From an optimization exercise on the open Yosys and OpenROAD flow, aimed at small area; shortcuts taken in it are not production practice.
Function was checked by simulation only, so behaviour that the tests miss may differ from the original.
Not every run is shown, and edits may drop behaviour that the tests do not exercise.
Power and IR drop assume default switching activity.

[design/flow/design.v]
module flipflop_uno (input clk, rst, d,
                     output reg q);
    always_ff @(posedge clk or posedge rst) begin
        if (rst) begin
            q <= 1'b0;
        end else begin
            q <= d;
        end
    end
endmodule
module flipflop_uno_nbits
    #(parameter N = 16)
    (   input clk, rst, input [N - 1:0] d,
        output logic [N - 1:0] q);
    always_ff @(posedge clk or posedge rst) begin
        if (rst) begin
            q <= 16'b0000000000000000;
        end else begin
            q <= d;
        end
    end
endmodule
module flipflop_vector
        #(parameter N = 16)
        (   input clk, rst,
            input [N - 1:0] d,
            output [N - 1:0] q);
    genvar i;
    generate
        for (i = 0; i < N; i++) begin
            flipflop_uno u0 (.clk(clk), .rst(rst), .d(d[i]), .q(q[i]));
        end
    endgenerate
endmodule
module flipflop_bloque
        #(parameter N = 16, M = 16)
    (   input clk, rst,
        input [M - 1:0][N - 1:0] d,
        output [M - 1:0][N - 1:0] q);
    genvar i;
    generate
        for (i = 0; i < M; i++) begin
            flipflop_uno_nbits #(.N(N)) u0 (.clk(clk), .rst(rst), .d(d[i]), .q(q[i]));
        end
    endgenerate
endmodule
module mux (input a, b, sel,
            output eleccion);
    assign eleccion = (sel) ? b : a;
endmodule
module mecanismo_flipping_uno 
    #(parameter N = 16)
        (   input [N - 1:0] a, input f,
            output [N - 1:0] b);
    genvar i;
    generate;
        for (i = 0; i < N; i++) begin
            mux u0 (.a(a[i]), .b(a[N - 1 - i]), .sel(f), .eleccion(b[i]));
        end
    endgenerate
endmodule
module mecanismo_flipping_bloque
    #(parameter N = 16, M = 16)
        (   input [M - 1:0][N - 1:0] a, input [M - 1:0] f,
            output [M - 1:0][N - 1:0] b);
    genvar i;
    generate;
        for (i = 0; i < M; i++) begin
            mecanismo_flipping_uno #(.N(N)) u0 (.a(a[i]), .f(f[i]), .b(b[i]));
        end
    endgenerate
endmodule
module mecanismo_flipping_flipflop
    #(parameter N = 16, M = 16)
        (   input clk, rst, input [M - 1:0] input_f_bits,
            input [M - 1:0][N - 1:0] input_activaciones,
            output [M - 1:0][N - 1:0] salida_flip_flop_con_activaciones_procesadas);
    wire [M -1:0] salida_flip_flop_con_bit_f;
    wire [M - 1:0][N - 1:0] salida_flip_flop_activaciones_sin_procesar;
    wire [M - 1:0][N - 1:0] salida_mecanismo_flipping;
    flipflop_vector #(M) u1 (
        .clk(clk),
        .rst(rst),
        .d(input_f_bits),
        .q(salida_flip_flop_con_bit_f));  
    flipflop_bloque #(N, M) u0 (
        .clk(clk),
        .rst(rst),
        .d(input_activaciones),
        .q(salida_flip_flop_activaciones_sin_procesar));  
    mecanismo_flipping_bloque #(N, M) u2 (.a(salida_flip_flop_activaciones_sin_procesar), .f(salida_flip_flop_con_bit_f), .b(salida_mecanismo_flipping));  
    flipflop_bloque #(N, M) u3 (
        .clk(clk),
        .rst(rst),
        .d(salida_mecanismo_flipping),
        .q(salida_flip_flop_con_activaciones_procesadas));  
endmodule
module mux_nbits #(
    parameter int N = 16   
) (
    input  logic [N-1:0] a,
    input  logic [N-1:0] b,
    input logic sel,
    output logic [N-1:0] eleccion
);
    assign eleccion = (sel) ? b : a;  
endmodule
module mecanismo_patching_uno #(
    parameter N = 16
) (
    input [N - 1:0] a_org,  
    input [N - 1:0] a_cache,  
    input p,  
    output [N - 1:0] b  
);
    mux_nbits #(.N(N)) mux_patching (
        .a(a_org),
        .b(a_cache),
        .sel(p),
        .eleccion(b)
    );
endmodule
module mecanismo_patching_16 #(
    parameter int N = 16,  
    parameter int M = 16  
) (
    input  logic [M-1:0][N-1:0] a_org,  
    input  logic [M-1:0][N-1:0] a_cache,  
    input  logic [M-1:0] p,  
    output logic [M-1:0][N-1:0] b 
);
    genvar i;
    generate
        for (i = 0; i < M; i++) begin : patching_units
            mecanismo_patching_uno #(.N(N)) u0 (
                .a_org(a_org[i]),
                .a_cache(a_cache[i]),
                .p(p[i]),
                .b(b[i])
            );
        end
    endgenerate
endmodule
module top_patching_final #(
    parameter int N = 16,  
    parameter int M = 16,  
    parameter int ADDR_WIDTH = 21
) (
    input logic clk,
    input logic reset,
    input logic request,
    input logic read_write,  
    input logic [ADDR_WIDTH-1:0] address,
    input logic [N-1:0] activation_in,  
    input logic [M-1:0] p,  
    input logic [M-1:0][N-1:0] activation_org,  
    input  logic [$clog2(M)-1:0]     index,
    input  logic                     store_enable,
    output logic [M-1:0][N-1:0] chosen_activation,  
    output logic valid,
    output logic error
);
    logic [N-1:0] activation_out;  
    logic [M-1:0][N-1:0] activation_cache;  
    assign activation_out = '0;
    assign valid = 1'b0;
    assign error = 1'b0;
    always_ff @(posedge clk) begin
        if (store_enable) begin
            activation_cache[index] <= activation_in;
        end
    end
    logic [M-1:0][N-1:0] patched_result;
    mecanismo_patching_16 #(
        .N(N),
        .M(M)
    ) patching_unit (
        .a_org(activation_org),  
        .a_cache(activation_cache),  
        .p(p),  
        .b(patched_result)  
    );
    generate
        genvar i;
        for (i = 0; i < M; i++) begin
            always_comb begin
                if (read_write) begin
                    chosen_activation[i] = patched_result[i];
                end else begin
                    chosen_activation[i] = 16'hBEBA;
                end
            end
        end
    endgenerate
endmodule
module mux_selector_final #(
    parameter int N = 16,
    parameter int M = 16
) (
    input logic [M-1:0][N-1:0] a_original,
    input logic [M-1:0][N-1:0] a_flipped,
    input logic [M-1:0][N-1:0] a_patched,
    input logic [M-1:0] f,  
    input logic [M-1:0] p,  
    output logic [M-1:0][N-1:0] selected 
);
    genvar i;
    generate
        for (i = 0; i < M; i++) begin
            always_comb begin
                if (p[i])
                    selected[i] = a_patched[i];
                else if (f[i])
                    selected[i] = a_flipped[i];
                else if (f[i] == 0 && p[i] == 0)
                    selected[i] = a_original[i];
                else
                    selected[i] = 16'hFFFF;  
            end
        end
    endgenerate
endmodule
module test_mechanisms #(
    parameter N = 16,
    parameter M = 4
) (
    input  logic clk,
    input  logic reset,
    input  logic [M-1:0][N-1:0] activation_org,
    input  logic [M-1:0][N-1:0] activation_cache,  
    input  logic [M-1:0] f,
    input  logic [M-1:0] p,
    input  logic start_reading,  
    output logic [M-1:0][N-1:0] flipped_out,
    output logic [M-1:0][N-1:0] patched_out,
    output logic [M-1:0][N-1:0] activation_final
);
    mecanismo_flipping_flipflop #(
        .N(N), .M(M)
    ) flip_inst (
        .clk(clk),
        .rst(reset),
        .input_f_bits(f),
        .input_activaciones(activation_org),
        .salida_flip_flop_con_activaciones_procesadas(flipped_out)
    );
    logic request;
    logic read_write;
    logic [20:0] address;
    logic [N-1:0] activation_in;
    logic [$clog2(M)-1:0] index;
    logic store_enable;
    logic valid;
    logic error;
    typedef enum logic [1:0] {
        RESET,
        LOAD_CACHE,
        READ_CACHE
    } state_t;
    state_t state, next_state;
    logic [$clog2(M)-1:0] index_counter, next_index;
    localparam LAST_INDEX = M - 1;
    logic done_loading;
    logic [31:0] ciclos;
    always_ff @(posedge clk or posedge reset) begin
        if (reset) begin
            state <= RESET;
            index_counter <= 0;
            ciclos <= 0;
            done_loading <= 1'b0;
        end else begin
            state <= next_state;
            index_counter <= next_index;
            ciclos <= ciclos + 1;
            if (state == LOAD_CACHE && next_state == READ_CACHE)
                done_loading <= 1;
        end
    end
    always_comb begin
        next_state     = state;
        next_index     = index_counter;
        request        = 1'b1;
        address        = { {(21 - $clog2(M)){1'b0}}, index_counter };
        index          = index_counter;
        store_enable   = 1'b0;
        read_write     = 1'b0;
        activation_in  = '0;
        case (state)
            RESET: begin
                next_state = LOAD_CACHE;
            end
            LOAD_CACHE: begin
                store_enable  = 1'b1;
                read_write    = 1'b0;  
                activation_in = activation_cache[index_counter];
                if (index_counter < $clog2(M)'(LAST_INDEX)) begin
                    next_index = index_counter + 1;
                    next_state = LOAD_CACHE;
                end else begin
                    if (start_reading && !done_loading) begin
                        next_index = 0;
                        next_state = READ_CACHE;
                    end else begin
                        next_index = 0;
                        next_state = LOAD_CACHE;
                    end
                end
            end
            READ_CACHE: begin
                read_write    = 1'b1;  
                store_enable  = 1'b0;
                if (index_counter < $clog2(M)'(LAST_INDEX))
                    next_index = index_counter + 1;
                else
                    next_index = 0;
                next_state = READ_CACHE;
            end
            default: begin
                next_state = RESET;
                next_index = 0;
            end
        endcase
    end
    top_patching_final #(
        .N(N), .M(M)
    ) patch_inst (
        .clk(clk),
        .reset(reset),
        .request(request),
        .read_write(read_write),
        .address(address),
        .activation_in(activation_in),
        .p(p),
        .activation_org(activation_org),
        .index(index),
        .store_enable(store_enable),
        .chosen_activation(patched_out),
        .valid(valid),
        .error(error)
    );
    mux_selector_final #(
        .N(N),
        .M(M)
    ) selector_inst (
        .a_original(activation_org),
        .a_flipped(flipped_out),
        .a_patched(patched_out),
        .f(f),
        .p(p),
        .selected(activation_final)
    );
endmodule
module mechanisms_top (
    input  logic         clk,
    input  logic         reset,
    input  logic [255:0] activation_org,
    input  logic [255:0] activation_cache,
    input  logic [15:0]  f,
    input  logic [15:0]  p,
    input  logic         start_reading,
    output logic [255:0] activation_final,
    output logic [255:0] flipped_out,
    output logic [255:0] patched_out
);
    localparam int N = 16;
    localparam int M = 16;
    test_mechanisms #(
        .N(N), .M(M)
    ) dut (
        .clk(clk),
        .reset(reset),
        .activation_org(activation_org),
        .activation_cache(activation_cache),
        .f(f),
        .p(p),
        .start_reading(start_reading),
        .activation_final(activation_final),
        .flipped_out(flipped_out),
        .patched_out(patched_out)
    );
endmodule
[design/flow/run.sh]
#!/bin/bash
# synth_recipe.tcl (not shown) runs the flow's synth.tcl, then flattens the netlist and writes it again
# the make line also repeats each setting of config.mk as NAME=value (left out here)
make -C /OpenROAD-flow-scripts/flow DESIGN_CONFIG=/design/flow/config.mk WORK_HOME=/design/flow/orfs CLKGATE_MAP_FILE= SYNTH_SCRIPT=/design/flow/synth_recipe.tcl finish
[design/flow/config.mk]
export PLATFORM = sky130hd
export DESIGN_NAME = mechanisms_top
export DESIGN_NICKNAME = mechanisms_top
export VERILOG_FILES = /design/flow/design.v
export SDC_FILE = /design/flow/constraint.sdc
export NUM_CORES = 4
export LEC_CHECK = 0
export CAP_MARGIN = 20
export CORE_AREA = 5 5 455 455
export DIE_AREA = 0 0 460 460
export SLEW_MARGIN = 20
[design/flow/constraint.sdc]
create_clock -name core_clock -period 6.0 [get_ports {clk}]
set_input_delay 1.2000 -clock core_clock [delete_from_list [all_inputs] [get_ports {clk}]]
set_output_delay 1.2000 -clock core_clock [all_outputs]
set_load 0.01 [all_outputs]
==> flow_summary.ini, run 1 <==
[finish]
register_area_sq_mm = 0.0211
clkbuf_count = 135
multi_input_comb_cells = 2501
final_core_util = 0.297
largestRegisters = dut.flip_inst.u0.genblk1.u0.q (256), dut.flip_inst.u3.genblk1.u0.q (256), dut.patch_inst.activation_cache (256)
area_growth_pct = 48.7
final_cell_mix = 1301 x clkdlybuf4s50_1, 532 x dfrtp_1, 440 x nor2b_1
seq_cells = 791
diodes = 34
nonClockBufferCount = 1449

[synthesis]
synthAdderAreaFrac = 0.00217
synth_edf_count = 256
synthXorXnorAreaFrac = 0
synth_nets = 4233
syn_avg_cell_area_sq_um = 11.0
synth_top_family_by_area = multiplexers
ys_async_sr_fraction = 0.676
synth_area_sq_mm = 0.0404
synth_area_leaders = dfrtp_1 33%, edfxtp_1 19%, mux2_2 8.0%, nor2b_1 6.8%, mux2i_1 4.5%
yosysWarnings = 5
synth_ff_type = dfrtp_1
synthMuxAreaShare = 0.158
yosysTopAreaCellShare = 0.332

[setup_path]
reg2reg_depth = 7
crit_buf_inv = 3
crit_path_start_kind = input pin
critPathCaptureType = output port
endpoint = activation_final[229]
cp-startpoint = p[14]

[sta]
timing.final.crit_share = 0.858
rsz0062_at_grt = false
worst_slack_ns = 0.855
whs_ns = 0.471
min_period_ns = 5.15
fin_skew_ns = 0.0517
max_clock_freq_mhz = 194
maxSlewHeadroom = 0.273

[route]
viasPerCell = 4.80
vias = 37000
route.met2.wl_mm = 124
drc = 0
wl_per_cell_um = 33.8
drtPass1Iterations = 8

[die]
start_util = 0.200
fp-row-count = 165
die_h_um = 460
io_pins = 1315

[power_and_ir_drop]
pwr-share-clk = 0.412
power_switching_w = 0.00417
power_density_mw_per_mm2 = 246
p_leak_nw = 23.8
power-top-group = the clock network
seqPwrFrac = 0.405
power_w = 0.0148

[clock_network]
clkTransAtPathRegs_ns = 0.06
cts_max_path_buffers = 3
cts_tree = done
clock_sinks = 791
clk_latency_ns = 0.74
numCtsBuffers = 96

[placed_design]
gp_congestion = 0.926
hpwl_mm = 204
dp_slack_ns = 0.900
place_inst = 7490

[global_routing]
grt-ovfl-total = 0
grt_max_degree = 142
grt_pass1_vias = 36800
grt_use_met2 = 0.390

[status]
outcome = finished clean

[hold_path]
hold_depth = 1

[flow_run]
cap_viol_max_count = 0
==> run_1/met1.png <==
Bar = 100 um. Supply wires on this layer in grey.
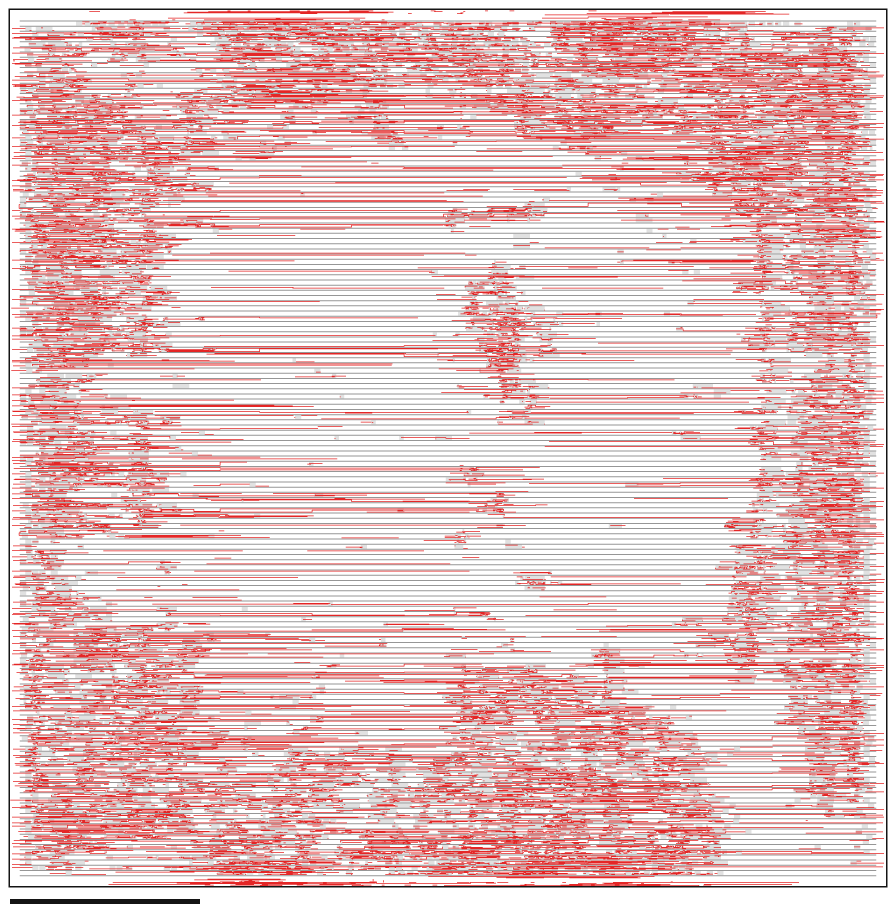
5031 nets have wire on it. The longest straight run is 216 um.

==> run_1/met2.png <==
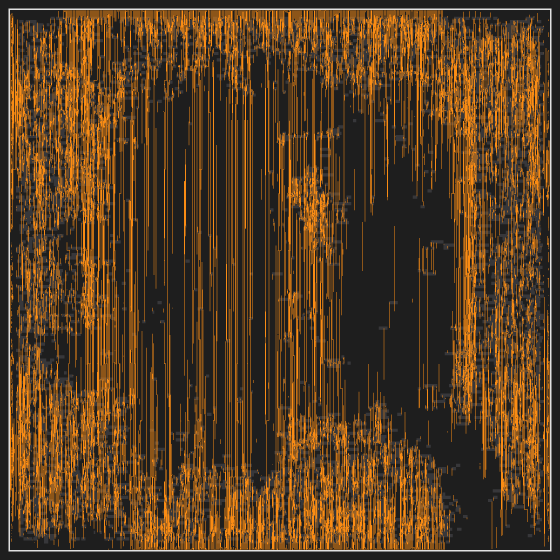
The longest straight run is 384 um. The layer holds 48% of the routed length. The layer carries 124 mm of wire. 4789 nets have wire on it. The wires run mostly vertical.

==> run_1/met3.png <==
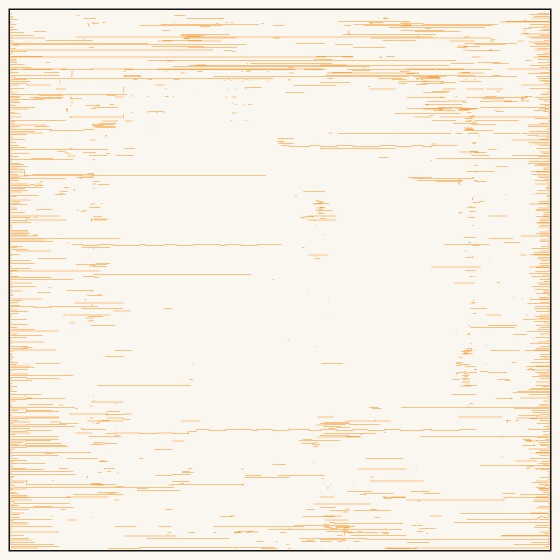
The layer holds 8.2% of the routed length. The wires run mostly horizontal. The longest straight run is 304 um. 1084 nets have wire on it.

--- run 2 (changed files replaced; the others as in run 1) ---
removed: design/flow/run.sh
==> design/flow/design.v <==
module mt_hold (
    input  logic c, q, we, wen,
    output logic d
);
    assign d = (we & c) | (wen & q);
endmodule
module mt_flipbit (
    input  logic a, b, f, fn,
    output logic yn
);
    assign yn = ~((f & b) | (fn & a));
endmodule
module mt_outbit #(parameter bit C = 1'b0) (
    input  logic q2n, o, s,
    input  logic p, pr, pn, prn, g, h,
    input  logic rd, rdn, v2n,
    output logic flp, pat, fin
);
    logic yn;
    if (C) begin : g_one
        assign yn  = ~((p & s) | (pn & o) | prn);
        assign pat = ~(yn & rd);
    end else begin : g_zero
        assign yn  = ~((pr & s) | (pn & o));
        assign pat = ~(yn | rdn);
    end
    assign flp = ~(q2n | v2n);
    assign fin = ~((h | q2n) & (g | yn));
endmodule
module mechanisms_top (
    input  logic         clk,
    input  logic         reset,
    input  logic [255:0] activation_org,
    input  logic [255:0] activation_cache,
    input  logic [15:0]  f,
    input  logic [15:0]  p,
    input  logic         start_reading,
    output logic [255:0] activation_final,
    output logic [255:0] flipped_out,
    output logic [255:0] patched_out
);
    localparam logic [15:0] FILL = 16'hBEBA;
    logic [4:0] st;
    logic       rd;
    assign rd = st[4] & ~st[0];
    always_ff @(posedge clk or posedge reset) begin
        if (reset) begin
            st <= 5'b11111;
        end else begin
            st[3:0] <= rd ? 4'd0 : st[3:0] + 4'd1;
            st[4]   <= rd | (~st[4] & (&st[3:0]) & start_reading);
        end
    end
    logic [15:0][15:0] slot;
    genvar i, j;
    generate
        for (i = 0; i < 16; i++) begin : g_slot
            logic we, wen;
            logic [15:0] nxt;
            if (i == 0) begin : g_we0
                assign we = ~st[4] & (st[3:0] == 4'd0);
            end else begin : g_wei
                assign we = (st[3:0] == 4'(i));
            end
            assign wen = ~we;
            for (j = 0; j < 16; j++) begin : g_bit
                mt_hold u_h (
                    .c(activation_cache[16*i + j]), .q(slot[i][j]),
                    .we(we), .wen(wen), .d(nxt[j])
                );
            end
            always_ff @(posedge clk) begin
                slot[i] <= nxt;
            end
        end
    endgenerate
    logic [15:0][15:0] s1n, s2n, fin_n;
    logic v1, v2;
    always_ff @(posedge clk or posedge reset) begin
        if (reset) begin
            v1 <= 1'b0;
            v2 <= 1'b0;
        end else begin
            v1 <= 1'b1;
            v2 <= v1;
        end
    end
    generate
        for (i = 0; i < 16; i++) begin : g_flip
            logic fn;
            assign fn = ~f[i];
            for (j = 0; j < 16; j++) begin : g_bit
                mt_flipbit u_fb (
                    .a(activation_org[16*i + j]), .b(activation_org[16*i + 15 - j]),
                    .f(f[i]), .fn(fn), .yn(fin_n[i][j])
                );
            end
        end
    endgenerate
    always_ff @(posedge clk) begin
        s1n <= fin_n;
        s2n <= s1n;
    end
    logic rdn, v2n;
    assign rdn = ~rd;
    assign v2n = ~v2;
    generate
        for (i = 0; i < 16; i++) begin : g_out
            logic pr, pn, prn, g, h;
            assign pr  = p[i] & rd;
            assign pn  = ~p[i];
            assign prn = p[i] & ~rd;
            assign g   = f[i] & ~p[i];
            assign h   = ~(g & v2);
            for (j = 0; j < 16; j++) begin : g_bit
                mt_outbit #(.C(FILL[j])) u_ob (
                    .q2n(s2n[i][j]), .o(activation_org[16*i + j]), .s(slot[i][j]),
                    .p(p[i]), .pr(pr), .pn(pn), .prn(prn), .g(g), .h(h),
                    .rd(rd), .rdn(rdn), .v2n(v2n),
                    .flp(flipped_out[16*i + j]), .pat(patched_out[16*i + j]),
                    .fin(activation_final[16*i + j])
                );
            end
        end
    endgenerate
endmodule
==> design/flow/flow/run.sh <==
#!/bin/bash
# Own layout flow: the standard flow (standard.sh) with three changes:
#  - after synthesis, combinational cells start at their smallest drive
#    strength (flow/downsize.tcl); the resizer upsizes where needed;
#  - port buffers are sky130_fd_sc_hd__buf_1 instead of the default pick;
#  - clock tree without dummy loads.
# Every tool's output goes to the ORFS logs under orfs/logs; make's own
# output goes to flow_make.log here.
set -euo pipefail
W=$PWD
F=$W/flow
bash standard.sh \
  POST_SYNTH_TCL=$F/downsize.tcl \
  "BUFFER_PORTS_ARGS=-buffer_cell sky130_fd_sc_hd__buf_1" \
  "CTS_ARGS=-sink_clustering_enable -repair_clock_nets -dont_use_dummy_load" \
  finish > $W/flow_make.log 2>&1
==> design/flow/flow/downsize.tcl <==
# Run after synthesis (POST_SYNTH_TCL): give every combinational cell its
# smallest drive strength. Registers keep the cell synthesis gave them.
# The resizer's later repair passes upsize wherever slew, capacitance or
# timing need it.
set db [ord::get_db]
set n 0
foreach inst [[ord::get_db_block] getInsts] {
  set m [[$inst getMaster] getName]
  if {![regexp {^(sky130_fd_sc_hd__)([a-z0-9]+)_([0-9]+)$} $m -> pre base drv]} { continue }
  if {[regexp {^(df|edf|sdf|dl|sdl|conb|tap|fill|decap|diode)} $base]} { continue }
  foreach d {0 1} {
    if {$d >= $drv} { break }
    set c [$db findMaster ${pre}${base}_$d]
    if {$c ne "NULL" && $c ne ""} {
      $inst swapMaster $c
      incr n
      break
    }
  }
}
puts "downsize: $n cells set to their smallest drive strength"
==> design/flow/standard.sh <==
#!/bin/bash
# synth_recipe.tcl (not shown) runs the flow's synth.tcl, then flattens the netlist and writes it again
# the make line also repeats each setting of config.mk as NAME=value (left out here)
make -C /OpenROAD-flow-scripts/flow DESIGN_CONFIG=/design/flow/config.mk WORK_HOME=/design/flow/orfs CLKGATE_MAP_FILE= SYNTH_SCRIPT=/design/flow/synth_recipe.tcl "${@:-finish}"
==> design/flow/config.mk <==
export PLATFORM = sky130hd
export DESIGN_NAME = mechanisms_top
export DESIGN_NICKNAME = mechanisms_top
export VERILOG_FILES = /design/flow/design.v
export SDC_FILE = /design/flow/constraint.sdc
export NUM_CORES = 4
export LEC_CHECK = 0
export CAP_MARGIN = 20
export CORE_AREA = 5 5 455 455
export DIE_AREA = 0 0 460 460
export SLEW_MARGIN = 20
export SYNTH_HIERARCHICAL = 1
export SYNTH_MINIMUM_KEEP_SIZE = 0
==> run_2/met4.png <==
Supply wires on this layer in grey.
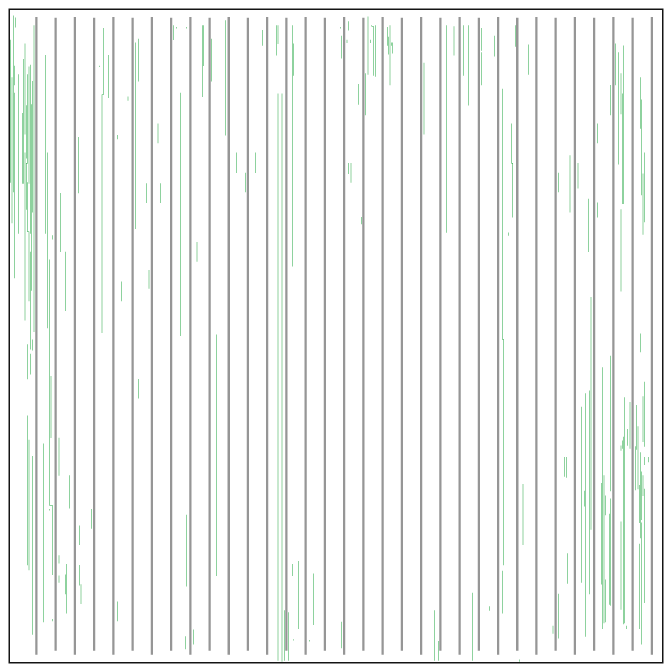
The layer holds 4.8% of the routed length. The wires run mostly vertical. 145 nets have wire on it. The layer carries 9840 um of wire.

==> run_2/met1.png <==
Bar = 100 um. Supply wires on this layer in grey.
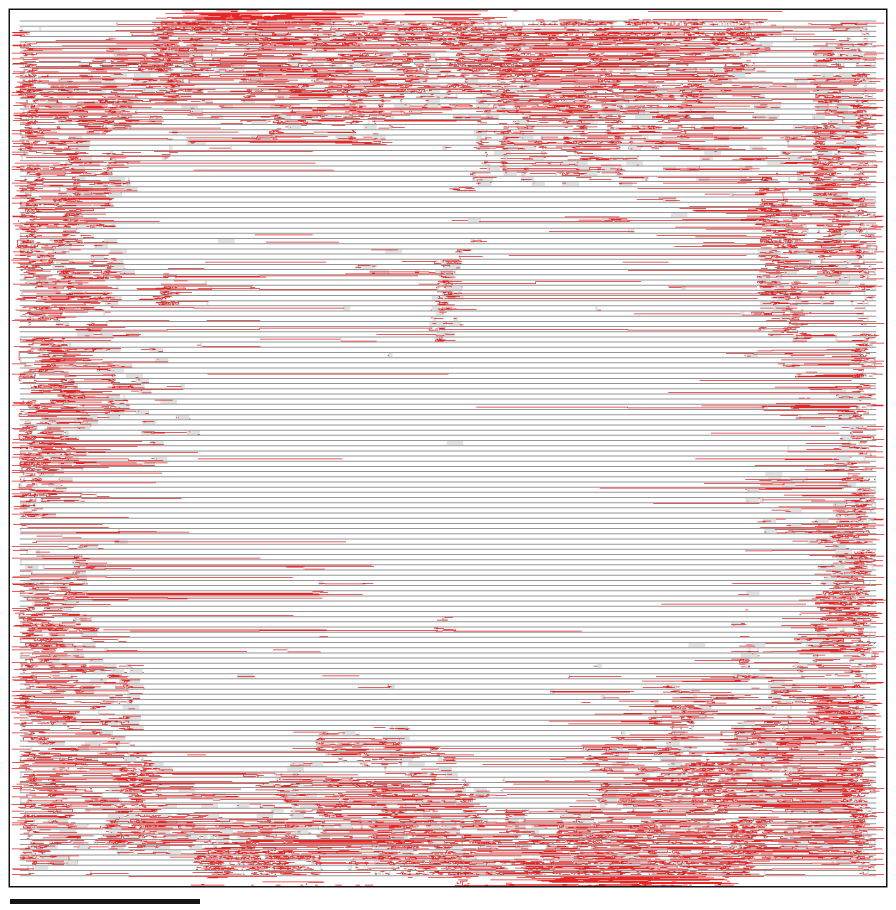
The wires run mostly horizontal. The layer carries 77.5 mm of wire. The longest straight run is 166 um. 4169 nets have wire on it.

==> flow_summary.ini, run 2 <==
[power_and_ir_drop]
seqPwrFrac = 0.458
power_density_mw_per_mm2 = 421
p_leak_nw = 13.7
pwr-share-clk = 0.299
power_w = 0.0159
p_int_w = 0.0105
p_sw_frac = 0.339
power-top-group = sequential cells
power_switching_w = 0.00539
comb-power_w = 0.00385

[finish]
register_area_sq_mm = 0.0156
nonClockBufferCount = 1418
final_cells = 6678
largestRegisters = s1n (256), s2n (256), slot (256)
final_cell_mix = 1298 x buf_1, 768 x dfxtp_1, 356 x nor2_1
nNetsFinal = 4528
multi_input_comb_cells = 1648
clkbuf_count = 92
seq_cells = 775
diodes = 31
layout_commonest_cell = buf_1
inv_count = 42
fillers = 22700
area_growth_pct = 44.3
final_core_util = 0.187

[placed_design]
place_area_sq_mm = 0.0354
hpwl_mm = 168
dp_slack_ns = 0.940
place_inst = 6554
gp_congestion = 1.08

[route]
routed_wl_mm = 205
wl_per_cell_um = 30.7
routed-wl-met3_mm = 18.4
drc = 0
vias = 30000
route.met2.wl_mm = 98.7
ant_nets = 0
drtPass1Iterations = 6
viasPerCell = 4.49
drtIter0Drc = 3304

[setup_path]
path_cells = nor2b_4 -> buf_4 -> nor2_1 -> buf_4 -> a221oi_1 -> o22ai_1 -> buf_1
path_common_cell = buf_4
endpoint = activation_final[220]
reg2reg_depth = 4
worstSetupPathType = reg -> out
cp_slowest_cell = a221oi_1
cp.required_ns = 4.80
crit_path_max_fanout = 23
critPathCaptureType = output port
crit_path_start_kind = register
cp-startpoint = st[4]$_DFF_PP1_
slowest_delay_ns = 0.93
r2r_setup_slack_ns = 3.07
crit_buf_inv = 3

[synthesis]
syn_avg_cell_area_sq_um = 10.6
yosysWarnings = 7
synth_nets = 3024
synth_area_sq_mm = 0.0262

[sta]
whs_ns = 0.299
rsz0062_at_grt = false
maxSlewHeadroom = 0.209
final-hold-violation-count = 0
max_clock_freq_mhz = 196
timing.final.crit_share = 0.852
min_period_ns = 5.11
worst_slack_ns = 0.889
fin_skew_ns = 0.0584

[clock_network]
cts_tree = done
clk_latency_ns = 0.71
clock_sinks = 775
cts_max_path_buffers = 3
clkTransAtPathRegs_ns = 0.06
cts-root-buf = clkbuf_16
numCtsBuffers = 92
cts_setup_buffers = 0

[global_routing]
grt-ovfl-total = 0
grt_max_degree = 70
grt_pass1_vias = 29600
grt_use_met2 = 0.312
gr-usage-met3 = 0.0525
antenna_found_initial = 73

[status]
outcome = finished clean

[die]
die_h_um = 460
core_area_sq_mm = 0.202
fp-row-count = 165
start_util = 0.130
io_pins = 1315

[hold_path]
min_to = s2n[249]$_DFF_P_
hold_depth = 0

[flow_run]
cap_viol_max_count = 0
==> run_2/met2.png <==
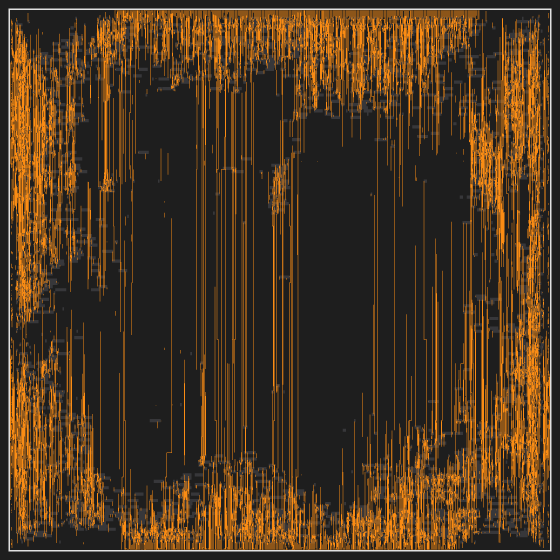
The longest straight run is 425 um. The layer carries 98.7 mm of wire.

==> inputs of run 3 (changes only) <==
--- a/design/flow/design.v
+++ b/design/flow/design.v
@@ -28,2 +28,16 @@
     assign fin = ~((h | q2n) & (g | yn));
+endmodule
+module mt_elem (
+    input  logic p, f, st4, st0, v2,
+    output logic fn, pn, pr, prn, g, h, rd, rdn, v2n
+);
+    assign rd  = st4 & ~st0;
+    assign rdn = ~rd;
+    assign v2n = ~v2;
+    assign fn  = ~f;
+    assign pn  = ~p;
+    assign pr  = p & rd;
+    assign prn = p & rdn;
+    assign g   = f & ~p;
+    assign h   = ~(g & v2);
 endmodule
@@ -77,2 +91,3 @@
     logic [15:0][15:0] s1n, s2n, fin_n;
+    logic [15:0] fn_e;
     logic v1, v2;
@@ -89,4 +104,2 @@
         for (i = 0; i < 16; i++) begin : g_flip
-            logic fn;
-            assign fn = ~f[i];
             for (j = 0; j < 16; j++) begin : g_bit
@@ -94,3 +107,3 @@
                     .a(activation_org[16*i + j]), .b(activation_org[16*i + 15 - j]),
-                    .f(f[i]), .fn(fn), .yn(fin_n[i][j])
+                    .f(f[i]), .fn(fn_e[i]), .yn(fin_n[i][j])
                 );
@@ -103,13 +116,10 @@
     end
-    logic rdn, v2n;
-    assign rdn = ~rd;
-    assign v2n = ~v2;
     generate
         for (i = 0; i < 16; i++) begin : g_out
-            logic pr, pn, prn, g, h;
-            assign pr  = p[i] & rd;
-            assign pn  = ~p[i];
-            assign prn = p[i] & ~rd;
-            assign g   = f[i] & ~p[i];
-            assign h   = ~(g & v2);
+            logic pn, pr, prn, g, h, rd_l, rdn_l, v2n_l;
+            mt_elem u_el (
+                .p(p[i]), .f(f[i]), .st4(st[4]), .st0(st[0]), .v2(v2),
+                .fn(fn_e[i]), .pn(pn), .pr(pr), .prn(prn), .g(g), .h(h),
+                .rd(rd_l), .rdn(rdn_l), .v2n(v2n_l)
+            );
             for (j = 0; j < 16; j++) begin : g_bit
@@ -118,3 +128,3 @@
                     .p(p[i]), .pr(pr), .pn(pn), .prn(prn), .g(g), .h(h),
-                    .rd(rd), .rdn(rdn), .v2n(v2n),
+                    .rd(rd_l), .rdn(rdn_l), .v2n(v2n_l),
                     .flp(flipped_out[16*i + j]), .pat(patched_out[16*i + j]),
==> design/flow/flow/run.sh (replaced) <==
#!/bin/bash
# Own layout flow: the standard flow (standard.sh) with three changes:
#  - after synthesis, combinational cells start at their smallest drive
#    strength (flow/downsize.tcl); the resizer upsizes where needed;
#  - port buffers are sky130_fd_sc_hd__buf_1 instead of the default pick;
#  - clock tree of sky130_fd_sc_hd__clkbuf_8, sink clusters of at most 20, and
#    no dummy loads.
# Each tool writes its full log under orfs/logs; make's own output goes to
# flow_make.log here.
set -euo pipefail
W=$PWD
F=$W/flow
bash standard.sh \
  POST_SYNTH_TCL=$F/downsize.tcl \
  "BUFFER_PORTS_ARGS=-buffer_cell sky130_fd_sc_hd__buf_1" \
  "CTS_ARGS=-sink_clustering_enable -repair_clock_nets -dont_use_dummy_load -buf_list sky130_fd_sc_hd__clkbuf_8 -sink_clustering_size 20 -sink_clustering_max_diameter 60" \
  finish > $W/flow_make.log 2>&1
--- a/design/flow/config.mk
+++ b/design/flow/config.mk
@@ -7,6 +7,7 @@
 export LEC_CHECK = 0
-export CAP_MARGIN = 20
+export CAP_MARGIN = 5
 export CORE_AREA = 5 5 455 455
 export DIE_AREA = 0 0 460 460
-export SLEW_MARGIN = 20
+export GPL_TIMING_DRIVEN = 0
+export SLEW_MARGIN = 5
 export SYNTH_HIERARCHICAL = 1
==> run_3/met4.png <==
Supply wires on this layer in grey.
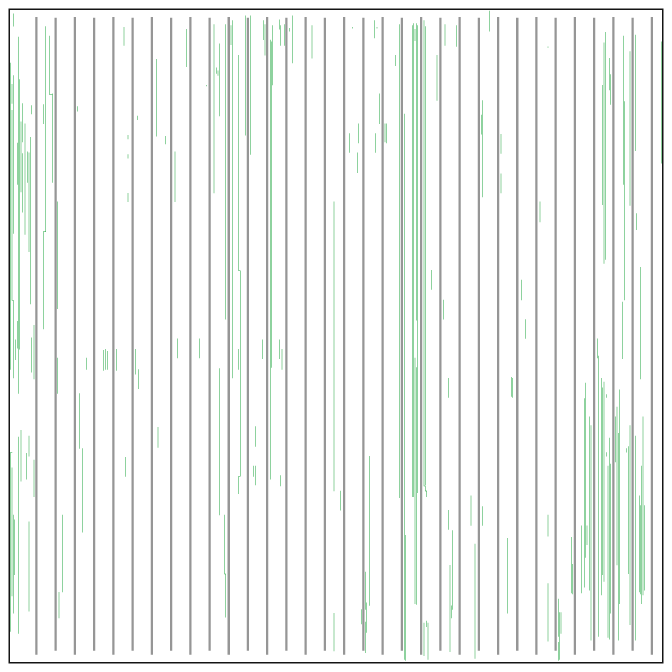
161 nets have wire on it. The layer holds 6.4% of the routed length.

==> run_3/met3.png <==
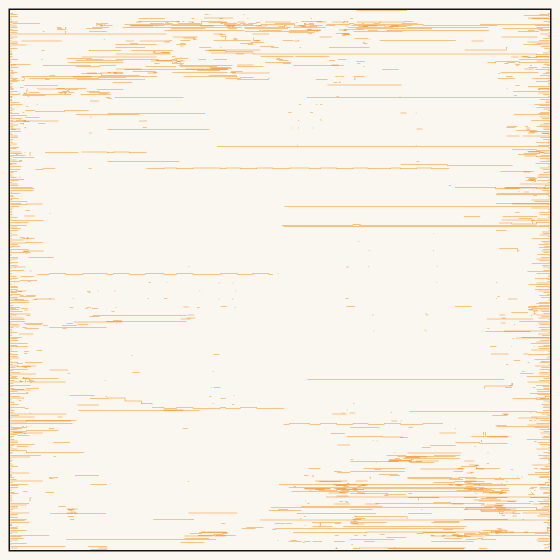
The wires run mostly horizontal. The longest straight run is 282 um.

==> flow_summary.ini, run 3 <==
[finish]
seq_cells = 775
nonClockBufferCount = 1331
layout_commonest_cell = buf_1
clkbuf_count = 80
area_growth_pct = 37.4
final_core_util = 0.179
fillers = 22800
largestRegisters = s1n (256), s2n (256), slot (256)
register_area_sq_mm = 0.0156
multi_input_comb_cells = 1664
final_cells = 6652

[setup_path]
cp.required_ns = 4.80
endpoint = activation_final[141]
crit_buf_inv = 2
worstSetupPathType = in -> out
slowest_delay_ns = 0.99
path_cells = buf_1 -> nor2b_2 -> nand2_1 -> o22ai_1 -> buf_1
cp_slowest_cell = nor2b_2
path_common_cell = buf_1

[global_routing]
antenna_found_initial = 96
grt-ovfl-total = 0
gr-usage-met3 = 0.0617
grt_max_degree = 25
grt_pass1_vias = 28600

[die]
fp-row-count = 165
core_area_sq_mm = 0.202
io_pins = 1315

[synthesis]
syn_avg_cell_area_sq_um = 10.5
yosysWarnings = 7
synth_area_sq_mm = 0.0263
synth_nets = 3064

[clock_network]
clkTransAtPathRegs_ns = 0.09
cts_setup_buffers = 0
numCtsBuffers = 80
cts_tree = done
cts-root-buf = clkbuf_8

[route]
drc = 0
viasPerCell = 4.54
drtIter0Drc = 3342
ant_nets = 0
routed-wl-met3_mm = 20.7
routed_wl_mm = 213
drtPass1Iterations = 6
vias = 30200

[power_and_ir_drop]
seqPwrFrac = 0.554
power-top-group = sequential cells
power_w = 0.0101
p_sw_frac = 0.305
power_density_mw_per_mm2 = 279
p_int_w = 0.00701

[placed_design]
hpwl_mm = 180
gp_congestion = 1.02
dp_slack_ns = -0.424
place_inst = 6514

[sta]
min_period_ns = 6.01
final-hold-violation-count = 0
setup_viol = 1
maxSlewHeadroom = 0.0864
whs_ns = 0.258
worst_slack_ns = -0.0134

[status]
check.faults = negative setup slack
outcome = complete, but fails checks

[hold_path]
hold_depth = 0
min_to = s2n[128]$_DFF_P_

[flow_run]
cap_viol_max_count = 0
==> run_3/met2.png <==
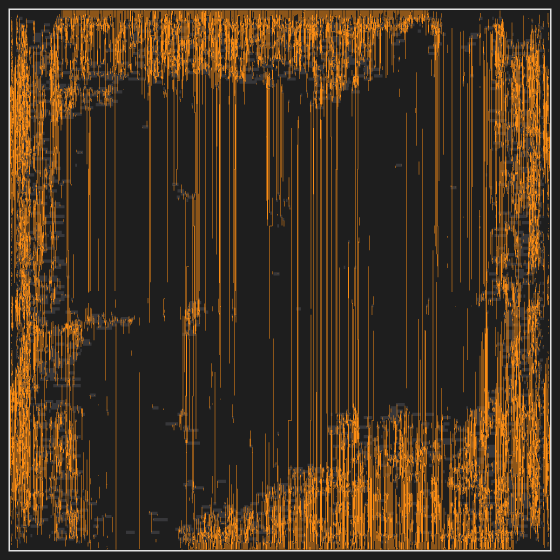
The longest straight run is 400 um. The layer carries 95.5 mm of wire. 4137 nets have wire on it. The layer holds 45% of the routed length.

==> inputs of run 4 (changes only) <==
--- a/design/flow/flow/run.sh
+++ b/design/flow/flow/run.sh
@@ -5,3 +5,3 @@
 #  - port buffers are sky130_fd_sc_hd__buf_1 instead of the default pick;
-#  - clock tree of sky130_fd_sc_hd__clkbuf_8, sink clusters of at most 20, and
+#  - clock tree of sky130_fd_sc_hd__clkbuf_8, sink clusters of at most 16, and
 #    no dummy loads.
@@ -15,3 +15,3 @@
   "BUFFER_PORTS_ARGS=-buffer_cell sky130_fd_sc_hd__buf_1" \
-  "CTS_ARGS=-sink_clustering_enable -repair_clock_nets -dont_use_dummy_load -buf_list sky130_fd_sc_hd__clkbuf_8 -sink_clustering_size 20 -sink_clustering_max_diameter 60" \
+  "CTS_ARGS=-sink_clustering_enable -repair_clock_nets -dont_use_dummy_load -buf_list sky130_fd_sc_hd__clkbuf_8 -sink_clustering_size 16 -sink_clustering_max_diameter 50" \
   finish > $W/flow_make.log 2>&1
--- a/design/flow/config.mk
+++ b/design/flow/config.mk
@@ -7,3 +7,3 @@
 export LEC_CHECK = 0
-export CAP_MARGIN = 5
+export CAP_MARGIN = 20
 export CORE_AREA = 5 5 455 455
@@ -11,3 +11,4 @@
 export GPL_TIMING_DRIVEN = 0
-export SLEW_MARGIN = 5
+export SETUP_SLACK_MARGIN = 0.3
+export SLEW_MARGIN = 20
 export SYNTH_HIERARCHICAL = 1
==> run_4/met2.png <==
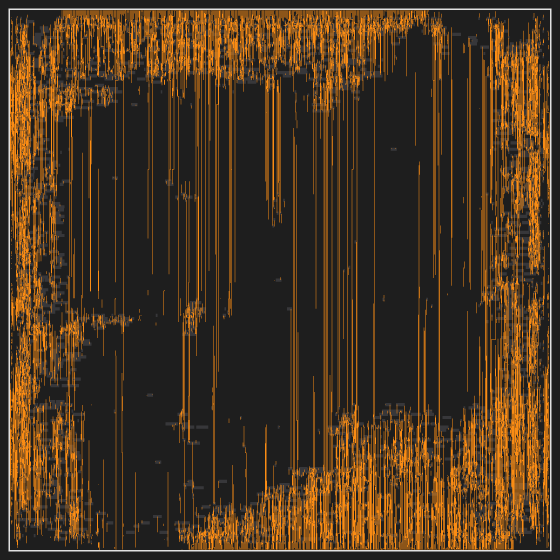
The layer carries 94.4 mm of wire. 4179 nets have wire on it.

==> run_4/met1.png <==
Bar = 100 um. Supply wires on this layer in grey.
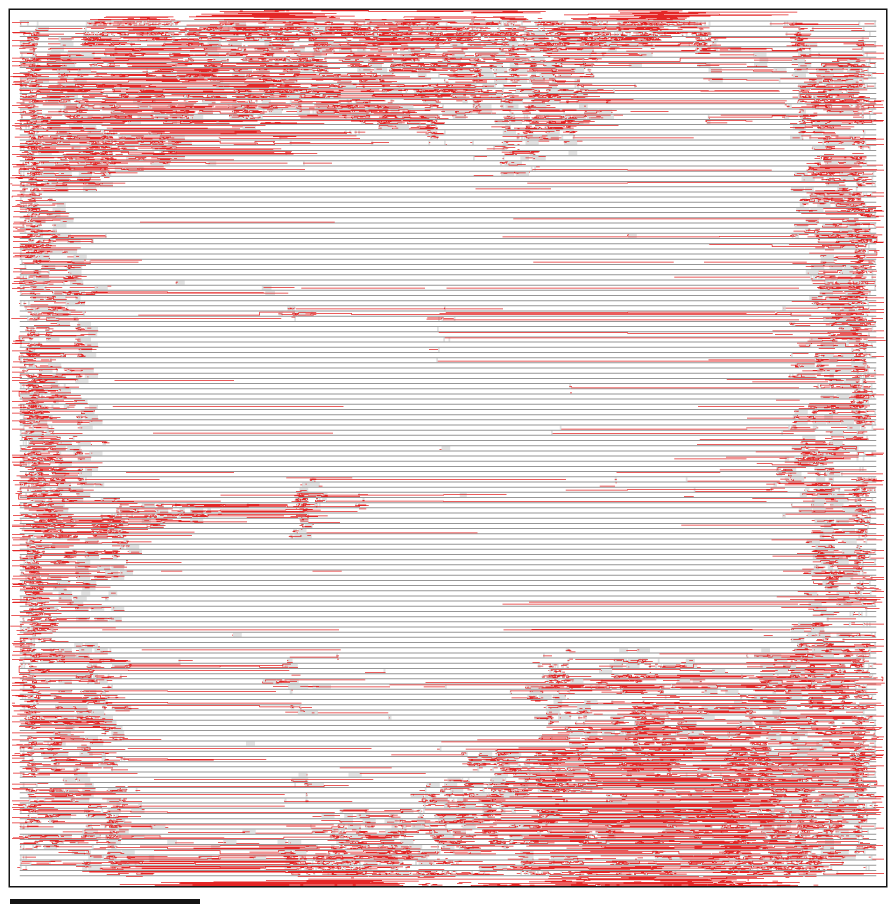
The layer carries 82.1 mm of wire. The wires run mostly horizontal.

==> flow_summary.ini, run 4 <==
[global_routing]
grt_use_met2 = 0.287
grt_max_degree = 25
gr-usage-met3 = 0.0612
grt_first_pass_wirelength_mm = 270
grt-ovfl-total = 0
antenna_found_initial = 106
grt_pass1_vias = 29100
grt_busiest_layer = met2

[setup_path]
endpoint = activation_final[199]
critPathTopFamily = simple AND/OR/NAND/NOR gates
arrival_ns = 4.34
r2r_start = st[0]$_DFF_PP1_
crit_cells = 5
crit_path_max_fanout = 18
path_common_cell = buf_1
cp.required_ns = 4.80
crit_path_start_kind = input pin
worstSetupPathType = in -> out
cp_slowest_cell = nor2b_2
r2r_end = slot[254]$_DFF_P_
slowest_delay_ns = 0.84
crit_buf_inv = 2
path_cells = buf_1 -> nor2b_2 -> nand2_1 -> o22ai_1 -> buf_1
critPathCaptureType = output port

[die]
fp-row-count = 165
core_area_sq_mm = 0.202
io_pins = 1315
die_h_um = 460
tap_cells = 2672

[flow_run]
cap_viol_max_count = 0

[route]
wl_per_cell_um = 31.7
drtPass1Iterations = 6
vias = 30200
routed-wl-met3_mm = 20.9
routed_wl_mm = 212
routed.top_layer = met5
viasPerCell = 4.51
drtIter0Drc = 3075
ant_nets = 0
drc = 0

[placed_design]
dp_slack_ns = 0.213
place_area_sq_mm = 0.0350
place_inst = 6526
hpwl_mm = 180
gp_congestion = 1.02

[sta]
min_period_ns = 5.54
worst_slack_ns = 0.463
whs_ns = 0.254
fin_skew_ns = 0.160
setup_viol = 0
drv_slew = 0
maxSlewHeadroom = 0.195
final-hold-violation-count = 0
max_clock_freq_mhz = 181
finalSetupTns_ns = 0

[finish]
nNetsFinal = 4502
multi_input_area_share = 0.291
register_area_sq_mm = 0.0156
clkbuf_count = 91
seq_cells = 775
largestRegisters = s1n (256), s2n (256), slot (256)
nonClockBufferCount = 1347
drive_gt1_frac = 0.0425
final_cells = 6703
layout_commonest_cell = buf_1
multi_input_area_sq_mm = 0.0106
multi_input_comb_cells = 1664
final_core_util = 0.181
design_area_sq_mm = 0.0366
area_growth_pct = 38.8
final_cell_mix = 1311 x buf_1, 768 x dfxtp_1, 362 x nor2_1
fillers = 22800
diodes = 82

[clock_network]
numCtsBuffers = 91
clkTransAtPathRegs_ns = 0.09
cts_tree = done
cts_setup_buffers = 3
cts_max_path_buffers = 3
holdBufCountCts = 0
clk_latency_ns = 0.86
cts-root-buf = clkbuf_8

[synthesis]
synth_nets = 3064
synth_area_sq_mm = 0.0263
yosysWarnings = 7
syn_avg_cell_area_sq_um = 10.5
synth_cells = 2513

[power_and_ir_drop]
power-top-group = sequential cells
combPwrFrac = 0.146
comb-power_w = 0.00150
p_seq_w = 0.00559
seqPwrFrac = 0.544
pg_clk_w = 0.00319
power_density_mw_per_mm2 = 281
power_switching_w = 0.00311
p_int_w = 0.00717
power_w = 0.0103
p_sw_frac = 0.302

[hold_path]
hold_depth = 0
min_to = s2n[191]$_DFF_P_
hold_path_startpoint = s1n[191]$_DFF_P_

[status]
outcome = finished clean
==> run_4/met3.png <==
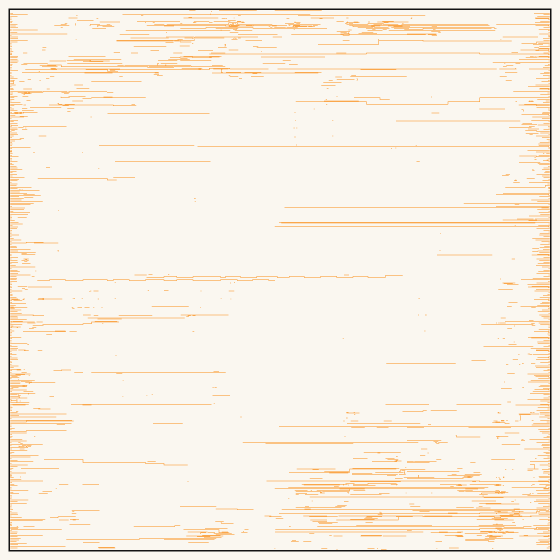
The wires run mostly horizontal. 1219 nets have wire on it. The layer carries 20.9 mm of wire. The longest straight run is 299 um.

==> inputs of run 5 (changes only) <==
--- a/design/flow/config.mk
+++ b/design/flow/config.mk
@@ -8,3 +8,3 @@
 export CAP_MARGIN = 20
-export CORE_AREA = 5 5 455 455
+export CORE_AREA = 105 105 355 355
 export DIE_AREA = 0 0 460 460
==> run_5/met1.png <==
Bar = 100 um. Supply wires on this layer in grey.
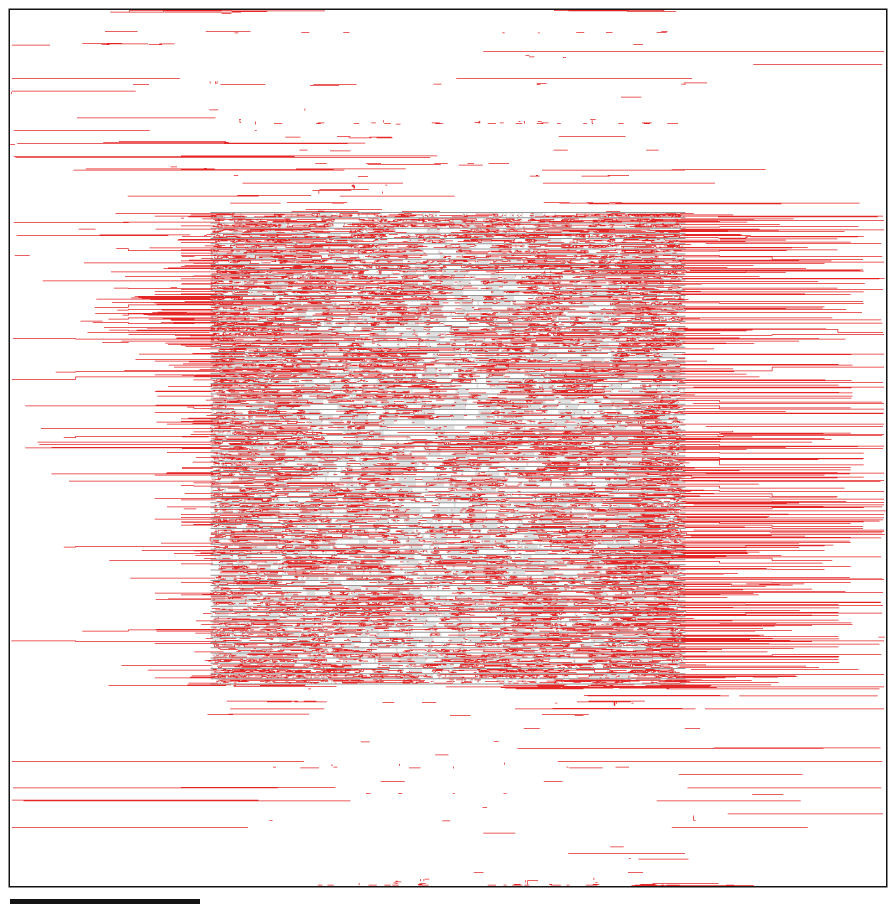
The wires run mostly horizontal. The layer holds 26% of the routed length. 4182 nets have wire on it.

==> run_5/met4.png <==
Supply wires on this layer in grey.
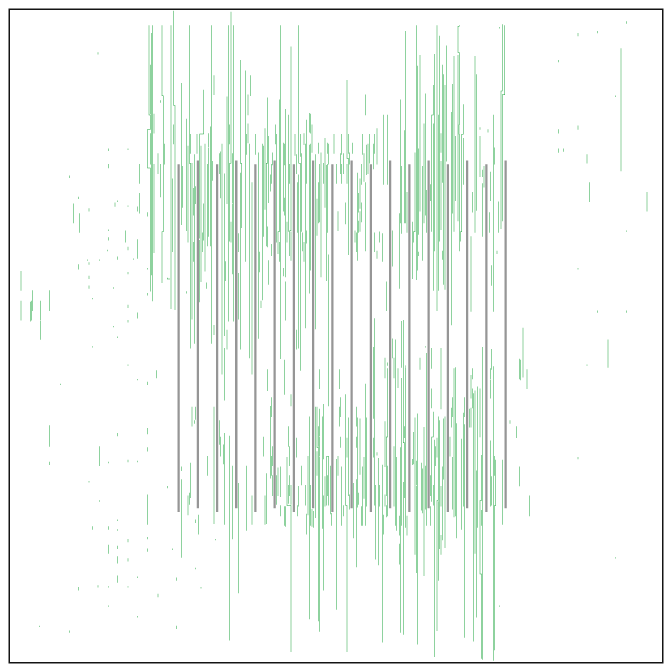
501 nets have wire on it. The wires run mostly vertical. The layer carries 22.6 mm of wire. The longest straight run is 235 um. The layer holds 6.8% of the routed length.

==> flow_summary.ini, run 5 <==
[route]
wl_per_cell_um = 67.8
routed-wl-met3_mm = 72.6
vias = 31800
routed_wl_mm = 331
routed.top_layer = met5
drtIter0Drc = 3785

[finish]
drive_gt1_frac = 0.0259
nNetsFinal = 4459
layout_commonest_cell = buf_1
clkbuf_count = 75
final_cells = 4877
fillers = 6242
register_area_sq_mm = 0.0156
diodes = 134
nonClockBufferCount = 1320
multi_input_area_share = 0.312

[global_routing]
grt_pass1_vias = 27900
grt-ovfl-total = 0
grt_busiest_layer = met2
grt_first_pass_wirelength_mm = 390

[clock_network]
clkTransAtPathRegs_ns = 0.10
cts_tree = done
cts_max_path_buffers = 3

[sta]
maxSlewHeadroom = 0.222
setup_viol = 0
final-hold-violation-count = 0
drv_slew = 0
finalSetupTns_ns = 0
whs_ns = 0.284

[placed_design]
gp_congestion = 1.05
dp_slack_ns = 0.389
place_area_sq_mm = 0.0324
place_inst = 4668

[synthesis]
synth_cells = 2513
synth_nets = 3064
synth_area_sq_mm = 0.0263

[die]
tap_cells = 837
io_pins = 1315

[setup_path]
r2r_end = slot[221]$_DFF_P_
critPathTopFamily = simple AND/OR/NAND/NOR gates
crit_path_max_fanout = 24
crit_buf_inv = 2
cp.required_ns = 4.80
cp_slowest_cell = dfstp_2
slowest_delay_ns = 1.04
path_cells = nand2b_1 -> inv_1 -> nor2_1 -> a221oi_1 -> o22ai_1 -> clkdlybuf4s15_1
r2r_start = st[0]$_DFF_PP1_

[power_and_ir_drop]
seqPwrFrac = 0.539
pg_clk_w = 0.00283
power_w = 0.0103
power_density_mw_per_mm2 = 306
power-top-group = sequential cells
combPwrFrac = 0.187
p_seq_w = 0.00557
comb-power_w = 0.00193
p_sw_frac = 0.328

[status]
outcome = finished clean

[flow_run]
cap_viol_max_count = 0

[hold_path]
hold_depth = 0
==> run_5/met2.png <==
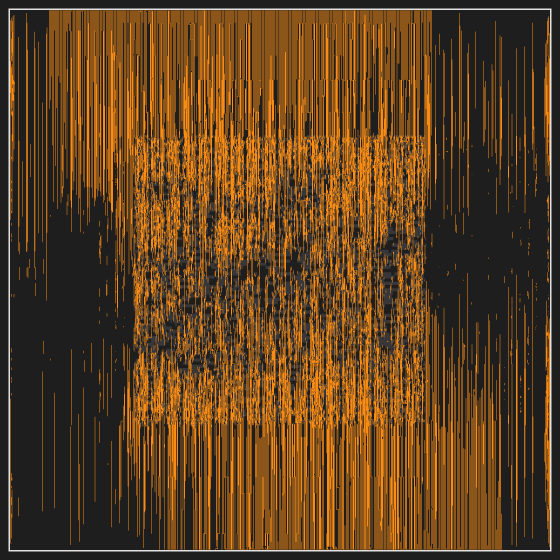
4066 nets have wire on it. The layer holds 45% of the routed length. The wires run mostly vertical. The layer carries 149 mm of wire.

==> inputs of run 6 (changes only) <==
--- a/design/flow/config.mk
+++ b/design/flow/config.mk
@@ -8,3 +8,3 @@
 export CAP_MARGIN = 20
-export CORE_AREA = 105 105 355 355
+export CORE_AREA = 120 120 340 340
 export DIE_AREA = 0 0 460 460
==> run_6/met2.png <==
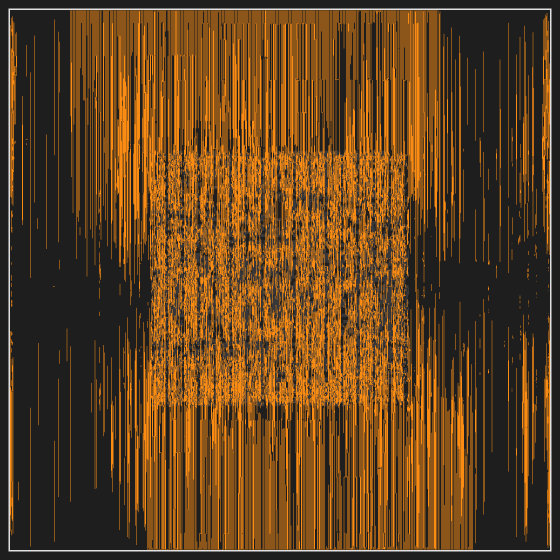
The longest straight run is 239 um. 4176 nets have wire on it. The wires run mostly vertical.

==> run_6/met1.png <==
Bar = 100 um. Supply wires on this layer in grey.
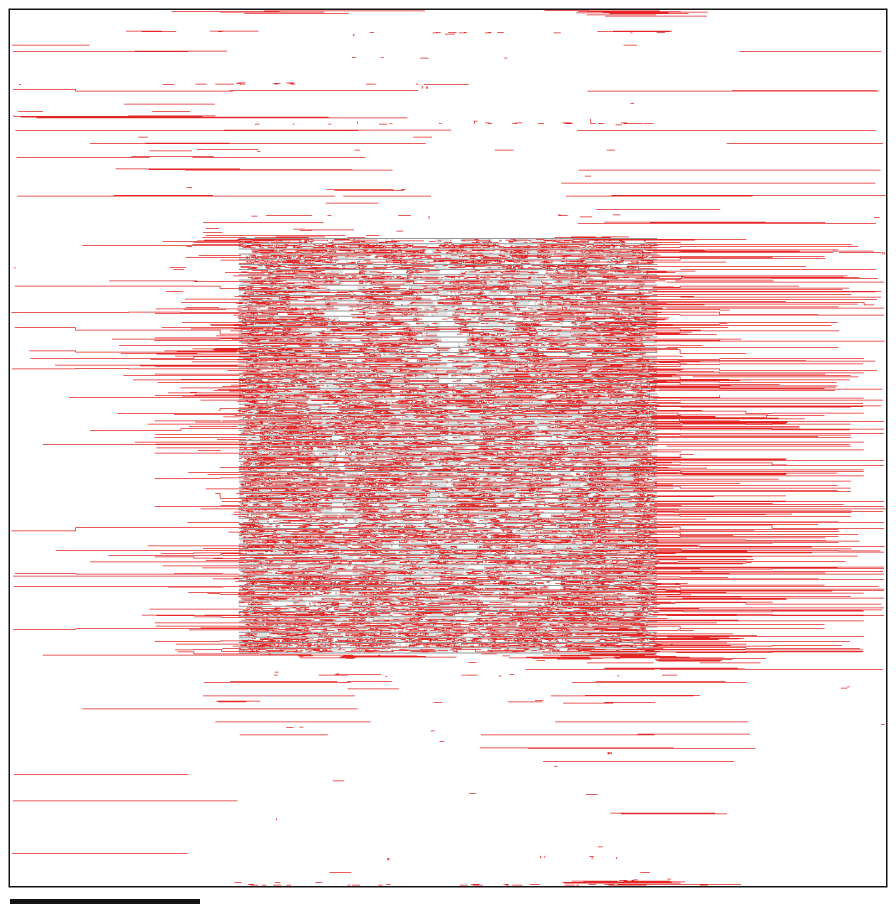
The layer holds 22% of the routed length. 4160 nets have wire on it. The wires run mostly horizontal. The longest straight run is 195 um.

==> flow_summary.ini, run 6 <==
[setup_path]
slowest_delay_ns = 0.85
crit_path_start_kind = input pin
endpoint = activation_final[128]
path_cells = buf_1 -> inv_1 -> nor2_1 -> a22oi_1 -> o22ai_1 -> buf_1
crit_path_max_fanout = 18
cp_slowest_cell = nor2_1
r2r_end = slot[227]$_DFF_P_
crit_buf_inv = 3
critPathTopFamily = buffers and inverters
r2r_start = st[0]$_DFF_PP1_
path_common_cell = buf_1
r2r_setup_slack_ns = 2.88
cp.required_ns = 4.80

[finish]
final_cell_mix = 1315 x buf_1, 768 x dfxtp_1, 370 x nor2_1
multi_input_comb_cells = 1664
nNetsFinal = 4445
largestRegisters = s1n (256), s2n (256), slot (256)
layout_commonest_cell = buf_1
area_growth_pct = 27.1
largest_class = sequential cells
fillers = 4040
diodes = 197
clk_share = 0.0247
clkbuf_count = 60
final_core_util = 0.700
drive_gt1_frac = 0.0221
register_area_sq_mm = 0.0156
design_area_sq_mm = 0.0335
final_cells = 4704
seq_area_frac = 0.465
nonClockBufferCount = 1321
inv_count = 72
seq_cells = 775
multi_input_area_share = 0.315

[power_and_ir_drop]
comb-power_w = 0.00202
p_leak_nw = 13.2
ir_drop_v = 0.000229
p_seq_w = 0.00555
pg_clk_w = 0.00255
power_density_mw_per_mm2 = 302
power_w = 0.0101
power-top-group = sequential cells
combPwrFrac = 0.200
p_sw_frac = 0.337
seqPwrFrac = 0.549
pwr-share-clk = 0.252

[clock_network]
clock_sinks = 775
holdBufCountCts = 0
cts_resized = 3
cts_setup_buffers = 0
clkTransAtPathRegs_ns = 0.10
cts_max_path_buffers = 3
cts_tree = done

[die]
start_util = 0.550
die_h_um = 460
io_pins = 1315
die_area_sq_mm = 0.212
core_area_sq_mm = 0.0478
fp-row-count = 80
tap_cells = 615

[route]
wl_met1_mm = 79.9
wl_per_cell_um = 75.5
drtIter0Drc = 5539
vias = 33900
drc = 0
ant_nets = 0
routed.top_layer = met5
routed-wl-met3_mm = 85.7
routed_wl_mm = 355

[global_routing]
grt_busiest_layer = met2
antenna_found_initial = 466
grt_pass1_vias = 29100
grt_use_met2 = 0.440
grt-ovfl-total = 0
grt_usage = 0.279
grt_first_pass_wirelength_mm = 415
globalRouteMet1Util = 0.183

[synthesis]
synth_cells = 2513
syn_avg_cell_area_sq_um = 10.5
synth_area_sq_mm = 0.0263
synth_nets = 3064

[placed_design]
dp_slack_ns = 0.245
hpwl_mm = 320
numPortBuffers = 1314
place_inst = 4446
place_area_sq_mm = 0.0321
gp_congestion = 1.08

[sta]
worst_slack_ns = 0.174
setup_viol = 0
whs_ns = 0.291
drv_slew = 0
fin_skew_ns = 0.0753
final-hold-violation-count = 0
maxSlewHeadroom = 0.195
rsz0062_at_grt = false
finalSetupTns_ns = 0
timing.final.crit_share = 0.971

[hold_path]
hold_path_startpoint = s1n[240]$_DFF_P_
hold_depth = 0

[flow_run]
cap_viol_max_count = 0

[status]
outcome = finished clean
==> run_6/met4.png <==
Supply wires on this layer in grey.
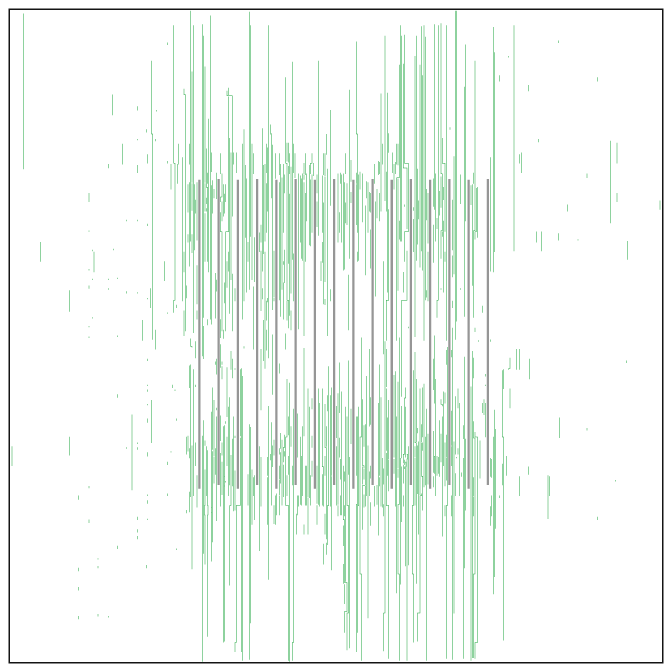
The wires run mostly vertical. The longest straight run is 235 um.


==> notes/layouts.md <==
Pictures saved along the way, in no particular order.

The metal 3 layer.
picture 1
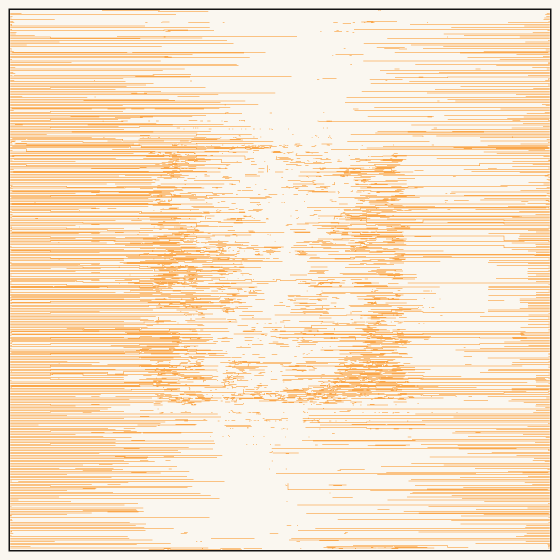
picture 2
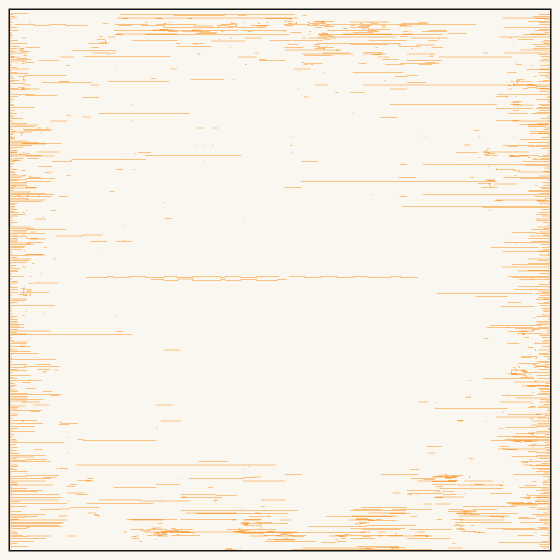
picture 3
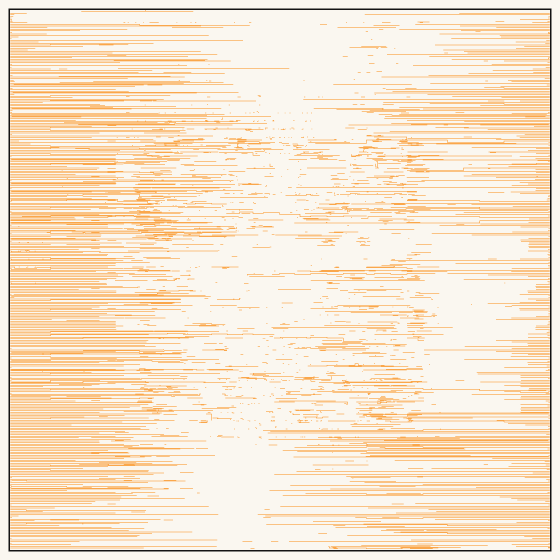
picture 2: run 2
picture 1: run 6
picture 3: run 5

Key to picture 3:
The layer holds 22% of the routed length. The longest straight run is 248 um. 1396 nets have wire on it. The layer carries 72.6 mm of wire. The wires run mostly horizontal.

[separate check: timing with driven ports]
How much do the figures lean on ideal ports? The routed layouts below were timed once more, with nothing changed but the port constraints.
Step 1, drivers: a clkbuf_16 drives clk and a buf_2 each remaining input, both assumed.
Step 2 moves the port delays by t, midway between the first and last clock arrival at a register: inputs arrive t later, outputs are due t later. That takes back most of the time a late clock gives input paths.
Three values: ideal, step 1, step 2; two values: the first two.
run | t (ns) | setup WS [ns] | worst setup path at the end | latest minus earliest clock arrival (ns) | worst slew at a driven data input, ns
run 1 | 0.807 | 0.855 / 0.822 / 0.822 | input to output | 0.058 / 0.058 | 0.35
run 2 | 0.754 | 0.889 / 0.804 / 0.979 | input to output | 0.086 / 0.086 | 0.27
run 3 | 0.850 | -0.013 / -0.045 / -0.045 | input to output | 0.146 / 0.145 | 0.40
run 4 | 0.875 | 0.463 / 0.369 / 0.369 | input to output | 0.167 / 0.167 | 0.33
run 5 | 0.752 | 0.520 / 0.400 / 0.400 | input to output | 0.054 / 0.055 | 0.32
run 6 | 0.810 | 0.174 / -0.027 / -0.027 | input to output | 0.086 / 0.085 | 0.35
Met with ideal ports but missed after step 2: setup timing in run 6. The setup slack of run 6, which loses most, moves by -0.201 ns with the drivers and by -0.201 ns with both steps.
